Context: an optimization exercise on an open-source flow, tuned for small area. The choices shown serve that exercise and are no tape-out recipe.
Where RTL was checked, it was by simulation tests only, not by an equivalence proof against the original.
Some runs may be left out. An edit can pass the tests and still lose a function that they never use.
For run 7, only the layout was checked, not whether the RTL still works.
With no activity given, the tool overestimates toggling in this design, so its power and IR-drop figures are unreliable.

Run 1, nets reached from selected ports:
(1 px per um)
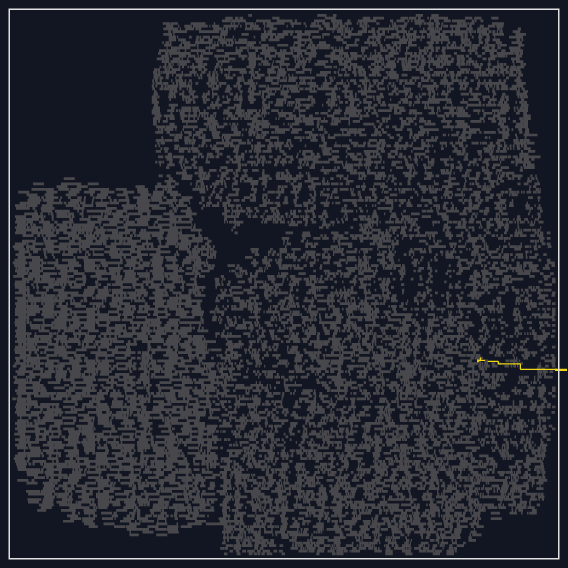
Run 1, where the registers sit:
(1 px per um) Other sequential cells in the stronger gray, the rest of the logic in the fainter gray.
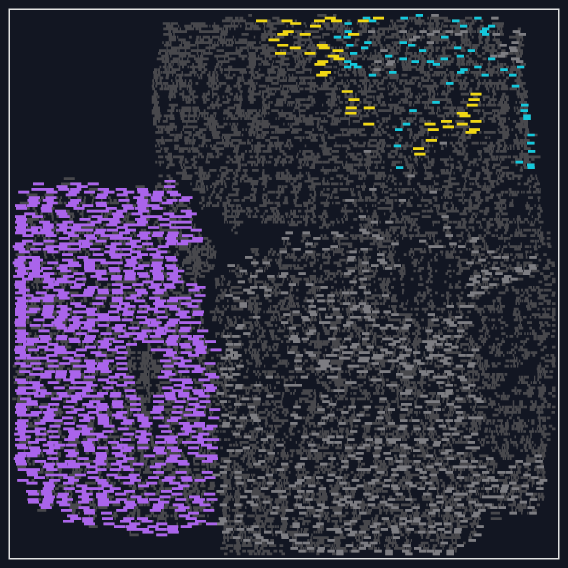
Run 1, pin map:
Pins as bars across the die edge, other pins in gray.
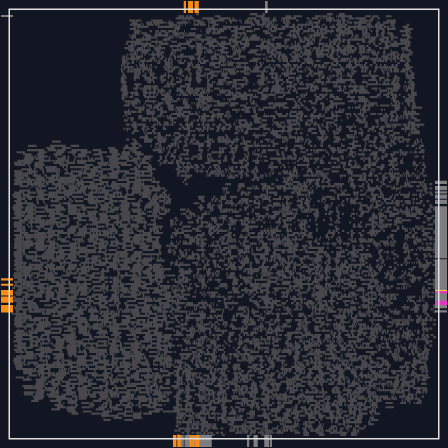
## flow/design.v in outline (module list and top-level ports)
// module Add: 16 lines
// module Inc: 13 lines
// module ALU: 158 lines
// module Compare: 16 lines
// module Control: 430 lines
// module CPZero: 326 lines
// module Mul2: 1196 lines
// module EXMEM_Stage: 75 lines
// module Hazard_Detection: 84 lines
// module IDEX_Stage: 117 lines
// module IFID_Stage: 24 lines
// module MemControl: 161 lines
// module MEMWB_Stage: 19 lines
// module Mux2: 7 lines
// module Mux4: 14 lines
// module RegisterFile: 30 lines
// module Register: 11 lines
// module TrapDetect: 9 lines
// module Processor: 565 lines
module Processor(
    input  clock,
    input  reset,
    input  [4:0] Interrupts,             
    input  NMI,                          
    input  [31:0] DataMem_In,
    input  DataMem_Ready,
    output DataMem_Read,
    output [3:0]  DataMem_Write,         
    output [29:0] DataMem_Address,       
    output [31:0] DataMem_Out,
    input  [31:0] InstMem_In,
    output [29:0] InstMem_Address,       
    input  InstMem_Ready,
    output InstMem_Read,
    output [7:0] IP                      
    );
  // ...
==> flow/run.sh <==
#!/bin/bash
# synth_recipe.tcl (not shown) runs the flow's synth.tcl, then flattens the netlist and writes it again
# the make line also repeats each setting of config.mk as NAME=value (left out here)
make -C /OpenROAD-flow-scripts/flow DESIGN_CONFIG=/design/flow/config.mk WORK_HOME=/design/flow/orfs CLKGATE_MAP_FILE= SYNTH_SCRIPT=/design/flow/synth_recipe.tcl finish
==> flow/config.mk <==
export PLATFORM = sky130hd
export DESIGN_NAME = Processor
export DESIGN_NICKNAME = Processor
export VERILOG_FILES = /design/flow/design.v
export SDC_FILE = /design/flow/constraint.sdc
export NUM_CORES = 8
export LEC_CHECK = 0
export CAP_MARGIN = 20
export CORE_MARGIN = 2
export CORE_UTILIZATION = 40
export SLEW_MARGIN = 20
==> flow/constraint.sdc <==
create_clock -name core_clock -period 25.0 [get_ports {clock}]
set_input_delay 5.0000 -clock core_clock [delete_from_list [all_inputs] [get_ports {clock}]]
set_output_delay 5.0000 -clock core_clock [all_outputs]
set_load 0.01 [all_outputs]
==> flow_summary.yaml, run 1 <==
clock_tree:
  cts-resized-gates: 0
  insertion_delay_ns: 0.96
  h-tree-depth: 4
  clk_pin_slew_ns: 0.06
  cts_sinks: 1860
  post-cts-setup-buffer-count: 0
  holdBufCountCts: 0
  cts_buffer_depth: 4
  cts_made_buffers: 210
  cts_root_buf: "clkbuf_16"
  cts_tree: "built"
yosys:
  yosysSeqAreaShare_pct: 40.5
  synth_ff_type: "edfxtp_1"
  yosysTopAreaCell: "edfxtp_1"
  yosys_register_bits: 1860
  yosysUniqueCellTypes: 115
  yosysMostFrequentCell: "nand2_1"
  synthArstFlopShare_pct: 0
  synthTopCellsByCount: "1429 x nand2_1, 1081 x a21oi_1, 1074 x nor2_1"
  synth_edf_count: 1073
  yosys.area.top_type_share_pct: 27.2
  syn_inst: 12900
  synth_area_per_cell_um2: 9.19
  ys_warn_count: 15
  synth_top_cells_by_area: "edfxtp_1 27%, dfxtp_1 13%, fa_1 7.8%"
  synth_area_um2: 118000
floorplan:
  core.rowCount: 199
  fp.dieW_um: 548
  dieHeight_um: 548
  start_util_pct: 40.3
  core_um2: 294000
  die-area_um2: 300000
global_route:
  grt_pass1_vias: 105000
  grt_max_degree: 118
  grt_antenna_before_repair: 61
  grt_pass1_wl_mm: 846
  overflow: 0
  grtUsageTotal_pct: 39.7
placed_design:
  dpl_cell_area_um2: 125000
  dp_cells: 16200
  dp_hpwl_mm: 421
  gp_routability_congestion: 1.05
  place_ws_ns: 1.51
worst_setup_path:
  cpPeakStageDelay_ns: 0.84
  reg2reg_depth: 77
  reg2reg_setup_slack_ns: 1.19
  required_ns: 25.71
  critPathArrivalTime_ns: 24.52
  critical-path-slowest-cell: "dfxtp_1"
  criticalPathCategory: "flop to flop"
  worst_setup_path_start_kind: "flop"
  crit_top_cell: "fa_1"
  cp-end-kind: "flop"
  critical_path_peak_fanout: 21
drt:
  num_vias: 114000
  drt_first_iter_violations: 21200
  viasPerCell: 6.89
  post-route-drc-count: 0
  dr.pass1.iters: 14
  wirelength_mm: 619
  wl_per_cell_um: 37.2
  postRouteAntennaNets: 0
layout:
  largest_register_ffs: 992
  nNetsFinal: 13200
  drive_gt1_share_pct: 9.66
  fin_util_pct: 44.9
  fin_area_um2: 132000
  layoutNonFillerInstCount: 16600
  syn2layout_area_growth_pct: 11.5
timing:
  max_freq_ghz: 0.0420
  drv_slew: 0
  final-hold-violation-count: 0
  fin_crit_ns: 23.81
  max-slew-margin-rel_pct: 8.72
  fin_ws_ns: 1.19
  fin_setup_tns_ns: 0
  clock_skew_ns: 0.112
  fin_hold_ws_ns: 0.454
  finalCritPeriodShare_pct: 95.2
  worstMarginPinSlew_ns: 1.37
  finalSetupViolations: 0
  grt_setup_unrepaired: "false"
worst_hold_path:
  hold_path_class: "flop to flop"
  hold_depth: 2
job:
  drv_cap: 0
status:
  outcome: "timing/DRC/antenna clean"
Back to the opening pictures, 'nets reached from selected ports':
Key: yellow = DataMem_Read [direction output, edge east, end cells 1, buffers 1, wire 86.9 um]
port bufs: 179
I/O pins: 180

Back to the opening pictures, 'where the registers sit':
Key: yellow = ALU.Multiplier.PL [placed flops 49]; cyan = ALU.HILO [placed flops 64, where north-east]; purple = RegisterFile.registers [placed flops 992]
Another 755 sequential cells are not colored.

Back to the opening pictures, 'pin map':
Key: magenta = DataMem_Write [pins 4, direction output, edge east]; orange = InstMem_In [pins 32, direction input, edge 15 west, 10 south, 7 north]; yellow = DataMem_Read [pins 1, direction output, edge east]

==> run 1: worst max-delay path: cells and delay by family, from the launching register on <==
family	cells	cell delay (ns)
fa+ha+maj	63	20.29
flops	1	0.84
buf+inv	3	0.29
simple gates	5	1.23
compound gates	5	0.80
xor+xnor	1	0.17
==> run 1: area by class of cell <==
| type | instances | area [um^2] |
|---|---|---|
| clock inverters | 128 | 1330 |
| repair buffers | 722 | 5930 |
| multi-input cells | 9146 | 64100 |
| inverters | 544 | 2040 |
| diodes | 41 | 103 |
| clock buffers | 256 | 5630 |
| fillers | 28100 | 162000 |
| flip-flops and latches | 1860 | 48000 |
| well taps | 3919 | 4900 |
==> run 1: layer usage <==
layer  global-route usage, %  share of wire, %  up-vias
li1                        -                 -    46700
met1                    50.9                37    56100
met2                    55.8                40     9566
met3                    13.6                15     2083
met4                    27.2               8.3       30
met5                   0.617             0.089        -
==> run 1: logic make-up after synthesis <==
kind of cell,count (synthesis),synth area share [%]
flops,1860,40.5
simple gates,3606,13.6
buf+inv,1876,6.46
fa+ha+maj,648,9.78
mux,310,2.75
xor+xnor,431,3.19
compound gates,4151,23.6
==> run 1: cell usage in the layout, fill, tap and decap left out, types with 56 or more instances in the layout <==
cell | Yosys | routed
nor2_1 | 1074 | 1048
clkdlybuf4s50_1 | 0 | 178
nand2_1 | 1429 | 1408
xor2_1 | 233 | 233
mux2i_1 | 273 | 269
a211oi_1 | 269 | 269
o221ai_1 | 232 | 232
nand3_1 | 220 | 218
o211ai_1 | 116 | 116
a31oi_1 | 68 | 66
a222oi_1 | 159 | 159
fa_1 | 462 | 461
o22ai_1 | 236 | 235
xnor2_1 | 198 | 195
edfxtp_1 | 1073 | 1073
inv_1 | 517 | 516
a22o_1 | 76 | 76
nor4_1 | 98 | 89
dfxtp_1 | 787 | 778
a221oi_1 | 181 | 181
a22oi_1 | 421 | 420
nor3_1 | 276 | 265
nor2b_1 | 89 | 56
nand4_1 | 82 | 82
a21oi_1 | 1081 | 1061
o21ai_0 | 754 | 731
ha_1 | 186 | 184
clkbuf_16 | 0 | 213
buf_4 | 84 | 536
Run 1, routed metal, one color a layer:
(1 px per um)
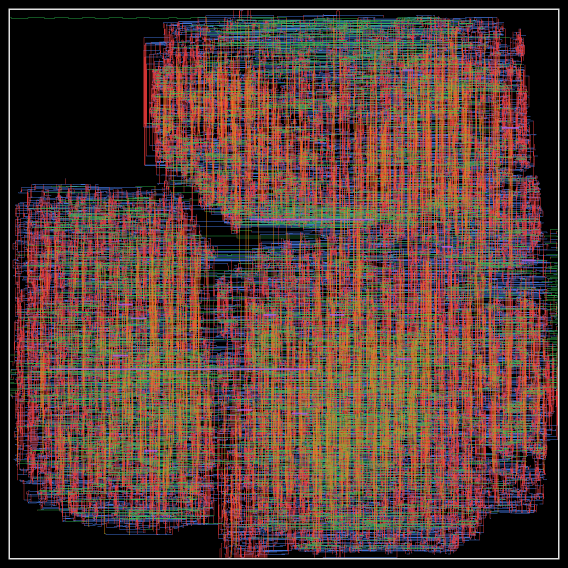

==> run 2, diff against run 1 <==
--- a/flow/design.v
+++ b/flow/design.v
@@ -569,17 +569,18 @@
     wire Mul_Signed = op_mult | op_madd | op_msub | op_mul;
     wire Mul_Acc    = op_madd | op_maddu | op_msub | op_msubu;
     wire Mul_Sub    = op_msub | op_msubu;
-    wire [63:0] Mul_Addend = ph0 ? 64'd0 : ((Mul_Acc ? HILO : 64'd0) ^ {64{Mul_Sub}});
+    wire [63:0] Mul_Addend = (Mul_Acc & ~ph0) ? HILO : 64'd0;
     wire [63:0] Mac_Sum;
     Mul2 Multiplier (
         .clock  (clock),
         .ph0    (ph0),
         .A      ({Mul_Signed & A[31], A}),
         .B      ({Mul_Signed & B[31], B}),
+        .Negate (Mul_Sub),
         .Addend (Mul_Addend),
         .Sum    (Mac_Sum)
     );
-    wire [63:0] Mac_Result = Mac_Sum ^ {64{Mul_Sub}};
+    wire [63:0] Mac_Result = Mac_Sum;
     assign BZero = (B == 32'h00000000);
     always_comb begin
         case (Operation)
@@ -636,10 +637,6 @@
         if (reset) begin
             div_fsm    <= 1'b0;
             div_active <= 1'b0;
-            div_cycle  <= 5'd0;
-            div_neg    <= 1'b0;
-            div_dneg   <= 1'b0;
-            div_denom  <= 32'd0;
         end
         else if (Div_Start) begin
             div_fsm    <= 1'b1;
@@ -1455,6 +1452,7 @@
     input  ph0,               
     input  [32:0] A,          
     input  [32:0] B,          
+    input  Negate,            
     input  [63:0] Addend,     
     output [63:0] Sum
     );
@@ -1468,7 +1466,7 @@
     wire [8:0] neg, one, two;
     genvar g, h;
     generate for (g = 0; g < 9; g = g + 1) begin : enc
-        assign neg[g] = yx[2*g+2];
+        assign neg[g] = yx[2*g+2] ^ Negate;    
         assign one[g] = yx[2*g+1] ^ yx[2*g];
         assign two[g] = (yx[2*g+2] & ~yx[2*g+1] & ~yx[2*g]) | (~yx[2*g+2] & yx[2*g+1] & yx[2*g]);
     end endgenerate
@@ -2712,14 +2710,14 @@
         M_Left          <= (reset) ? 1'b0  : ((M_Stall) ? M_Left                                          : EX_Left);
         M_Right         <= (reset) ? 1'b0  : ((M_Stall) ? M_Right                                         : EX_Right);
         M_KernelMode    <= (reset) ? 1'b0  : ((M_Stall) ? M_KernelMode                                    : EX_KernelMode);
-        M_RestartPC     <= (reset) ? 32'b0 : ((M_Stall) ? M_RestartPC                                     : EX_RestartPC);
+        M_RestartPC     <= ((M_Stall) ? M_RestartPC                                     : EX_RestartPC);
         M_IsBDS         <= (reset) ? 1'b0  : ((M_Stall) ? M_IsBDS                                         : EX_IsBDS);
         M_Trap          <= (reset) ? 1'b0  : ((M_Stall) ? M_Trap          : ((EX_Stall | EX_Flush) ? 1'b0 : EX_Trap));
         M_TrapCond      <= (reset) ? 1'b0  : ((M_Stall) ? M_TrapCond                                      : EX_TrapCond);
         M_M_CanErr      <= (reset) ? 1'b0  : ((M_Stall) ? M_M_CanErr      : ((EX_Stall | EX_Flush) ? 1'b0 : EX_M_CanErr));
-        M_ALU_Result    <= (reset) ? 32'b0 : ((M_Stall) ? M_ALU_Result                                    : EX_ALU_Result);
-        M_ReadData2     <= (reset) ? 32'b0 : ((M_Stall) ? M_ReadData2                                     : EX_ReadData2);
-        M_RtRd          <= (reset) ? 5'b0  : ((M_Stall) ? M_RtRd                                          : EX_RtRd);
+        M_ALU_Result    <= ((M_Stall) ? M_ALU_Result                                    : EX_ALU_Result);
+        M_ReadData2     <= ((M_Stall) ? M_ReadData2                                     : EX_ReadData2);
+        M_RtRd          <= ((M_Stall) ? M_RtRd                                          : EX_RtRd);
     end
 endmodule
 `timescale 1ns / 1ps
@@ -2907,17 +2905,17 @@
         EX_RegWrite       <= (reset) ? 1'b0  : ((EX_Stall) ? EX_RegWrite      : ((ID_Stall | ID_Flush) ? 1'b0 : ID_RegWrite));
         EX_MemtoReg       <= (reset) ? 1'b0  : ((EX_Stall) ? EX_MemtoReg                                      : ID_MemtoReg);
         EX_ReverseEndian  <= (reset) ? 1'b0  : ((EX_Stall) ? EX_ReverseEndian                                 : ID_ReverseEndian);
-        EX_RestartPC      <= (reset) ? 32'b0 : ((EX_Stall) ? EX_RestartPC                                     : ID_RestartPC);
+        EX_RestartPC      <= ((EX_Stall) ? EX_RestartPC                                     : ID_RestartPC);
         EX_IsBDS          <= (reset) ? 1'b0  : ((EX_Stall) ? EX_IsBDS                                         : ID_IsBDS);
         EX_Trap           <= (reset) ? 1'b0  : ((EX_Stall) ? EX_Trap          : ((ID_Stall | ID_Flush) ? 1'b0 : ID_Trap));
         EX_TrapCond       <= (reset) ? 1'b0  : ((EX_Stall) ? EX_TrapCond                                      : ID_TrapCond);
         EX_EX_CanErr      <= (reset) ? 1'b0  : ((EX_Stall) ? EX_EX_CanErr     : ((ID_Stall | ID_Flush) ? 1'b0 : ID_EX_CanErr));
         EX_M_CanErr       <= (reset) ? 1'b0  : ((EX_Stall) ? EX_M_CanErr      : ((ID_Stall | ID_Flush) ? 1'b0 : ID_M_CanErr));
-        EX_ReadData1      <= (reset) ? 32'b0 : ((EX_Stall) ? EX_ReadData1                                     : ID_ReadData1);
-        EX_ReadData2      <= (reset) ? 32'b0 : ((EX_Stall) ? EX_ReadData2                                     : ID_ReadData2);
-        EX_SignExtImm_pre <= (reset) ? 17'b0 : ((EX_Stall) ? EX_SignExtImm_pre                                : ID_SignExtImm);
-        EX_Rs             <= (reset) ? 5'b0  : ((EX_Stall) ? EX_Rs                                            : ID_Rs);
-        EX_Rt             <= (reset) ? 5'b0  : ((EX_Stall) ? EX_Rt                                            : ID_Rt);
+        EX_ReadData1      <= ((EX_Stall) ? EX_ReadData1                                     : ID_ReadData1);
+        EX_ReadData2      <= ((EX_Stall) ? EX_ReadData2                                     : ID_ReadData2);
+        EX_SignExtImm_pre <= ((EX_Stall) ? EX_SignExtImm_pre                                : ID_SignExtImm);
+        EX_Rs             <= ((EX_Stall) ? EX_Rs                                            : ID_Rs);
+        EX_Rt             <= ((EX_Stall) ? EX_Rt                                            : ID_Rt);
         EX_WantRsByEX     <= (reset) ? 1'b0  : ((EX_Stall) ? EX_WantRsByEX    : ((ID_Stall | ID_Flush) ? 1'b0 : ID_WantRsByEX));
         EX_NeedRsByEX     <= (reset) ? 1'b0  : ((EX_Stall) ? EX_NeedRsByEX    : ((ID_Stall | ID_Flush) ? 1'b0 : ID_NeedRsByEX));
         EX_WantRtByEX     <= (reset) ? 1'b0  : ((EX_Stall) ? EX_WantRtByEX    : ((ID_Stall | ID_Flush) ? 1'b0 : ID_WantRtByEX));
@@ -2944,9 +2942,9 @@
     );
     always_ff @(posedge clock) begin
         ID_Instruction <= (reset) ? 32'b0 : ((ID_Stall) ? ID_Instruction : ((IF_Stall | IF_Flush) ? 32'b0 : IF_Instruction));
-        ID_PCAdd4      <= (reset) ? 32'b0 : ((ID_Stall) ? ID_PCAdd4                                       : IF_PCAdd4);
+        ID_PCAdd4      <= ((ID_Stall) ? ID_PCAdd4                                       : IF_PCAdd4);
         ID_IsBDS       <= (reset) ? 1'b0  : ((ID_Stall) ? ID_IsBDS                                        : IF_IsBDS);
-        ID_RestartPC   <= (reset) ? 32'b0 : ((ID_Stall | IF_IsBDS) ? ID_RestartPC                         : IF_PC);
+        ID_RestartPC   <= ((ID_Stall | IF_IsBDS) ? ID_RestartPC                         : IF_PC);
         ID_IsFlushed   <= (reset) ? 1'b0  : ((ID_Stall) ? ID_IsFlushed                                    : IF_Flush);
     end
 endmodule
@@ -2991,7 +2989,7 @@
     reg  LLSC_Atomic;
     wire LLSC_MemWrite_Mask;
     always_ff @(posedge clock) begin
-        LLSC_Address <= (reset) ? 30'b0 : (MemRead & LLSC) ? Address[31:2] : LLSC_Address;
+        LLSC_Address <= (MemRead & LLSC) ? Address[31:2] : LLSC_Address;
     end
     always_ff @(posedge clock) begin
         if (reset) begin
@@ -3129,8 +3127,8 @@
     );
     always_ff @(posedge clock) begin
         WB_RegWrite  <= (reset) ? 1'b0  : ((WB_Stall) ? WB_RegWrite  : ((M_Stall | M_Flush) ? 1'b0 : M_RegWrite));
-        WB_WriteData <= (reset) ? 32'b0 : ((WB_Stall) ? WB_WriteData : M_WriteData);
-        WB_RtRd      <= (reset) ? 5'b0  : ((WB_Stall) ? WB_RtRd      : M_RtRd);
+        WB_WriteData <= ((WB_Stall) ? WB_WriteData : M_WriteData);
+        WB_RtRd      <= ((WB_Stall) ? WB_RtRd      : M_RtRd);
     end
 endmodule
 `timescale 1ns / 1ps
--- a/flow/config.mk
+++ b/flow/config.mk
@@ -7,5 +7,5 @@
 export LEC_CHECK = 0
 export CAP_MARGIN = 20
 export CORE_MARGIN = 2
-export CORE_UTILIZATION = 40
+export CORE_UTILIZATION = 55
 export SLEW_MARGIN = 20
Run 2, routed metal, one color a layer:
(1 px per um)
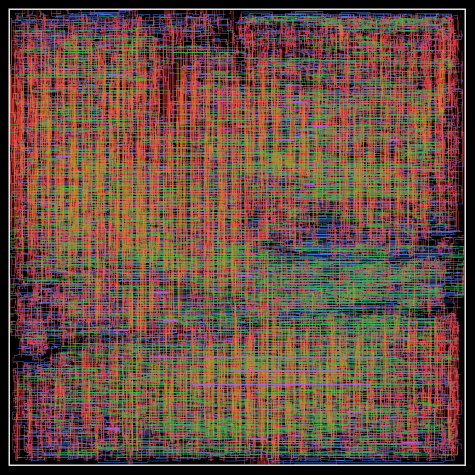
Key: purple = M5 [wire length 775 um]; orange = M4 [wire length 44.9 mm]; red = M2 [wire length 210 mm]; blue = M1 [wire length 185 mm]; green = M3 [wire length 92.7 mm]
Detailed Route WL: 534 mm
vias post-DR: 100000
wire per inst: 40.0 um
Total GRT Usage: 50.5%

==> flow_summary.yaml, run 2 <==
floorplan:
  die-area_um2: 207000
  core.rowCount: 165
  io_pins: 180
  core_um2: 202000
  start_util_pct: 55.3
timing:
  fin_crit_ns: 24.29
  drv_slew: 0
  final-hold-violation-count: 0
  max-slew-margin-rel_pct: 12.5
  grt_setup_unrepaired: "false"
  fin_hold_ws_ns: 0.458
  max_freq_ghz: 0.0412
  fin_setup_tns_ns: 0
  clock_skew_ns: 0.0703
  worstMarginPinSlew_ns: 1.28
  finalSetupViolations: 0
  finalCritPeriodShare_pct: 97.2
yosys:
  synthTopCellsByCount: "1467 x edfxtp_1, 932 x nand2_1, 757 x clkbuf_1"
  synth_area_um2: 112000
  yosys_register_bits: 1860
  synth_ff_type: "edfxtp_1"
  yosysSeqAreaShare_pct: 46.5
  yosys.area.top_type_share_pct: 39.4
  yosysUniqueCellTypes: 112
  synth_top_cells_by_area: "edfxtp_1 39%, fa_1 8.3%, dfxtp_1 7.0%"
  synth_area_per_cell_um2: 10.5
  ys_warn_count: 15
  yosysMostFrequentCell: "edfxtp_1"
  yosysTopAreaCell: "edfxtp_1"
  synthArstFlopShare_pct: 0
  synth_edf_count: 1467
  syn_inst: 10600
layout:
  layoutNonFillerInstCount: 13300
  nNetsFinal: 11200
  drive_gt1_share_pct: 12.0
  syn2layout_area_growth_pct: 11.7
  largest_register_ffs: 992
  final_cell_mix: "1467 x edfxtp_1, 910 x nand2_1, 615 x o21ai_0"
  fin_util_pct: 61.8
  final_common_cell: "edfxtp_1"
clock_tree:
  cts_sinks: 1860
  cts_root_buf: "clkbuf_16"
  cts_made_buffers: 195
  insertion_delay_ns: 0.90
  cts_buffer_depth: 3
  h-tree-depth: 4
  clk_pin_slew_ns: 0.06
  holdBufCountCts: 0
  cts_tree: "built"
drt:
  post-route-drc-count: 0
  postRouteAntennaNets: 0
  viasPerCell: 7.50
  drt_first_iter_violations: 18100
  dr.pass1.iters: 10
worst_setup_path:
  critical_path_peak_fanout: 7
  reg2reg_depth: 79
  required_ns: 25.58
  critical-path-slowest-cell: "fa_2"
  worst-path-buf-inv: 3
  crit_top_cell: "fa_2"
  cp_top_family: "adder cells"
  cpPeakStageDelay_ns: 0.43
  worst_setup_path_start_kind: "flop"
  criticalPathCategory: "flop to flop"
  critPathArrivalTime_ns: 24.88
  reg2reg_setup_slack_ns: 0.71
  cp-end-kind: "flop"
  cp.depth: 79
job:
  drv_cap: 0
status:
  outcome: "timing/DRC/antenna clean"
worst_hold_path:
  hold_depth: 2
  hold_path_class: "flop to flop"
placed_design:
  gp_routability_congestion: 1.06
  dp_hpwl_mm: 361
  io_buffers: 179
  dp_cells: 12900
global_route:
  overflow: 0
  grt_pass1_wl_mm: 730
  grt_max_degree: 174
  grt_antenna_before_repair: 59
  grt_pass1_vias: 92100
Run 2, pin map:
Pins as bars across the die edge, other pins in gray.
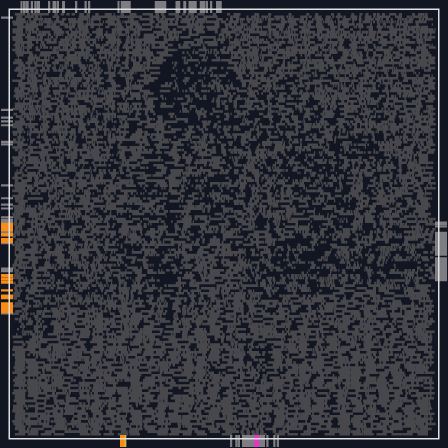
die height: 455 um
Die Wd: 455 um

-- run 2: cell count changes after synthesis, sizes merged, moves of 131 or more --
cell,before,now
a21oi,1081,600
nor3,279,148
edfxtp,1073,1467
o221ai,232,56
a211oi,269,81
xnor2,198,353
dfxtp,787,393
clkbuf,987,757
nand2,1432,933
nor2,1076,620
-- run 2: what timing repair did --
action                     in CTS  in global routing
resized for setup              12                 19
setup endpoints to repair       3                  4
buffers inserted                0                  0
pin swaps                       2                  5
-- run 2: final cells by class --
cell class,count,area (um^2)
inverters,513,1940
repair buffers,648,5350
fillers,16400,77100
clock buffers,260,5460
clock inverters,108,1320
well taps,2672,3340
flip-flops and latches,1860,51900
multi-input cells,7220,55300
diodes,52,130
-- run 2: worst register-to-register path: cells and delay by family (launching register included) --
family | cells | cell delay [ns]
AO/OA/AOI/OAI | 3 | 0.36
XOR/XNOR | 6 | 0.88
AND/OR/NAND/NOR | 4 | 0.57
flip-flops | 1 | 0.37
buffers and inverters | 3 | 0.15
adder cells (fa/ha/maj) | 63 | 21.70
-- run 2: cells by family after synthesis --
kind of cell    share of synthesized area, %
buf+inv                                 5.45
compound gates                          19.7
mux                                     3.47
flops                                   46.5
xor+xnor                                4.24
fa+ha+maj                               10.4
simple gates                            10.3
-- run 2: through the flow --
stage	setup WS, ns	instance area, um^2
after floorplan	0.0354	112000
after global placement	-0.635	118000
after detailed placement	-0.462	118000
after CTS	0.0184	124000
after global routing	0.00420	125000
final	0.705	125000
-- run 2: routing by layer --
layer  wire (um)  global-route usage (%)
met2      210000                    67.6
met1      185000                    65.0
met5         774                   0.933
met4       44900                    33.0
met3       92700                    23.2
Run 2, nets reached from selected ports:
(1 px per um)
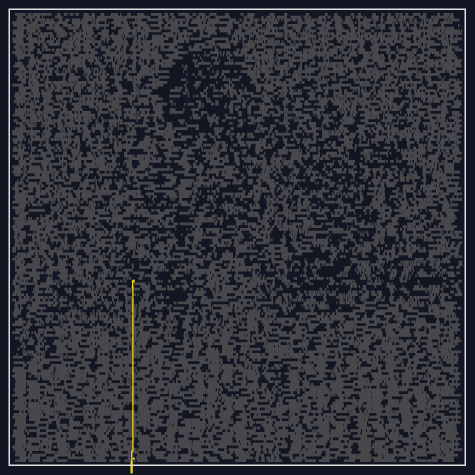

==> run 3, diff against run 2 <==
--- a/flow/design.v
+++ b/flow/design.v
@@ -557,15 +557,11 @@
     wire Sh_Var   = (Operation == AluOp_Sllv) | (Operation == AluOp_Srav) | (Operation == AluOp_Srlv);
     wire Sh_Left  = (Operation == AluOp_Sll)  | (Operation == AluOp_Sllv);
     wire Sh_Arith = (Operation == AluOp_Sra)  | (Operation == AluOp_Srav);
+    wire Sh_Right = Sh_Arith | (Operation == AluOp_Srl) | (Operation == AluOp_Srlv);
+    wire Is_Shift = Sh_Left | Sh_Right;
     wire [4:0] Sh_Amt = Sh_Var ? A[4:0] : Shamt;
-    reg  [31:0] Sh_In, Sh_Out;
-    wire signed [32:0] Sh_Ext = {Sh_Arith & B[31], Sh_In};
-    wire signed [32:0] Sh_R = Sh_Ext >>> Sh_Amt;
-    integer k;
-    always_comb begin
-        for (k = 0; k < 32; k = k + 1) Sh_In[k]  = Sh_Left ? B[31-k]    : B[k];
-        for (k = 0; k < 32; k = k + 1) Sh_Out[k] = Sh_Left ? Sh_R[31-k] : Sh_R[k];
-    end
+    wire [4:0] Sh_Pow = Sh_Left ? Sh_Amt : ~Sh_Amt;
+    wire [31:0] Sh_Mult = 32'd1 << Sh_Pow;
     wire Mul_Signed = op_mult | op_madd | op_msub | op_mul;
     wire Mul_Acc    = op_madd | op_maddu | op_msub | op_msubu;
     wire Mul_Sub    = op_msub | op_msubu;
@@ -574,8 +570,8 @@
     Mul2 Multiplier (
         .clock  (clock),
         .ph0    (ph0),
-        .A      ({Mul_Signed & A[31], A}),
-        .B      ({Mul_Signed & B[31], B}),
+        .A      (Is_Shift ? {1'b0, Sh_Mult} : {Mul_Signed & A[31], A}),
+        .B      ({(Mul_Signed | Sh_Arith) & B[31], B}),
         .Negate (Mul_Sub),
         .Addend (Mul_Addend),
         .Sum    (Mac_Sum)
@@ -594,15 +590,15 @@
             AluOp_Mul   : Result = Mac_Sum[31:0];
             AluOp_Nor   : Result = ~(A | B);
             AluOp_Or    : Result = A | B;
-            AluOp_Sll   : Result = Sh_Out;
+            AluOp_Sll   : Result = Mac_Sum[31:0];
             AluOp_Sllc  : Result = {B[15:0], 16'b0};
-            AluOp_Sllv  : Result = Sh_Out;
+            AluOp_Sllv  : Result = Mac_Sum[31:0];
             AluOp_Slt   : Result = {31'b0, Lts};
             AluOp_Sltu  : Result = {31'b0, Ltu};
-            AluOp_Sra   : Result = Sh_Out;
-            AluOp_Srav  : Result = Sh_Out;
-            AluOp_Srl   : Result = Sh_Out;
-            AluOp_Srlv  : Result = Sh_Out;
+            AluOp_Sra   : Result = Mac_Sum[62:31];
+            AluOp_Srav  : Result = Mac_Sum[62:31];
+            AluOp_Srl   : Result = Mac_Sum[62:31];
+            AluOp_Srlv  : Result = Mac_Sum[62:31];
             AluOp_Sub   : Result = AddSub_Result;
             AluOp_Subu  : Result = AddSub_Result;
             AluOp_Xor   : Result = A ^ B;
@@ -2628,18 +2624,17 @@
         assign lo_s[g] = fa_a[g] ^ fa_b[g] ^ lo_c[g];
         assign lo_c[g+1] = (fa_a[g] & fa_b[g]) | (lo_c[g] & (fa_a[g] ^ fa_b[g]));
     end endgenerate
-    wire [33:0] lo = {lo_c[33], lo_s};
-    wire [31:0] hi0, hi1;
-    wire [32:0] c0, c1;
+    wire [31:0] hi0, hi;
+    wire [32:0] c0, pa;
     assign c0[0] = 1'b0;
-    assign c1[0] = 1'b1;
-    generate for (g = 0; g < 32; g = g + 1) begin : csel
+    assign pa[0] = 1'b1;
+    generate for (g = 0; g < 32; g = g + 1) begin : rhi
         assign hi0[g] = fa_a[33+g] ^ fa_b[33+g] ^ c0[g];
         assign c0[g+1] = (fa_a[33+g] & fa_b[33+g]) | (c0[g] & (fa_a[33+g] ^ fa_b[33+g]));
-        assign hi1[g] = fa_a[33+g] ^ fa_b[33+g] ^ c1[g];
-        assign c1[g+1] = (fa_a[33+g] & fa_b[33+g]) | (c1[g] & (fa_a[33+g] ^ fa_b[33+g]));
+        assign pa[g+1] = pa[g] & hi0[g];
+        assign hi[g] = hi0[g] ^ (lo_c[33] & pa[g]);
     end endgenerate
-    wire [64:0] tot = {lo[33] ? hi1 : hi0, lo[32:0]};
+    wire [64:0] tot = {hi, lo_s};
     assign Sum = tot[63:0];
     always_ff @(posedge clock)
         if (ph0) PL <= tot[64:16];
@@ -3063,53 +3058,36 @@
     assign MWriteData[23:16] = (Byte | Half) ? DataIn[7:0] : DataIn[23:16];
     assign MWriteData[15:8]  = (Byte) ? DataIn[7:0] : DataIn[15:8];
     assign MWriteData[7:0]   = DataIn[7:0];
-    always_comb
-    begin
-        if (Byte) begin
-            if (Byte_Access_LL) begin
-                DataOut <= (SignExtend & MReadData[31]) ? {24'hFFFFFF, MReadData[31:24]} : {24'h000000, MReadData[31:24]};
-            end
-            else if (Byte_Access_LM) begin
-                DataOut <= (SignExtend & MReadData[23]) ? {24'hFFFFFF, MReadData[23:16]} : {24'h000000, MReadData[23:16]};
-            end
-            else if (Byte_Access_RM) begin
-                DataOut <= (SignExtend & MReadData[15]) ? {24'hFFFFFF, MReadData[15:8]}  : {24'h000000, MReadData[15:8]};
-            end
-            else begin
-                DataOut <= (SignExtend & MReadData[7])  ? {24'hFFFFFF, MReadData[7:0]}   : {24'h000000, MReadData[7:0]};
-            end
-        end
-        else if (Half) begin
-            if (Half_Access_L) begin
-                DataOut <= (SignExtend & MReadData[31]) ? {16'hFFFF, MReadData[31:16]} : {16'h0000, MReadData[31:16]};
-            end
-            else begin
-                DataOut <= (SignExtend & MReadData[15]) ? {16'hFFFF, MReadData[15:0]}  : {16'h0000, MReadData[15:0]};
-            end
-        end
-        else if (LLSC & MemWrite) begin
-            DataOut <= (LLSC_Atomic & (Address[31:2] == LLSC_Address)) ? 32'h0000_0001 : 32'h0000_0000;
-        end
-        else if (Left) begin
-            case (Address[1:0])
-                2'b00 : DataOut <= (BE) ?  MReadData                      : {MReadData[7:0],  DataIn[23:0]};
-                2'b01 : DataOut <= (BE) ? {MReadData[23:0], DataIn[7:0]}  : {MReadData[15:0], DataIn[15:0]};
-                2'b10 : DataOut <= (BE) ? {MReadData[15:0], DataIn[15:0]} : {MReadData[23:0], DataIn[7:0]};
-                2'b11 : DataOut <= (BE) ? {MReadData[7:0],  DataIn[23:0]} :  MReadData;
-            endcase
-        end
-        else if (Right) begin
-            case (Address[1:0])
-                2'b00 : DataOut <= (BE) ? {DataIn[31:8],  MReadData[31:24]} : MReadData;
-                2'b01 : DataOut <= (BE) ? {DataIn[31:16], MReadData[31:16]} : {DataIn[31:24], MReadData[31:8]};
-                2'b10 : DataOut <= (BE) ? {DataIn[31:24], MReadData[31:8]}  : {DataIn[31:16], MReadData[31:16]};
-                2'b11 : DataOut <= (BE) ? MReadData                         : {DataIn[31:8],  MReadData[31:24]};
-            endcase
-        end
-        else begin
-            DataOut <= MReadData;
+    wire [1:0] Off = BE ? Address[1:0] : ~Address[1:0];
+    wire [7:0] MR [0:3];
+    wire [7:0] DI [0:3];
+    assign MR[0] = MReadData[31:24]; assign MR[1] = MReadData[23:16];
+    assign MR[2] = MReadData[15:8];  assign MR[3] = MReadData[7:0];
+    assign DI[0] = DataIn[31:24];    assign DI[1] = DataIn[23:16];
+    assign DI[2] = DataIn[15:8];     assign DI[3] = DataIn[7:0];
+    wire SC = LLSC & MemWrite;
+    wire SC_Ok = LLSC_Atomic & (Address[31:2] == LLSC_Address);
+    wire [7:0] ExtSrc = Byte ? MR[Off] : MR[{Off[1], 1'b0}];
+    wire Ext = SignExtend & ExtSrc[7];
+    reg  [7:0] Lane [0:3];
+    integer L;
+    always_comb begin
+        for (L = 0; L < 4; L = L + 1) begin
+            if (Byte)
+                Lane[L] = (L == 3) ? MR[Off] : {8{Ext}};
+            else if (Half)
+                Lane[L] = (L == 2) ? MR[{Off[1], 1'b0}] : ((L == 3) ? MR[{Off[1], 1'b1}] : {8{Ext}});
+            else if (SC)
+                Lane[L] = (L == 3) ? {7'b0, SC_Ok} : 8'd0;
+            else if (Left)
+                Lane[L] = (L + Off <= 3) ? MR[L + Off] : DI[L];
+            else if (Right)
+                Lane[L] = (L >= 3 - Off) ? MR[L - (3 - Off)] : DI[L];
+            else
+                Lane[L] = MR[L];
         end
     end
+    always_comb DataOut = {Lane[0], Lane[1], Lane[2], Lane[3]};
 endmodule
 `timescale 1ns / 1ps
 module MEMWB_Stage(
--- a/flow/config.mk
+++ b/flow/config.mk
@@ -7,5 +7,5 @@
 export LEC_CHECK = 0
 export CAP_MARGIN = 20
 export CORE_MARGIN = 2
-export CORE_UTILIZATION = 55
+export CORE_UTILIZATION = 40
 export SLEW_MARGIN = 20
Run 3, nets reached from selected ports:
(1 px per um)
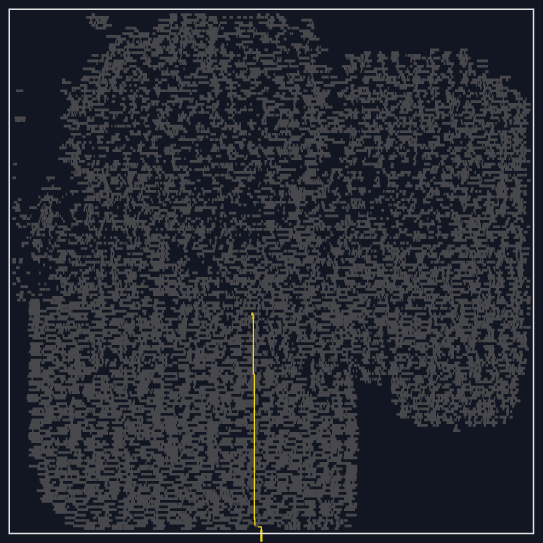
Key: yellow = DataMem_Read [direction output, edge south, end cells 1, buffers 1, wire 223 um]

Run 3, where the registers sit:
(1 px per um) Other sequential cells in the stronger gray, the rest of the logic in the fainter gray.
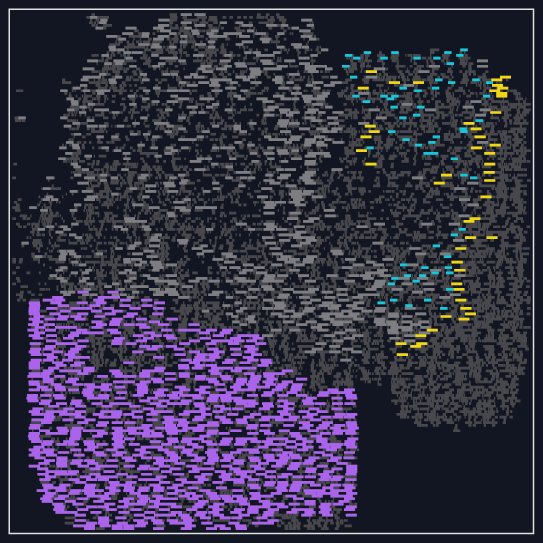
register area: 51900 um^2
Util after Layout: 45.4%
sequential share of cell area: 42.7%

==> flow_summary.yaml, run 3 <==
yosys:
  synth_ff_type: "edfxtp_1"
  synth_area_um2: 108000
  synth_area_per_cell_um2: 10.8
  yosysMostFrequentCell: "edfxtp_1"
  synthTopCellsByCount: "1467 x edfxtp_1, 919 x nand2_1, 656 x nor2_1"
  yosysUniqueCellTypes: 108
  yosys.area.top_type_share_pct: 40.9
  syn_inst: 10000
  synth_edf_count: 1467
  synth_top_cells_by_area: "edfxtp_1 41%, fa_1 8.6%, dfxtp_1 7.3%"
worst_setup_path:
  critical-path-slowest-cell: "edfxtp_1"
  critical_path_peak_fanout: 73
  cp_top_family: "adder cells"
  worst-path-buf-inv: 9
  critPathArrivalTime_ns: 21.91
  cp-end-kind: "flop"
  cpPeakStageDelay_ns: 0.75
  reg2reg_setup_slack_ns: 3.80
  criticalPathCategory: "flop to flop"
  required_ns: 25.72
  reg2reg_depth: 61
  cp.depth: 61
  crit_top_cell: "fa_1"
  worst_setup_path_start_kind: "flop"
drt:
  post-route-drc-count: 0
  wirelength_mm: 535
  drt_first_iter_violations: 16000
  num_vias: 92800
  viasPerCell: 6.75
worst_hold_path:
  hold_path_class: "flop to flop"
  hold_depth: 2
status:
  outcome: "timing/DRC/antenna clean"
timing:
  grt_setup_unrepaired: "false"
  fin_ws_ns: 3.80
  clock_skew_ns: 0.115
  finalCritPeriodShare_pct: 84.8
  fin_setup_tns_ns: 0
  worstMarginPinSlew_ns: 1.33
  fin_crit_ns: 21.20
  fin_hold_ws_ns: 0.460
  max_freq_ghz: 0.0472
global_route:
  grt_antenna_before_repair: 61
  grt_pass1_wl_mm: 726
  grt_pass1_vias: 86700
clock_tree:
  post-cts-setup-buffer-count: 0
  cts-resized-gates: 0
  cts_buffer_depth: 4
  cts_sinks: 1860
  insertion_delay_ns: 0.96
  h-tree-depth: 4
  holdBufCountCts: 0
  cts_made_buffers: 209
placed_design:
  place_ws_ns: 4.06
  dp_hpwl_mm: 359
  dpl_cell_area_um2: 115000
floorplan:
  core_um2: 268000
  core.rowCount: 190
  fp.dieW_um: 523
  io_pins: 180
layout:
  fin_area_um2: 122000
  nNetsFinal: 10700
  drive_gt1_share_pct: 10.4
  fillers: 24500
  final_common_cell: "edfxtp_1"
job:
  drv_cap: 0
[run 3: cell count changes in the layout (fill, tap and decap cells not counted), moves of 39 or more]
cell / previous run / this run
o22ai_1: 308 / 355
o211ai_1: 131 / 60
a21oi_1: 592 / 520
mux2_2: 84 / 20
o31ai_1: 18 / 63
a311oi_1: 63 / 3
a211oi_1: 79 / 136
o21ai_0: 615 / 358
nor2_1: 595 / 634
xor2_1: 187 / 309
xnor2_1: 337 / 267
nand2b_1: 95 / 42
[run 3: stage by stage]
| stage | util (%) | cells |
|---|---|---|
| final | 45.4 | 13700 |
| after global routing | 45.4 | 13700 |
| after CTS | 45.3 | 13700 |
| after detailed placement | 42.8 | 13300 |
| after global placement | 42.8 | 13300 |
| after floorplan | - | 10000 |
[run 3: per-layer routing]
layer  wire, um  part of all wire [%]  GRT usage (%)  vias up
li1           -                     -              -    36800
met1     193000                    36           48.8    46100
met2     220000                    41           54.5     7953
met3      75400                    14           12.5     1868
met4      46500                   8.7           26.6       42
met5        356                 0.067              0        -
[run 3: area by class of cell]
cell class                      instances  area [um^2]  area share [%]
Sequential cell                      1860        51900            42.7
Timing Repair Buffer                  645         5350            4.40
Tap cell                             3552         4440            3.65
Clock inverter                        107         1050           0.861
Antenna cell                           27         67.6          0.0555
Multi-Input combinational cell       6738        51100            42.0
Inverter                              544         2050            1.69
Clock buffer                          270         5650            4.64
[run 3: logic make-up after synthesis]
kind of cell    count (synthesis)  share of synthesized area (%)
compound gates               2736                           17.3
xor+xnor                      595                           4.84
fa+ha+maj                     644                           10.7
buf+inv                      1410                           5.34
flops                        1860                           48.2
mux                           310                           2.93
simple gates                 2453                           10.6
[run 3: worst min-delay path: cells and delay by family, from the launching register on]
family | cells | cell delay, ns
buffers and inverters | 1 | 0.06
AO/OA/AOI/OAI | 1 | 0.06
flip-flops | 1 | 0.29
Run 3, pin map:
Pins as bars across the die edge, other pins in gray.
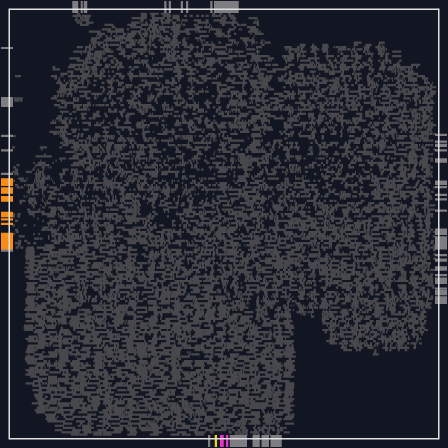

==> run 4, diff against run 3 <==
--- a/flow/config.mk
+++ b/flow/config.mk
@@ -7,5 +7,6 @@
 export LEC_CHECK = 0
 export CAP_MARGIN = 20
 export CORE_MARGIN = 2
-export CORE_UTILIZATION = 40
+export CORE_UTILIZATION = 55
+export CTS_BUF_LIST = sky130_fd_sc_hd__clkbuf_4
 export SLEW_MARGIN = 20
Run 4, pin map:
Pins as bars across the die edge, other pins in gray.
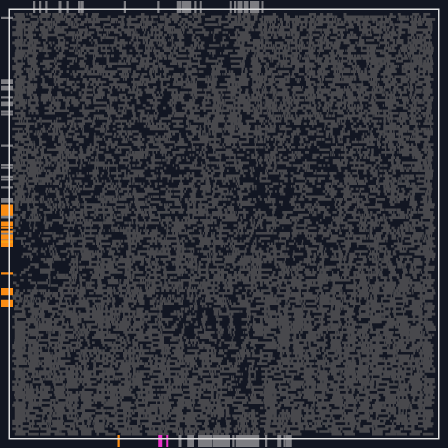
Key: magenta = DataMem_Write [pins 4, direction output, edge south]; yellow = DataMem_Read [pins 1, direction output, edge west]; orange = InstMem_In [pins 32, direction input, edge 31 west, 1 south]
All pins by edge: 77 south, 59 west, 44 north.

==> flow_summary.yaml, run 4 <==
layout:
  largest_register_ffs: 992
  final_cell_mix: "1467 x edfxtp_1, 912 x nand2_1, 792 x clkbuf_4"
  fillers: 16200
  syn2layout_area_growth_pct: 12.0
  multi_input_area_um2: 51100
  final_common_cell: "edfxtp_1"
  drive_gt1_share_pct: 14.9
  regArea_um2: 51900
  nNetsFinal: 11100
yosys:
  yosysTopAreaCell: "edfxtp_1"
  synthArstFlopShare_pct: 0
  yosysSeqAreaShare_pct: 48.2
  synth_edf_count: 1467
  synthTopCellsByCount: "1467 x edfxtp_1, 919 x nand2_1, 656 x nor2_1"
  yosys.area.top_type_share_pct: 40.9
  yosysUniqueCellTypes: 108
  synth_top_cells_by_area: "edfxtp_1 41%, fa_1 8.6%, dfxtp_1 7.3%"
  synth_area_per_cell_um2: 10.8
  synth_ff_type: "edfxtp_1"
  ys_warn_count: 16
  synth_area_um2: 108000
  yosys_register_bits: 1860
  yosysMostFrequentCell: "edfxtp_1"
  syn_inst: 10000
global_route:
  grt_pass1_vias: 90500
  grt_pass1_wl_mm: 705
  grt_antenna_before_repair: 51
  grt_max_degree: 115
  overflow: 0
  grtUsageTotal_pct: 50.7
clock_tree:
  cts_sinks: 1860
  post-cts-setup-buffer-count: 0
  h-tree-depth: 6
  cts_buffer_depth: 4
  insertion_delay_ns: 1.47
  holdBufCountCts: 0
  cts_root_buf: "clkbuf_4"
  cts_tree: "built"
  cts-resized-gates: 0
  cts_made_buffers: 530
  clk_pin_slew_ns: 0.07
floorplan:
  io_pins: 180
  die-area_um2: 199000
  fp.dieW_um: 446
  start_util_pct: 55.3
  core_um2: 195000
  core.rowCount: 162
  dieHeight_um: 446
worst_setup_path:
  criticalPathCategory: "flop to flop"
  reg2reg_setup_slack_ns: 2.71
  required_ns: 26.30
  critPathArrivalTime_ns: 23.59
  crit_top_cell: "fa_1"
  cpPeakStageDelay_ns: 0.91
  reg2reg_depth: 57
  cp-end-kind: "flop"
  worst_setup_path_start_kind: "flop"
  critical-path-slowest-cell: "o21ai_1"
  critical_path_peak_fanout: 53
worst_hold_path:
  hold_path_class: "flop to flop"
  hold_depth: 2
drt:
  drt_first_iter_violations: 17700
  dr.pass1.iters: 17
  wl_per_cell_um: 38.6
  post-route-drc-count: 0
  viasPerCell: 7.23
  postRouteAntennaNets: 0
timing:
  fin_hold_ws_ns: 0.417
  worstMarginPinSlew_ns: 1.45
  fin_crit_ns: 22.29
  clock_skew_ns: 0.151
  finalSetupViolations: 0
  max-slew-margin-rel_pct: 3.34
  drv_slew: 0
  final-hold-violation-count: 0
  grt_setup_unrepaired: "false"
  max_freq_ghz: 0.0449
  fin_setup_tns_ns: 0
  finalCritPeriodShare_pct: 89.1
job:
  drv_cap: 0
placed_design:
  io_buffers: 179
  gp_routability_congestion: 1.08
  dp_hpwl_mm: 343
status:
  outcome: "timing/DRC/antenna clean"
Run 4, routed metal, one color a layer:
(1 px per um)
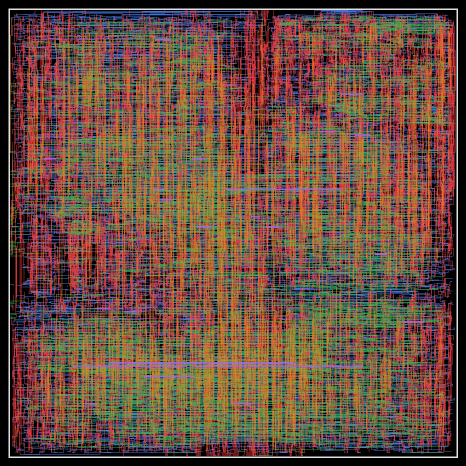
Detailed Route WL: 516 mm
vias post-DR: 96700

## run 4: changes by cell type in the layout (fill, tap and decap cells not counted), sizes merged, moves of 9 or more
cell    before  now
buf        466  480
bufinv      18    6
clkbuf     271  792
clkinv      81   98
diode       27   41
inv        545  554
## run 4: critical path: cells and delay by family, from the launching register on
family	cells	cell delay (ns)
muxes	1	0.19
and+or+nand+nor	9	4.03
adders and majority gates	31	12.26
buffers and inverters	8	2.06
DFF	1	0.73
xor gates and xnor gates	1	0.23
AOI/OAI and AO/OA	7	2.61
## run 4: final cells by class
type	count	share of cell area [%]
Sequential cell	1860	43.1
Multi-Input combinational cell	6738	42.4
Clock buffer	792	4.93
Timing Repair Buffer	658	4.51
Tap cell	2624	2.72
Inverter	544	1.70
Clock inverter	119	0.536
Antenna cell	41	0.0851
## run 4: kinds of logic after synthesis
logic type      after synthesis  synth area share (%)
compound gates             2736                  17.3
mux                         310                  2.93
xor+xnor                    595                  4.84
buf+inv                    1410                  5.34
fa+ha+maj                   644                  10.7
flops                      1860                  48.2
simple gates               2453                  10.6
## run 4: through the flow
stage / worst slack (ns) / instances / instance area (um^2) / util [%]
after global placement: 3.36 / 12400 / 114000 / 58.3
after CTS: 2.89 / 13300 / 120000 / 61.7
after detailed placement: 2.94 / 12400 / 114000 / 58.3
after global routing: 2.20 / 13300 / 120000 / 61.8
after floorplan: 5.12 / 10000 / 108000 / -
final: 2.71 / 13400 / 121000 / 61.9
## run 4: metal layers
layer / vias up / routed length (um) / track usage [%]
met2: 9351 / 205000 / 69.5
met4: 44 / 46400 / 34.7
met5: - / 853 / 1.20
met3: 2423 / 88300 / 22.8
li1: 37800 / - / -
met1: 47000 / 175000 / 63.7
Run 4, IR drop map:
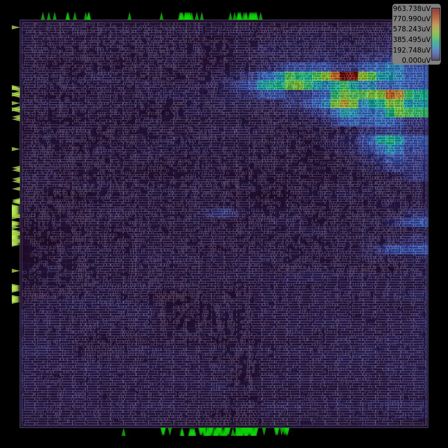

==> run 5: too many edits to list; what changed since run 4 <==
flow/design.v: 3754 -> 3730 lines; modules unchanged: 18
  Mul2: edited, 1196 -> 1172 lines
==> flow/config.mk (replaced) <==
export PLATFORM = sky130hd
export DESIGN_NAME = Processor
export DESIGN_NICKNAME = Processor
export VERILOG_FILES = /design/flow/design.v
export SDC_FILE = /design/flow/constraint.sdc
export NUM_CORES = 8
export LEC_CHECK = 0
export CAP_MARGIN = 10
export CORE_MARGIN = 2
export CORE_UTILIZATION = 40
export CTS_CLUSTER_DIAMETER = 80
export CTS_CLUSTER_SIZE = 24
export SLEW_MARGIN = 10
Run 5, IR drop map:
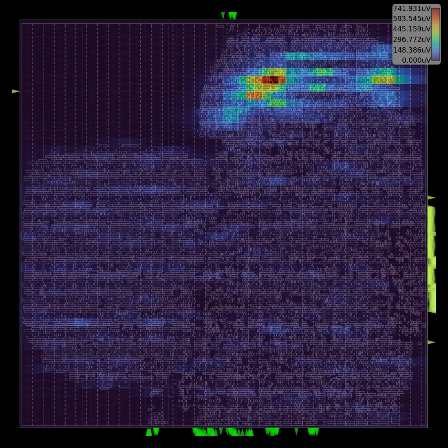

==> flow_summary.yaml, run 5 <==
placed_design:
  gp_routability_congestion: 1.05
  dp_hpwl_mm: 328
  io_buffers: 179
layout:
  syn2layout_area_growth_pct: 9.88
  final_common_cell: "edfxtp_1"
  drive_gt1_share_pct: 9.24
  fin_util_pct: 44.3
  largest_register_ffs: 992
  final_cell_mix: "1467 x edfxtp_1, 824 x nand2_1, 626 x nor2_1"
  nNetsFinal: 10400
worst_hold_path:
  hold_depth: 2
  hold_path_class: "flop to flop"
status:
  outcome: "timing/DRC/antenna clean"
worst_setup_path:
  required_ns: 25.79
  cp-end-kind: "flop"
  critPathArrivalTime_ns: 22.63
  cp_top_family: "adder cells"
  reg2reg_setup_slack_ns: 3.17
  worst_setup_path_start_kind: "flop"
  cp.depth: 56
  crit_top_cell: "fa_1"
  cpPeakStageDelay_ns: 0.78
  criticalPathCategory: "flop to flop"
  critical-path-slowest-cell: "nand2_1"
  worst-path-buf-inv: 7
  reg2reg_depth: 56
  critical_path_peak_fanout: 65
yosys:
  yosysTopAreaCell: "edfxtp_1"
  synth_area_um2: 107000
  yosys.area.top_type_share_pct: 41.2
  synth_area_per_cell_um2: 10.9
  syn_inst: 9863
  synth_ff_type: "edfxtp_1"
  yosysMostFrequentCell: "edfxtp_1"
  yosys_register_bits: 1860
  ys_warn_count: 16
  synth_top_cells_by_area: "edfxtp_1 41%, fa_1 8.4%, dfxtp_1 7.3%"
  synth_edf_count: 1467
  yosysSeqAreaShare_pct: 48.5
  synthArstFlopShare_pct: 0
  synthTopCellsByCount: "1467 x edfxtp_1, 847 x nand2_1, 641 x nor2_1"
  yosysUniqueCellTypes: 105
timing:
  drv_slew: 0
  clock_skew_ns: 0.0617
  fin_crit_ns: 21.83
  fin_setup_tns_ns: 0
  worstMarginPinSlew_ns: 1.38
  final-hold-violation-count: 0
  fin_hold_ws_ns: 0.468
  finalSetupViolations: 0
  grt_setup_unrepaired: "false"
  finalCritPeriodShare_pct: 87.3
  max-slew-margin-rel_pct: 8.33
  max_freq_ghz: 0.0458
clock_tree:
  cts_root_buf: "clkbuf_16"
  clk_pin_slew_ns: 0.10
  holdBufCountCts: 0
  post-cts-setup-buffer-count: 0
  cts_sinks: 1860
  insertion_delay_ns: 0.87
  cts_made_buffers: 111
  h-tree-depth: 3
  cts_buffer_depth: 3
  cts_tree: "built"
  cts-resized-gates: 0
global_route:
  grt_max_degree: 88
  grt_pass1_vias: 84200
  grtUsageTotal_pct: 34.9
  grt_antenna_before_repair: 45
  overflow: 0
  grt_pass1_wl_mm: 674
drt:
  drt_first_iter_violations: 16600
  wl_per_cell_um: 36.8
  viasPerCell: 6.80
  dr.pass1.iters: 13
  num_vias: 90800
  postRouteAntennaNets: 0
  post-route-drc-count: 0
  wirelength_mm: 491
floorplan:
  core.rowCount: 189
  die-area_um2: 272000
  core_um2: 266000
  io_pins: 180
  start_util_pct: 40.3
job:
  drv_cap: 0
Run 5, pin map:
Pins as bars across the die edge, other pins in gray.
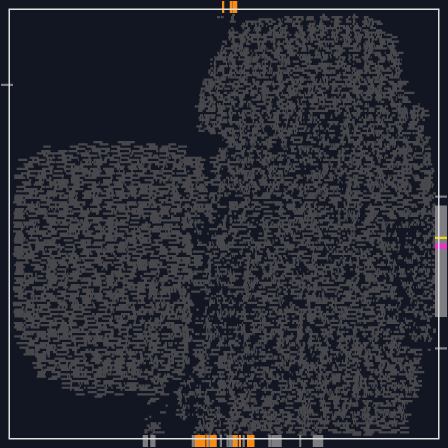
Key: yellow = DataMem_Read [pins 1, direction output, edge east]; magenta = DataMem_Write [pins 4, direction output, edge east]; orange = InstMem_In [pins 32, direction input, edge 25 south, 7 north]
All pins by edge: 101 east, 71 south, 7 north, 1 west.
die height: 521 um
Die Wd: 521 um

run 5: per-layer routing:
metal | global-route usage (%) | part of all wire (%)
met1 | 45.4 | 36
met2 | 50.1 | 41
met3 | 11.4 | 15
met4 | 21.7 | 7.9
met5 | 0.0878 | 0.058
run 5: logic make-up after synthesis:
logic type                 Yosys count  share of synthesized area [%]
muxes                              324                           3.09
xor gates and xnor gates           591                           4.84
buffers and inverters             1369                           5.22
adders and majority gates          632                           10.5
and+or+nand+nor                   2353                           10.3
DFF                               1860                           48.5
AOI/OAI and AO/OA                 2734                           17.5
run 5: cell type report:
cell class	instances	area (um^2)
Sequential cell	1860	51900
Fill cell	24500	148000
Clock inverter	61	806
Inverter	505	1910
Multi-Input combinational cell	6634	50600
Tap cell	3533	4420
Timing Repair Buffer	596	4930
Clock buffer	129	2920
Antenna cell	23	57.6
run 5: through the flow:
step,cell area [um^2],cells,setup slack (ns)
after global placement,114000,13100,3.92
final,118000,13300,3.17
after floorplan,107000,9863,4.81
after CTS,118000,13300,3.56
after detailed placement,114000,13100,3.56
after global routing,118000,13300,2.37
run 5: worst register-to-register path: cells and delay by family, from the launching register on:
| family | cells | cell delay (ns) |
|---|---|---|
| flops | 1 | 0.65 |
| fa+ha+maj | 31 | 12.54 |
| compound gates | 7 | 2.46 |
| simple gates | 9 | 2.99 |
| buf+inv | 7 | 2.18 |
| mux | 2 | 0.98 |
Run 5, routed metal, one color a layer:
(1 px per um)
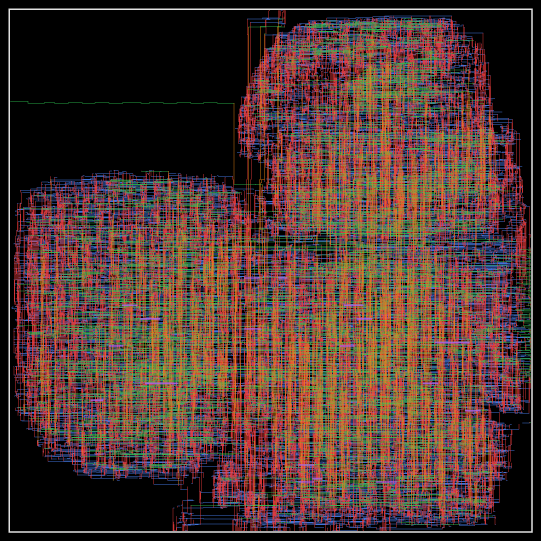

==> run 6, diff against run 5 <==
==> flow/flow/run.sh (new file) <==
#!/bin/bash
set -euo pipefail
export CTS_ARGS="-sink_clustering_enable -repair_clock_nets -dont_use_dummy_load -sink_clustering_size 24 -sink_clustering_max_diameter 80"
export BUFFER_PORTS_ARGS="-buffer_cell sky130_fd_sc_hd__buf_1"
bash standard.sh > flow_standard.log 2>&1
==> flow/standard.sh (new file) <==
#!/bin/bash
# synth_recipe.tcl (not shown) runs the flow's synth.tcl, then flattens the netlist and writes it again
# the make line also repeats each setting of config.mk as NAME=value (left out here)
make -C /OpenROAD-flow-scripts/flow DESIGN_CONFIG=/design/flow/config.mk WORK_HOME=/design/flow/orfs CLKGATE_MAP_FILE= SYNTH_SCRIPT=/design/flow/synth_recipe.tcl "${@:-finish}"
removed: flow/run.sh
Run 6, routed metal, one color a layer:
(1 px per um)
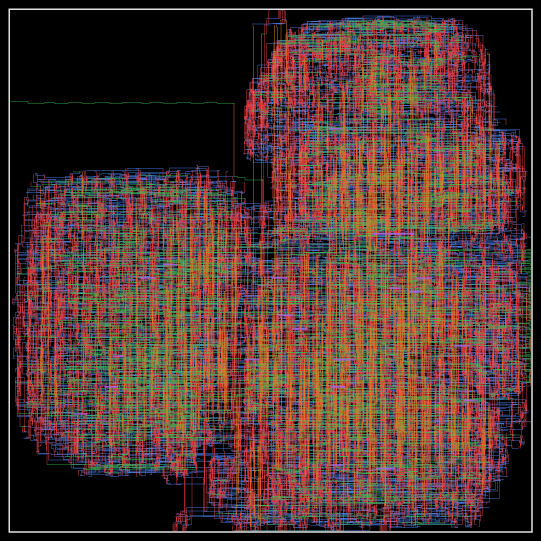
wire per inst: 37.0 um
Total GRT Usage: 35.0%
Detailed Route WL: 491 mm
vias post-DR: 90500

Run 6, where the registers sit:
(1 px per um) Other sequential cells in the stronger gray, the rest of the logic in the fainter gray.
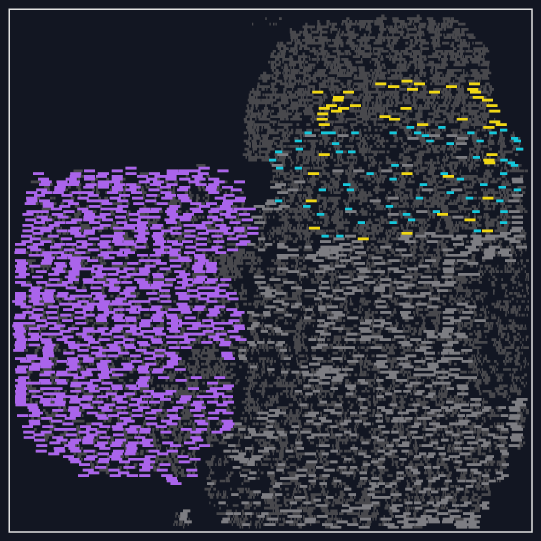
Key: purple = RegisterFile.registers [placed flops 992]; cyan = ALU.HILO [placed flops 64]; yellow = ALU.Multiplier.PL [placed flops 49, where north-east]
Util after Layout: 43.6%

==> flow_summary.yaml, run 6 <==
global_route:
  grt_pass1_vias: 84100
  overflow: 0
  grt_pass1_wl_mm: 677
  grt_busiest_layer: "met2"
  grt_use_met2_pct: 50.6
  grt_use_met3_pct: 10.9
  use_met1_pct: 46.1
  grt_antenna_before_repair: 51
  grt_max_degree: 214
worst_setup_path:
  crit_top_cell: "fa_1"
  reg2reg_setup_slack_ns: 3.16
  critPathArrivalTime_ns: 22.53
  critical_path_peak_fanout: 79
  critical-path-slowest-cell: "buf_4"
  cp-end-kind: "flop"
  cpPeakStageDelay_ns: 0.80
  criticalPathCategory: "flop to flop"
  worst_setup_path_start_kind: "flop"
  required_ns: 25.69
  reg2reg_depth: 58
worst_hold_path:
  hold_path_class: "flop to flop"
  hold_depth: 2
timing:
  drv_slew: 0
  final-hold-violation-count: 0
  fin_hold_ws_ns: 0.469
  finalCritPeriodShare_pct: 87.3
  worstMarginPinSlew_ns: 1.43
  max_freq_ghz: 0.0458
  fin_crit_ns: 21.84
  fin_setup_tns_ns: 0
  clock_skew_ns: 0.119
  fin_ws_ns: 3.16
  finalSetupViolations: 0
  max-slew-margin-rel_pct: 4.07
  grt_setup_unrepaired: "false"
yosys:
  ys_warn_count: 16
  yosysUniqueCellTypes: 105
  yosysSeqAreaShare_pct: 48.5
  synth_ff_type: "edfxtp_1"
  yosys.area.top_type_share_pct: 41.2
  synth_top_cells_by_area: "edfxtp_1 41%, fa_1 8.4%, dfxtp_1 7.3%"
  yosysMostFrequentCell: "edfxtp_1"
  yosys_register_bits: 1860
  synth_area_um2: 107000
  syn_inst: 9863
  synth_edf_count: 1467
  synth_area_per_cell_um2: 10.9
  synthArstFlopShare_pct: 0
  yosysTopAreaCell: "edfxtp_1"
  synthTopCellsByCount: "1467 x edfxtp_1, 847 x nand2_1, 641 x nor2_1"
layout:
  syn2layout_area_growth_pct: 8.06
  final_cell_mix: "1467 x edfxtp_1, 824 x nand2_1, 626 x nor2_1"
  drive_gt1_share_pct: 8.70
  nNetsFinal: 10400
  largest_register_ffs: 992
  layoutNonFillerInstCount: 13300
  final_common_cell: "edfxtp_1"
clock_tree:
  cts_buffer_depth: 3
  cts_root_buf: "clkbuf_16"
  cts_made_buffers: 114
  insertion_delay_ns: 0.85
  post-cts-setup-buffer-count: 0
  cts-resized-gates: 0
  cts_sinks: 1860
  h-tree-depth: 3
  holdBufCountCts: 0
  cts_tree: "built"
  clk_pin_slew_ns: 0.11
job:
  drv_cap: 0
floorplan:
  die-area_um2: 272000
  start_util_pct: 40.3
  core_um2: 266000
  dieHeight_um: 521
  core.rowCount: 189
  io_pins: 180
  fp.dieW_um: 521
placed_design:
  dp_cells: 13100
  io_buffers: 179
  gp_routability_congestion: 1.04
  dp_hpwl_mm: 326
  place_ws_ns: 3.55
drt:
  post-route-drc-count: 0
  postRouteAntennaNets: 0
  viasPerCell: 6.82
  drt_first_iter_violations: 15800
  dr.pass1.iters: 13
status:
  outcome: "timing/DRC/antenna clean"
-- run 6: cell counts after synthesis --
No cell type changed its count.
-- run 6: metrics by stage --
| step | cell area [um^2] | utilization, % |
|---|---|---|
| final | 116000 | 43.6 |
| after global routing | 116000 | 43.5 |
| after CTS | 116000 | 43.5 |
| after detailed placement | 113000 | 42.4 |
| after global placement | 113000 | 42.4 |
| after floorplan | 107000 | - |
-- run 6: critical path, delay by kind of cell, from the launching register on --
family                   cells  cell delay [ns]
AO/OA/AOI/OAI                9             2.45
adder cells (fa/ha/maj)     32            12.92
buffers and inverters        8             2.54
AND/OR/NAND/NOR              8             2.39
flip-flops                   1             0.59
multiplexers                 1             0.66
-- run 6: kinds of logic (layout without fill, tap and decap cells) --
family / Yosys count / after routing / synth area share [%]
xor+xnor: 591 / 591 / 4.84
fa+ha+maj: 632 / 632 / 10.5
other cells: 0 / 28 / 0
mux: 324 / 324 / 3.09
buf+inv: 1369 / 1212 / 5.22
flops: 1860 / 1860 / 48.5
simple gates: 2353 / 2353 / 10.3
compound gates: 2734 / 2734 / 17.5
-- run 6: final cells by class --
class                   count  area [um^2]
fillers                 24800       150000
repair buffers            593         3840
multi-input cells        6634        50700
well taps                3533         4420
clock buffers             114         2850
inverters                 505         1910
diodes                     28         70.1
flip-flops and latches   1860        51900
-- run 6: metal layers --
layer	share of wire, %	up-vias
met3	14	1579
met1	36	45100
met5	0.059	-
li1	-	36100
met4	7.4	40
met2	42	7716
Run 6, nets reached from selected ports:
(1 px per um)
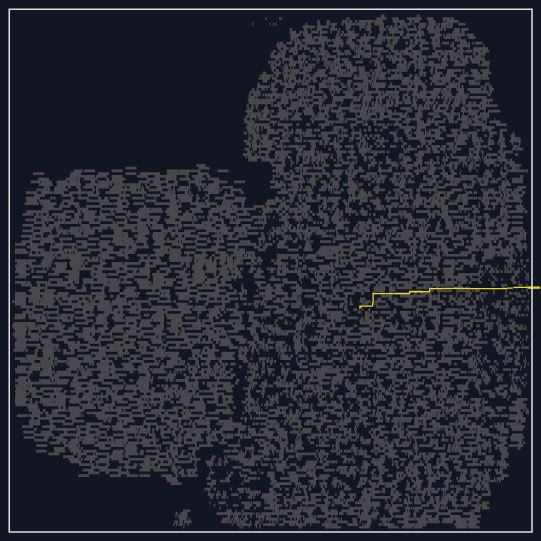

==> run 7: too many edits to list; what changed since run 6 <==
flow/design.v: 3730 -> 2702 lines; modules unchanged: 6
  Add: edited, 16 -> 7 lines
  ALU: edited, 151 -> 224 lines
  CPZero: edited, 326 -> 324 lines
  Divide: new, 64 lines
  EXMEM_Stage: edited, 75 -> 75 lines
  Hazard_Detection: edited, 84 -> 84 lines
  IDEX_Stage: edited, 117 -> 117 lines
  IFID_Stage: edited, 24 -> 24 lines
  MemControl: edited, 144 -> 161 lines
  MEMWB_Stage: edited, 19 -> 25 lines
  RegisterFile: edited, 30 -> 23 lines
  Processor: edited, 565 -> 579 lines
  removed: Inc, Mul2
==> module Add as of run 7 <==
module Add(
    input  [31:0] A,
    input  [31:0] B,
    output [31:0] C
    );
    assign C = (A + B);
endmodule
==> module IFID_Stage as of run 7 <==
module IFID_Stage(
    input  clock,
    input  reset,
    input  IF_Flush,
    input  IF_Stall,
    input  ID_Stall,
    input  [31:0] IF_Instruction,
    input  [31:0] IF_PCAdd4,
    input  [31:0] IF_PC,
    input  IF_IsBDS,
    output reg [31:0] ID_Instruction,
    output reg [31:0] ID_PCAdd4,
    output reg [31:0] ID_RestartPC,
    output reg ID_IsBDS,
    output reg ID_IsFlushed
    );
    always_ff @(posedge clock) begin
        ID_Instruction <= (reset) ? 32'b0 : ((ID_Stall) ? ID_Instruction : ((IF_Stall | IF_Flush) ? 32'b0 : IF_Instruction));
        ID_PCAdd4      <= (reset) ? 32'b0 : ((ID_Stall) ? ID_PCAdd4                                       : IF_PCAdd4);
        ID_IsBDS       <= (reset) ? 1'b0  : ((ID_Stall) ? ID_IsBDS                                        : IF_IsBDS);
        ID_RestartPC   <= (reset) ? 32'b0 : ((ID_Stall | IF_IsBDS) ? ID_RestartPC                         : IF_PC);
        ID_IsFlushed   <= (reset) ? 1'b0  : ((ID_Stall) ? ID_IsFlushed                                    : IF_Flush);
    end
endmodule
==> module ALU as of run 7 <==
module ALU(
    input  clock,
    input  reset,
    input  EX_Stall,
    input  EX_Flush,
    input  [31:0] A, B,
    input  [4:0]  Operation,
    input  signed [4:0] Shamt,
    output reg signed [31:0] Result,
    output BZero,            
    output reg EXC_Ov,
    output ALU_Stall         
    );
    reg  [63:0] HILO;
    reg  HILO_Access;                    
    reg  [5:0] CLO_Result, CLZ_Result;   
    reg  div_fsm;
    wire [31:0] HI, LO;
    wire HILO_Commit;
    wire signed [31:0] As, Bs;
    wire AddSub_Add;
    wire signed [31:0] AddSub_Result;
    wire signed [63:0] Mult_Result;
    wire [63:0] Multu_Result;
    wire [31:0] Quotient;
    wire [31:0] Remainder;
    wire Div_Stall;
    wire Div_Start, Divu_Start;
    wire DivOp;
    wire Div_Commit;
    assign HI = HILO[63:32];
    assign LO = HILO[31:0];
    assign HILO_Commit = ~(EX_Stall | EX_Flush);
    assign As = A;
    assign Bs = B;
    assign AddSub_Add = ((Operation == AluOp_Add) | (Operation == AluOp_Addu));
    assign AddSub_Result = (AddSub_Add) ? (A + B) : (A - B);
    assign Mult_Result = As * Bs;
    assign Multu_Result = A * B;
    assign BZero = (B == 32'h00000000);
    assign DivOp = (Operation == AluOp_Div) || (Operation == AluOp_Divu);
    assign Div_Commit   = (div_fsm == 1'b1) && (Div_Stall == 1'b0);
    assign Div_Start    = (div_fsm == 1'b0) && (Operation == AluOp_Div)  && (HILO_Commit == 1'b1);
    assign Divu_Start   = (div_fsm == 1'b0) && (Operation == AluOp_Divu) && (HILO_Commit == 1'b1);
    assign ALU_Stall    = (div_fsm == 1'b1) && (HILO_Access == 1'b1);
    always_comb
    begin
        case (Operation)
            AluOp_Add   : Result <= AddSub_Result;
            AluOp_Addu  : Result <= AddSub_Result;
            AluOp_And   : Result <= A & B;
            AluOp_Clo   : Result <= {26'b0, CLO_Result};
            AluOp_Clz   : Result <= {26'b0, CLZ_Result};
            AluOp_Mfhi  : Result <= HI;
            AluOp_Mflo  : Result <= LO;
            AluOp_Mul   : Result <= Mult_Result[31:0];
            AluOp_Nor   : Result <= ~(A | B);
            AluOp_Or    : Result <= A | B;
            AluOp_Sll   : Result <= B << Shamt;
            AluOp_Sllc  : Result <= {B[15:0], 16'b0};
            AluOp_Sllv  : Result <= B << A[4:0];
            AluOp_Slt   : Result <= (As < Bs) ? 32'h00000001 : 32'h00000000;
            AluOp_Sltu  : Result <= (A < B)   ? 32'h00000001 : 32'h00000000;
            AluOp_Sra   : Result <= Bs >>> Shamt;
            AluOp_Srav  : Result <= Bs >>> As[4:0];
            AluOp_Srl   : Result <= B >> Shamt;
            AluOp_Srlv  : Result <= B >> A[4:0];
            AluOp_Sub   : Result <= AddSub_Result;
            AluOp_Subu  : Result <= AddSub_Result;
            AluOp_Xor   : Result <= A ^ B;
            default     : Result <= 32'h00000000;    
        endcase
    end
    always_ff @(posedge clock) begin
        if (reset) begin
            HILO <= 64'h00000000_00000000;
        end
        else if (Div_Commit) begin
            HILO <= {Remainder, Quotient};
        end
        else if (HILO_Commit) begin
            case (Operation)
                AluOp_Mult  : HILO <= Mult_Result;
                AluOp_Multu : HILO <= Multu_Result;
                AluOp_Madd  : HILO <= HILO + Mult_Result;
                AluOp_Maddu : HILO <= HILO + Multu_Result;
                AluOp_Msub  : HILO <= HILO - Mult_Result;
                AluOp_Msubu : HILO <= HILO - Multu_Result;
                AluOp_Mthi  : HILO <= {A, LO};
                AluOp_Mtlo  : HILO <= {HI, B};
                default     : HILO <= HILO;
            endcase
        end
        else begin
            HILO <= HILO;
        end
    end
    always_comb
    begin
        case (Operation)
            AluOp_Div   : HILO_Access <= 1;
            AluOp_Divu  : HILO_Access <= 1;
            AluOp_Mfhi  : HILO_Access <= 1;
            AluOp_Mflo  : HILO_Access <= 1;
            AluOp_Mult  : HILO_Access <= 1;
            AluOp_Multu : HILO_Access <= 1;
            AluOp_Madd  : HILO_Access <= 1;
            AluOp_Maddu : HILO_Access <= 1;
            AluOp_Msub  : HILO_Access <= 1;
            AluOp_Msubu : HILO_Access <= 1;
            AluOp_Mthi  : HILO_Access <= 1;
            AluOp_Mtlo  : HILO_Access <= 1;
            default     : HILO_Access <= 0;
        endcase
    end
    always_ff @(posedge clock) begin
        if (reset) begin
            div_fsm <= 1'd0;
        end
        else begin
            case (div_fsm)
                1'd0 : div_fsm <= (DivOp & HILO_Commit) ? 1'd1 : 1'd0;
                1'd1 : div_fsm <= (~Div_Stall) ? 1'd0 : 1'd1;
            endcase
        end
    end
    always_comb
    begin
        case (Operation)
            AluOp_Add : EXC_Ov <= ((A[31] ~^ B[31]) & (A[31] ^ AddSub_Result[31]));
            AluOp_Sub : EXC_Ov <= ((A[31]  ^ B[31]) & (A[31] ^ AddSub_Result[31]));
            default   : EXC_Ov <= 0;
        endcase
    end
    always_comb
    begin
        case (A)
            A[31]==0: 			CLO_Result <= 6'd0;
            A[31:30] == 2'b10: 	CLO_Result <= 6'd1;
            A[31:29] == 3'b110: CLO_Result <= 6'd2;
            A[31:28] == 4'b1110: CLO_Result <= 6'd3;
            A[31:27] == 5'b1111_0: CLO_Result <= 6'd4;
            A[31:26] == 6'b1111_10: CLO_Result <= 6'd5;
            A[31:25] == 7'b1111_110: CLO_Result <= 6'd6;
            A[31:24] == 8'b1111_1110: CLO_Result <= 6'd7;
            A[31:23] == 9'b1111_1111_0: CLO_Result <= 6'd8;
            A[31:22] == 10'b1111_1111_10: CLO_Result <= 6'd9;
            A[31:21] == 11'b1111_1111_110: CLO_Result <= 6'd10;
            A[31:20] == 12'b1111_1111_1110: CLO_Result <= 6'd11;
            A[31:19] == 13'b1111_1111_1111_0: CLO_Result <= 6'd12;
            A[31:18] == 14'b1111_1111_1111_10: CLO_Result <= 6'd13;
            A[31:17] == 15'b1111_1111_1111_110: CLO_Result <= 6'd14;
            A[31:16] == 16'b1111_1111_1111_1110: CLO_Result <= 6'd15;
            A[31:15] == 17'b1111_1111_1111_1111_0: CLO_Result <= 6'd16;
            A[31:14] == 18'b1111_1111_1111_1111_10: CLO_Result <= 6'd17;
            A[31:13] == 19'b1111_1111_1111_1111_110: CLO_Result <= 6'd18;
            A[31:12] == 20'b1111_1111_1111_1111_1110: CLO_Result <= 6'd19;
            A[31:11] == 21'b1111_1111_1111_1111_1111_0: CLO_Result <= 6'd20;
            A[31:10] == 22'b1111_1111_1111_1111_1111_10: CLO_Result <= 6'd21;
            A[31:9]  == 23'b1111_1111_1111_1111_1111_110: CLO_Result <= 6'd22;
            A[31:8]  == 24'b1111_1111_1111_1111_1111_1110: CLO_Result <= 6'd23;
            A[31:7]  == 25'b1111_1111_1111_1111_1111_1111_0: CLO_Result <= 6'd24;
            A[31:6]  == 26'b1111_1111_1111_1111_1111_1111_10: CLO_Result <= 6'd25;
            A[31:5]  == 27'b1111_1111_1111_1111_1111_1111_110: CLO_Result <= 6'd26;
            A[31:4]  == 28'b1111_1111_1111_1111_1111_1111_1110: CLO_Result <= 6'd27;
            A[31:3]  == 29'b1111_1111_1111_1111_1111_1111_1111_0: CLO_Result <= 6'd28;
            A[31:2]  == 30'b1111_1111_1111_1111_1111_1111_1111_10: CLO_Result <= 6'd29;
            A[31:1]  == 31'b1111_1111_1111_1111_1111_1111_1111_110: CLO_Result <= 6'd30;
            A[31:0]  == 32'b1111_1111_1111_1111_1111_1111_1111_1110 : CLO_Result <= 6'd31;
            A[31:0]  == 32'b1111_1111_1111_1111_1111_1111_1111_1111: CLO_Result <= 6'd32;
            default : CLO_Result <= 6'd0;
        endcase
    end
    always_comb
    begin
        case (A)
            A[31]==1'b1 : CLZ_Result <= 6'd0;
            A[31:30]==2'b01: CLZ_Result <= 6'd1;
            A[31:29]==3'b001 : CLZ_Result <= 6'd2;
            A[31:28]==4'b0001: CLZ_Result <= 6'd3;
            A[31:27]==5'b0000_1: CLZ_Result <= 6'd4;
            A[31:26]==6'b0000_01: CLZ_Result <= 6'd5;
            A[31:25]==7'b0000_001: CLZ_Result <= 6'd6;
            A[31:24]==8'b0000_0001: CLZ_Result <= 6'd7;
            A[31:23]==9'b0000_0000_1: CLZ_Result <= 6'd8;
            A[31:22]==10'b0000_0000_01: CLZ_Result <= 6'd9;
            A[31:21]==11'b0000_0000_001: CLZ_Result <= 6'd10;
            A[31:20]==12'b0000_0000_0001: CLZ_Result <= 6'd11;
            A[31:19]==13'b0000_0000_0000_1: CLZ_Result <= 6'd12;
            A[31:18]==14'b0000_0000_0000_01: CLZ_Result <= 6'd13;
            A[31:17]==15'b0000_0000_0000_001: CLZ_Result <= 6'd14;
            A[31:16]==16'b0000_0000_0000_0001: CLZ_Result <= 6'd15;
            A[31:15]==17'b0000_0000_0000_0000_1: CLZ_Result <= 6'd16;
            A[31:14]==18'b0000_0000_0000_0000_01: CLZ_Result <= 6'd17;
            A[31:13]==19'b0000_0000_0000_0000_001: CLZ_Result <= 6'd18;
            A[31:12]==20'b0000_0000_0000_0000_0001: CLZ_Result <= 6'd19;
            A[31:11]==21'b0000_0000_0000_0000_0000_1: CLZ_Result <= 6'd20;
            A[31:10] == 22'b0000_0000_0000_0000_0000_01: CLZ_Result <= 6'd21;
            A[31:9]  == 23'b0000_0000_0000_0000_0000_001: CLZ_Result <= 6'd22;
            A[31:8]  == 24'b0000_0000_0000_0000_0000_0001: CLZ_Result <= 6'd23;
            A[31:7]  == 25'b0000_0000_0000_0000_0000_0000_1: CLZ_Result <= 6'd24;
            A[31:6]  == 26'b0000_0000_0000_0000_0000_0000_01: CLZ_Result <= 6'd25;
            A[31:5]  == 27'b0000_0000_0000_0000_0000_0000_001: CLZ_Result <= 6'd26;
            A[31:4]  == 28'b0000_0000_0000_0000_0000_0000_0001: CLZ_Result <= 6'd27;
            A[31:3]  == 29'b0000_0000_0000_0000_0000_0000_0000_1: CLZ_Result <= 6'd28;
            A[31:2]  == 30'b0000_0000_0000_0000_0000_0000_0000_01: CLZ_Result <= 6'd29;
            A[31:1]  == 31'b0000_0000_0000_0000_0000_0000_0000_001: CLZ_Result <= 6'd30;
            A[31:0]  == 32'b0000_0000_0000_0000_0000_0000_0000_0001: CLZ_Result <= 6'd31;
            A[31:0]  == 32'b0000_0000_0000_0000_0000_0000_0000_0000: CLZ_Result <= 6'd32;
            default : CLZ_Result <= 6'd0;
        endcase
    end
    Divide Divider (
        .clock      (clock),
        .reset      (reset),
        .OP_div     (Div_Start),
        .OP_divu    (Divu_Start),
        .Dividend   (A),
        .Divisor    (B),
        .Quotient   (Quotient),
        .Remainder  (Remainder),
        .Stall      (Div_Stall)
    );
endmodule
==> module MEMWB_Stage as of run 7 <==
module MEMWB_Stage(
    input  clock,
    input  reset,
    input  M_Flush,
    input  M_Stall,
    input  WB_Stall,
    input  M_RegWrite,
    input  M_MemtoReg,
    input  [31:0] M_ReadData,
    input  [31:0] M_ALU_Result,
    input  [4:0]  M_RtRd,
    output reg WB_RegWrite,
    output reg WB_MemtoReg,
    output reg [31:0] WB_ReadData,
    output reg [31:0] WB_ALU_Result,
    output reg [4:0]  WB_RtRd
    );
    always_ff @(posedge clock) begin
        WB_RegWrite   <= (reset) ? 1'b0  : ((WB_Stall) ? WB_RegWrite   : ((M_Stall | M_Flush) ? 1'b0 : M_RegWrite));
        WB_MemtoReg   <= (reset) ? 1'b0  : ((WB_Stall) ? WB_MemtoReg                                 : M_MemtoReg);
        WB_ReadData   <= (reset) ? 32'b0 : ((WB_Stall) ? WB_ReadData                                 : M_ReadData);
        WB_ALU_Result <= (reset) ? 32'b0 : ((WB_Stall) ? WB_ALU_Result                               : M_ALU_Result);
        WB_RtRd       <= (reset) ? 5'b0  : ((WB_Stall) ? WB_RtRd                                     : M_RtRd);
    end
endmodule
==> module RegisterFile as of run 7 <==
module RegisterFile(
    input  clock,
    input  reset,
    input  [4:0]  ReadReg1, ReadReg2, WriteReg,
    input  [31:0] WriteData,
    input  RegWrite,
    output [31:0] ReadData1, ReadData2
    );
    reg [31:0] registers [1:31];
    always_ff @(posedge clock) begin
        if (reset) begin
            for (int i=1; i<32; i=i+1) begin
                registers[i] <= 0;
            end
        end
        else begin
            if (WriteReg != 0)
                registers[WriteReg] <= (RegWrite) ? WriteData : registers[WriteReg];
        end
    end
    assign ReadData1 = (ReadReg1 == 0) ? 32'h00000000 : registers[ReadReg1];
    assign ReadData2 = (ReadReg2 == 0) ? 32'h00000000 : registers[ReadReg2];
endmodule
==> flow/run.sh (new file) <==
#!/bin/bash
# synth_recipe.tcl (not shown) runs the flow's synth.tcl, then flattens the netlist and writes it again
# the make line also repeats each setting of config.mk as NAME=value (left out here)
make -C /OpenROAD-flow-scripts/flow DESIGN_CONFIG=/design/flow/config.mk WORK_HOME=/design/flow/orfs CLKGATE_MAP_FILE= SYNTH_SCRIPT=/design/flow/synth_recipe.tcl finish
--- a/flow/config.mk
+++ b/flow/config.mk
@@ -6,8 +6,6 @@
 export NUM_CORES = 8
 export LEC_CHECK = 0
-export CAP_MARGIN = 10
+export CAP_MARGIN = 20
 export CORE_MARGIN = 2
 export CORE_UTILIZATION = 40
-export CTS_CLUSTER_DIAMETER = 80
-export CTS_CLUSTER_SIZE = 24
-export SLEW_MARGIN = 10
+export SLEW_MARGIN = 20
removed: flow/flow/run.sh
removed: flow/standard.sh
Run 7, nets reached from selected ports:
(1 px per um)
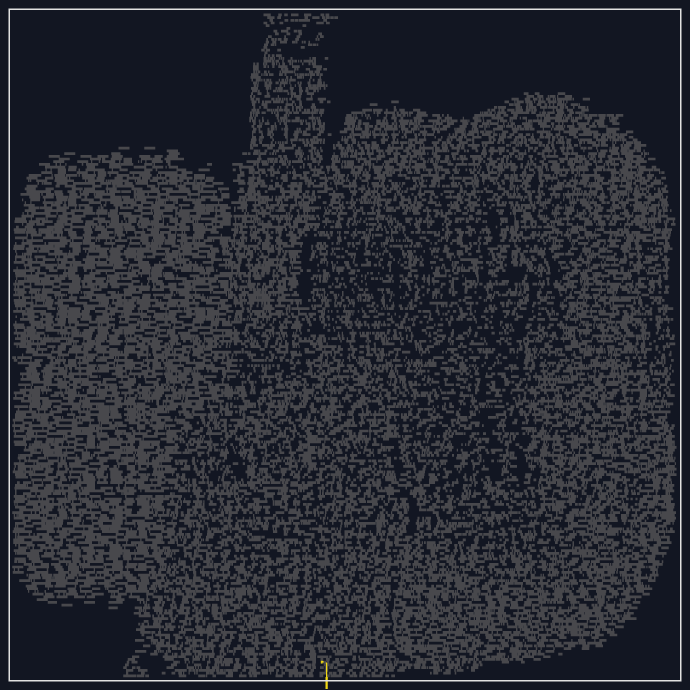
Key: yellow = DataMem_Read [direction output, edge south, end cells 1, buffers 1, wire 18.4 um]

Run 7, routed metal, one color a layer:
(1 px per um)
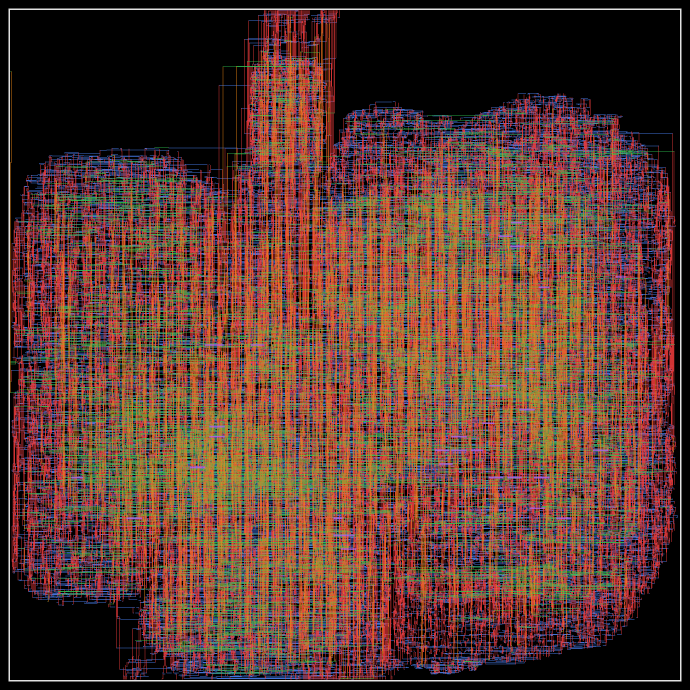
Key: purple = M5 [wire length 395 um]; green = M3 [wire length 113 mm]; orange = M4 [wire length 101 mm]; red = M2 [wire length 375 mm]; blue = M1 [wire length 300 mm]

==> flow_summary.yaml, run 7 <==
global_route:
  overflow: 0
  grt_max_degree: 216
  grtUsageTotal_pct: 38.5
  grt_antenna_before_repair: 107
  grt_pass1_vias: 158000
  grt_pass1_wl_mm: 1230
layout:
  drive_gt1_share_pct: 10.7
  layoutNonFillerInstCount: 25300
  nNetsFinal: 21300
  fin_util_pct: 43.8
  fin_area_um2: 194000
  largest_register_ffs: 1024
  syn2layout_area_growth_pct: 9.10
  final_cell_mix: "2700 x nor2_1, 2160 x nand2_1, 1847 x inv_1"
  fillers: 43500
drt:
  post-route-drc-count: 0
  wl_per_cell_um: 35.2
  viasPerCell: 6.56
  postRouteAntennaNets: 0
  drt_first_iter_violations: 26700
  dr.pass1.iters: 13
  wirelength_mm: 891
  num_vias: 166000
yosys:
  yosys_register_bits: 1917
  yosysUniqueCellTypes: 106
  synth_simple_gate_area_share_pct: 15.5
  synth_edf_count: 1024
  syn_inst: 19700
  synth_compound_area_share_pct: 15.6
  synth_fa_ha_area_share_pct: 21.0
  synth_xor_area_share_pct: 3.05
  yosysMostFrequentCell: "nor2_1"
  synth_area_per_cell_um2: 9.02
  yosys.area.top_type_share_pct: 17.3
  synth_top_cells_by_area: "edfxtp_1 17%, fa_1 16%, dfxtp_1 10%"
  synthArstFlopShare_pct: 0
  ys_warn_count: 14
  synth_area_um2: 177000
  synthTopCellsByCount: "2717 x nor2_1, 2225 x nand2_1, 1851 x inv_1"
worst_hold_path:
  hold_depth: 2
timing:
  finalSetupViolations: 0
  fin_hold_ws_ns: 0.446
  clock_skew_ns: 0.0852
  fin_ws_ns: 5.99
  worstMarginPinSlew_ns: 1.40
  max-slew-margin-rel_pct: 6.97
  grt_setup_unrepaired: "false"
  fin_crit_ns: 19.01
  max_freq_ghz: 0.0526
worst_setup_path:
  critical_path_peak_fanout: 34
  cp.depth: 52
  cp-end-kind: "flop"
  reg2reg_depth: 52
  critical-path-slowest-cell: "nor4_1"
  worst_setup_path_start_kind: "flop"
  criticalPathCategory: "flop to flop"
  crit_top_cell: "fa_1"
  cpPeakStageDelay_ns: 1.13
job:
  drv_cap: 0
clock_tree:
  h-tree-depth: 4
  cts_tree: "built"
  holdBufCountCts: 0
  cts-resized-gates: 0
  cts_root_buf: "clkbuf_16"
  insertion_delay_ns: 0.98
  cts_buffer_depth: 4
  cts_sinks: 1917
  post-cts-setup-buffer-count: 0
  cts_made_buffers: 214
  clk_pin_slew_ns: 0.07
placed_design:
  gp_routability_congestion: 1.11
  dp_cells: 24800
  dpl_cell_area_um2: 186000
  dp_hpwl_mm: 637
  io_buffers: 179
floorplan:
  io_pins: 180
  dieHeight_um: 670
  core.rowCount: 244
  die-area_um2: 449000
  core_um2: 441000
status:
  outcome: "timing/DRC/antenna clean"
[run 7: cell type report]
type	count	area [um^2]	share of cell area, %
multi-input cells	14300	117000	60.3
flip-flops and latches	1917	48700	25.2
well taps	5904	7390	3.82
inverters	1877	7050	3.64
repair buffers	813	6690	3.46
clock buffers	286	5930	3.06
clock inverters	107	945	0.488
diodes	73	183	0.0944
[run 7: cell families (layout without fill, tap and decap cells)]
kind of cell,count (synthesis),in the layout
fa+ha+maj,2107,2107
simple gates,6423,6423
xor+xnor,615,615
flops,1917,1917
buf+inv,3481,3083
compound gates,4186,4186
mux,933,933
other cells,1,105
[run 7: metal layers]
metal  part of all wire (%)  vias to the layer above  routed length, um  GRT usage, %
li1                       -                    67300                  -             -
met1                     34                    81800             300000          44.8
met2                     42                    12900             375000          56.7
met3                     13                     3788             113000          12.3
met4                     11                       62             101000          35.0
met5                  0.044                        -                394         0.128
[run 7: worst min-delay path: stages, from the launching register on]
cell	delay (ns)
dfxtp_1	0.32
nand2_1	0.06
a21oi_1	0.05

==> notes/layouts.md <==
Pictures saved along the way, in no particular order.

IR drop map.
shot_01.png
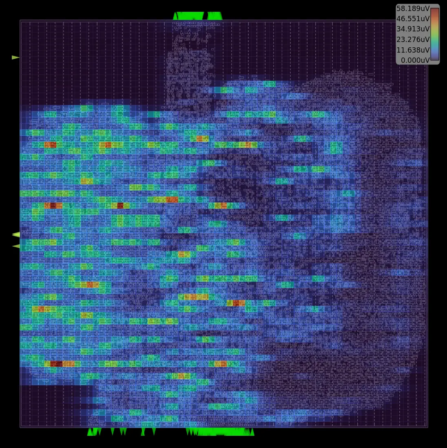
shot_02.png
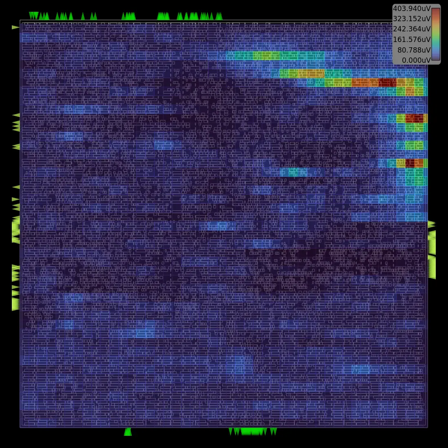
shot_03.png
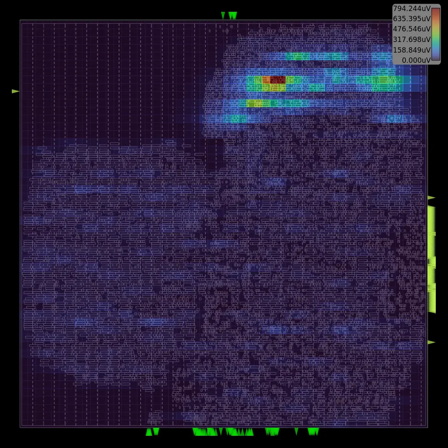
shot_04.png
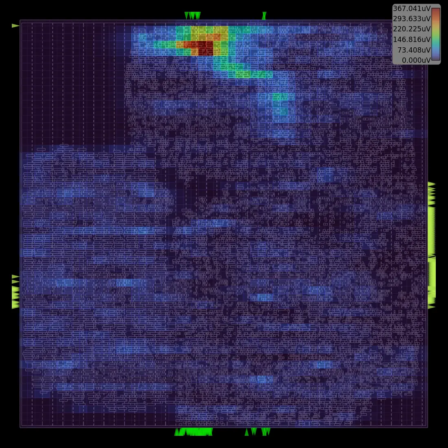
shot_05.png
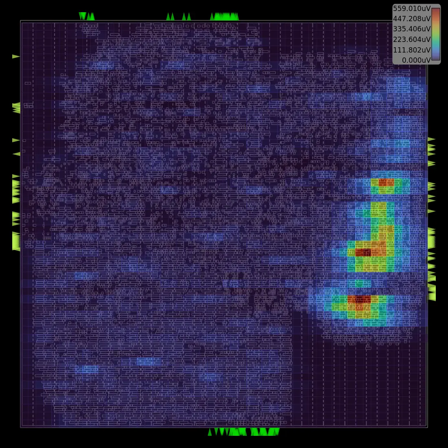
- shot_02.png = run 2
- shot_05.png = run 3
- shot_03.png = run 6
- shot_01.png = run 7
- shot_04.png = run 1


==> gallery <==
Where the registers sit.
(1 px per um) Other sequential cells in the stronger gray, the rest of the logic in the fainter gray.
panel A
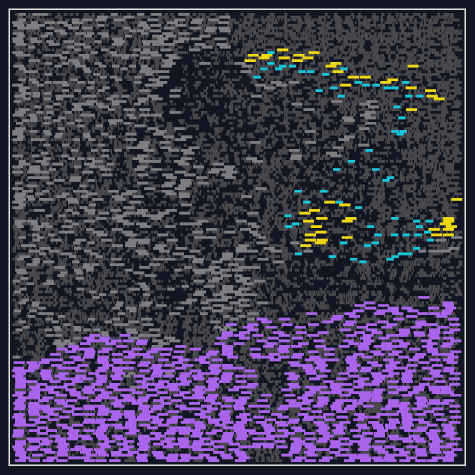
panel B
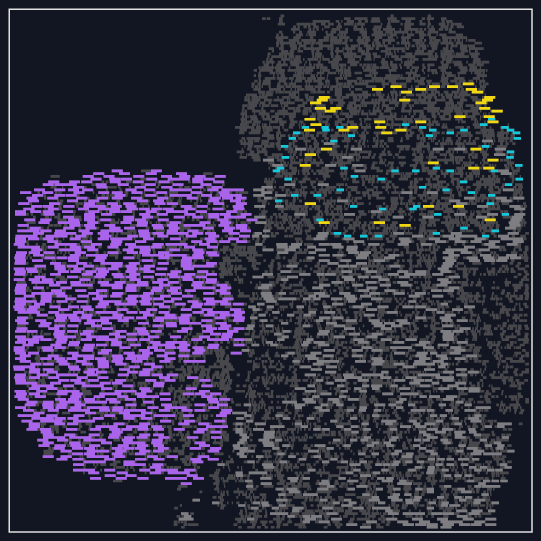
panel C
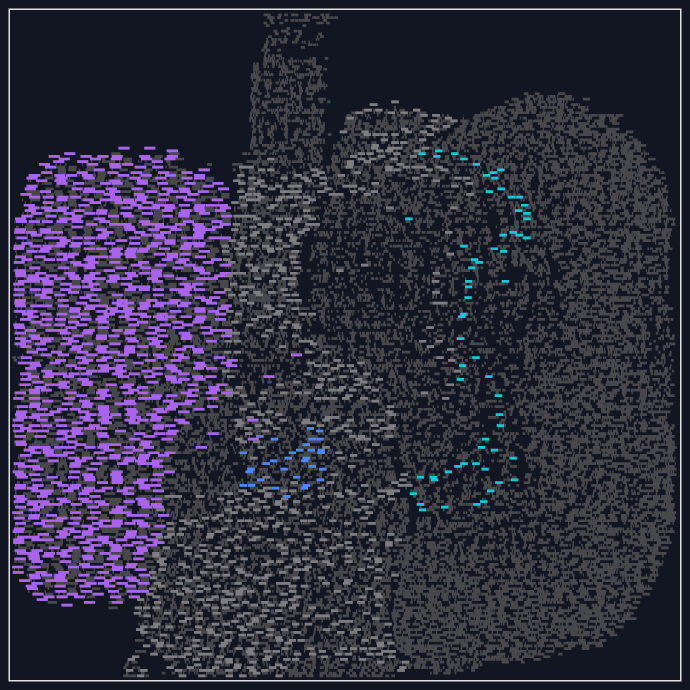
panel D
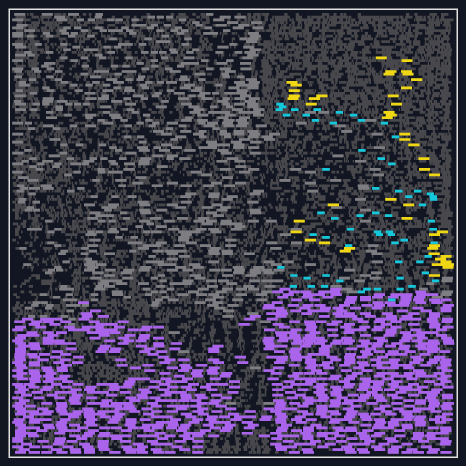
- most cells: panel C
- largest die: panel C
run 2: panel A
run 5: panel B
run 7: panel C
run 4: panel D

Key to panel C:
Key: purple = RegisterFile.registers [placed flops 1024]; blue = IDEX.EX_ReadData1 [placed flops 32]; cyan = ALU.HILO [placed flops 64]
Another 797 sequential cells are not colored.

==> re-timing with driven ports <==
The flow's constraints put no driver on any port. The routed layouts listed below were extracted and timed again, unchanged, in two steps.
Step 1 assumes that a clkbuf_16 drives the clock port and a buf_2 every other input.
Step 2 also shifts input and output timing later by t, the mid clock arrival at the registers, as if the neighbouring blocks saw the same clock.
Three values: ideal, step 1, step 2; two values: the first two.
run | t (ns) | setup slack, ns | worst slew at a driven data input, ns
run 1 | 1.016 | 1.192 / 1.192 / 1.192 | 0.13
run 2 | 0.972 | 0.705 / 0.705 / 0.705 | 0.06
run 3 | 0.998 | 3.803 / 3.803 / 3.803 | 0.20
run 4 | 1.493 | 2.714 / 2.714 / 2.714 | 0.07
run 5 | 0.923 | 3.166 / 3.166 / 3.166 | 0.06
run 6 | 0.878 | 3.164 / 3.164 / 3.164 | 0.17
run 7 | 1.051 | 5.995 / 5.995 / 5.995 | 0.13
After both steps setup and hold are still met in every run listed.
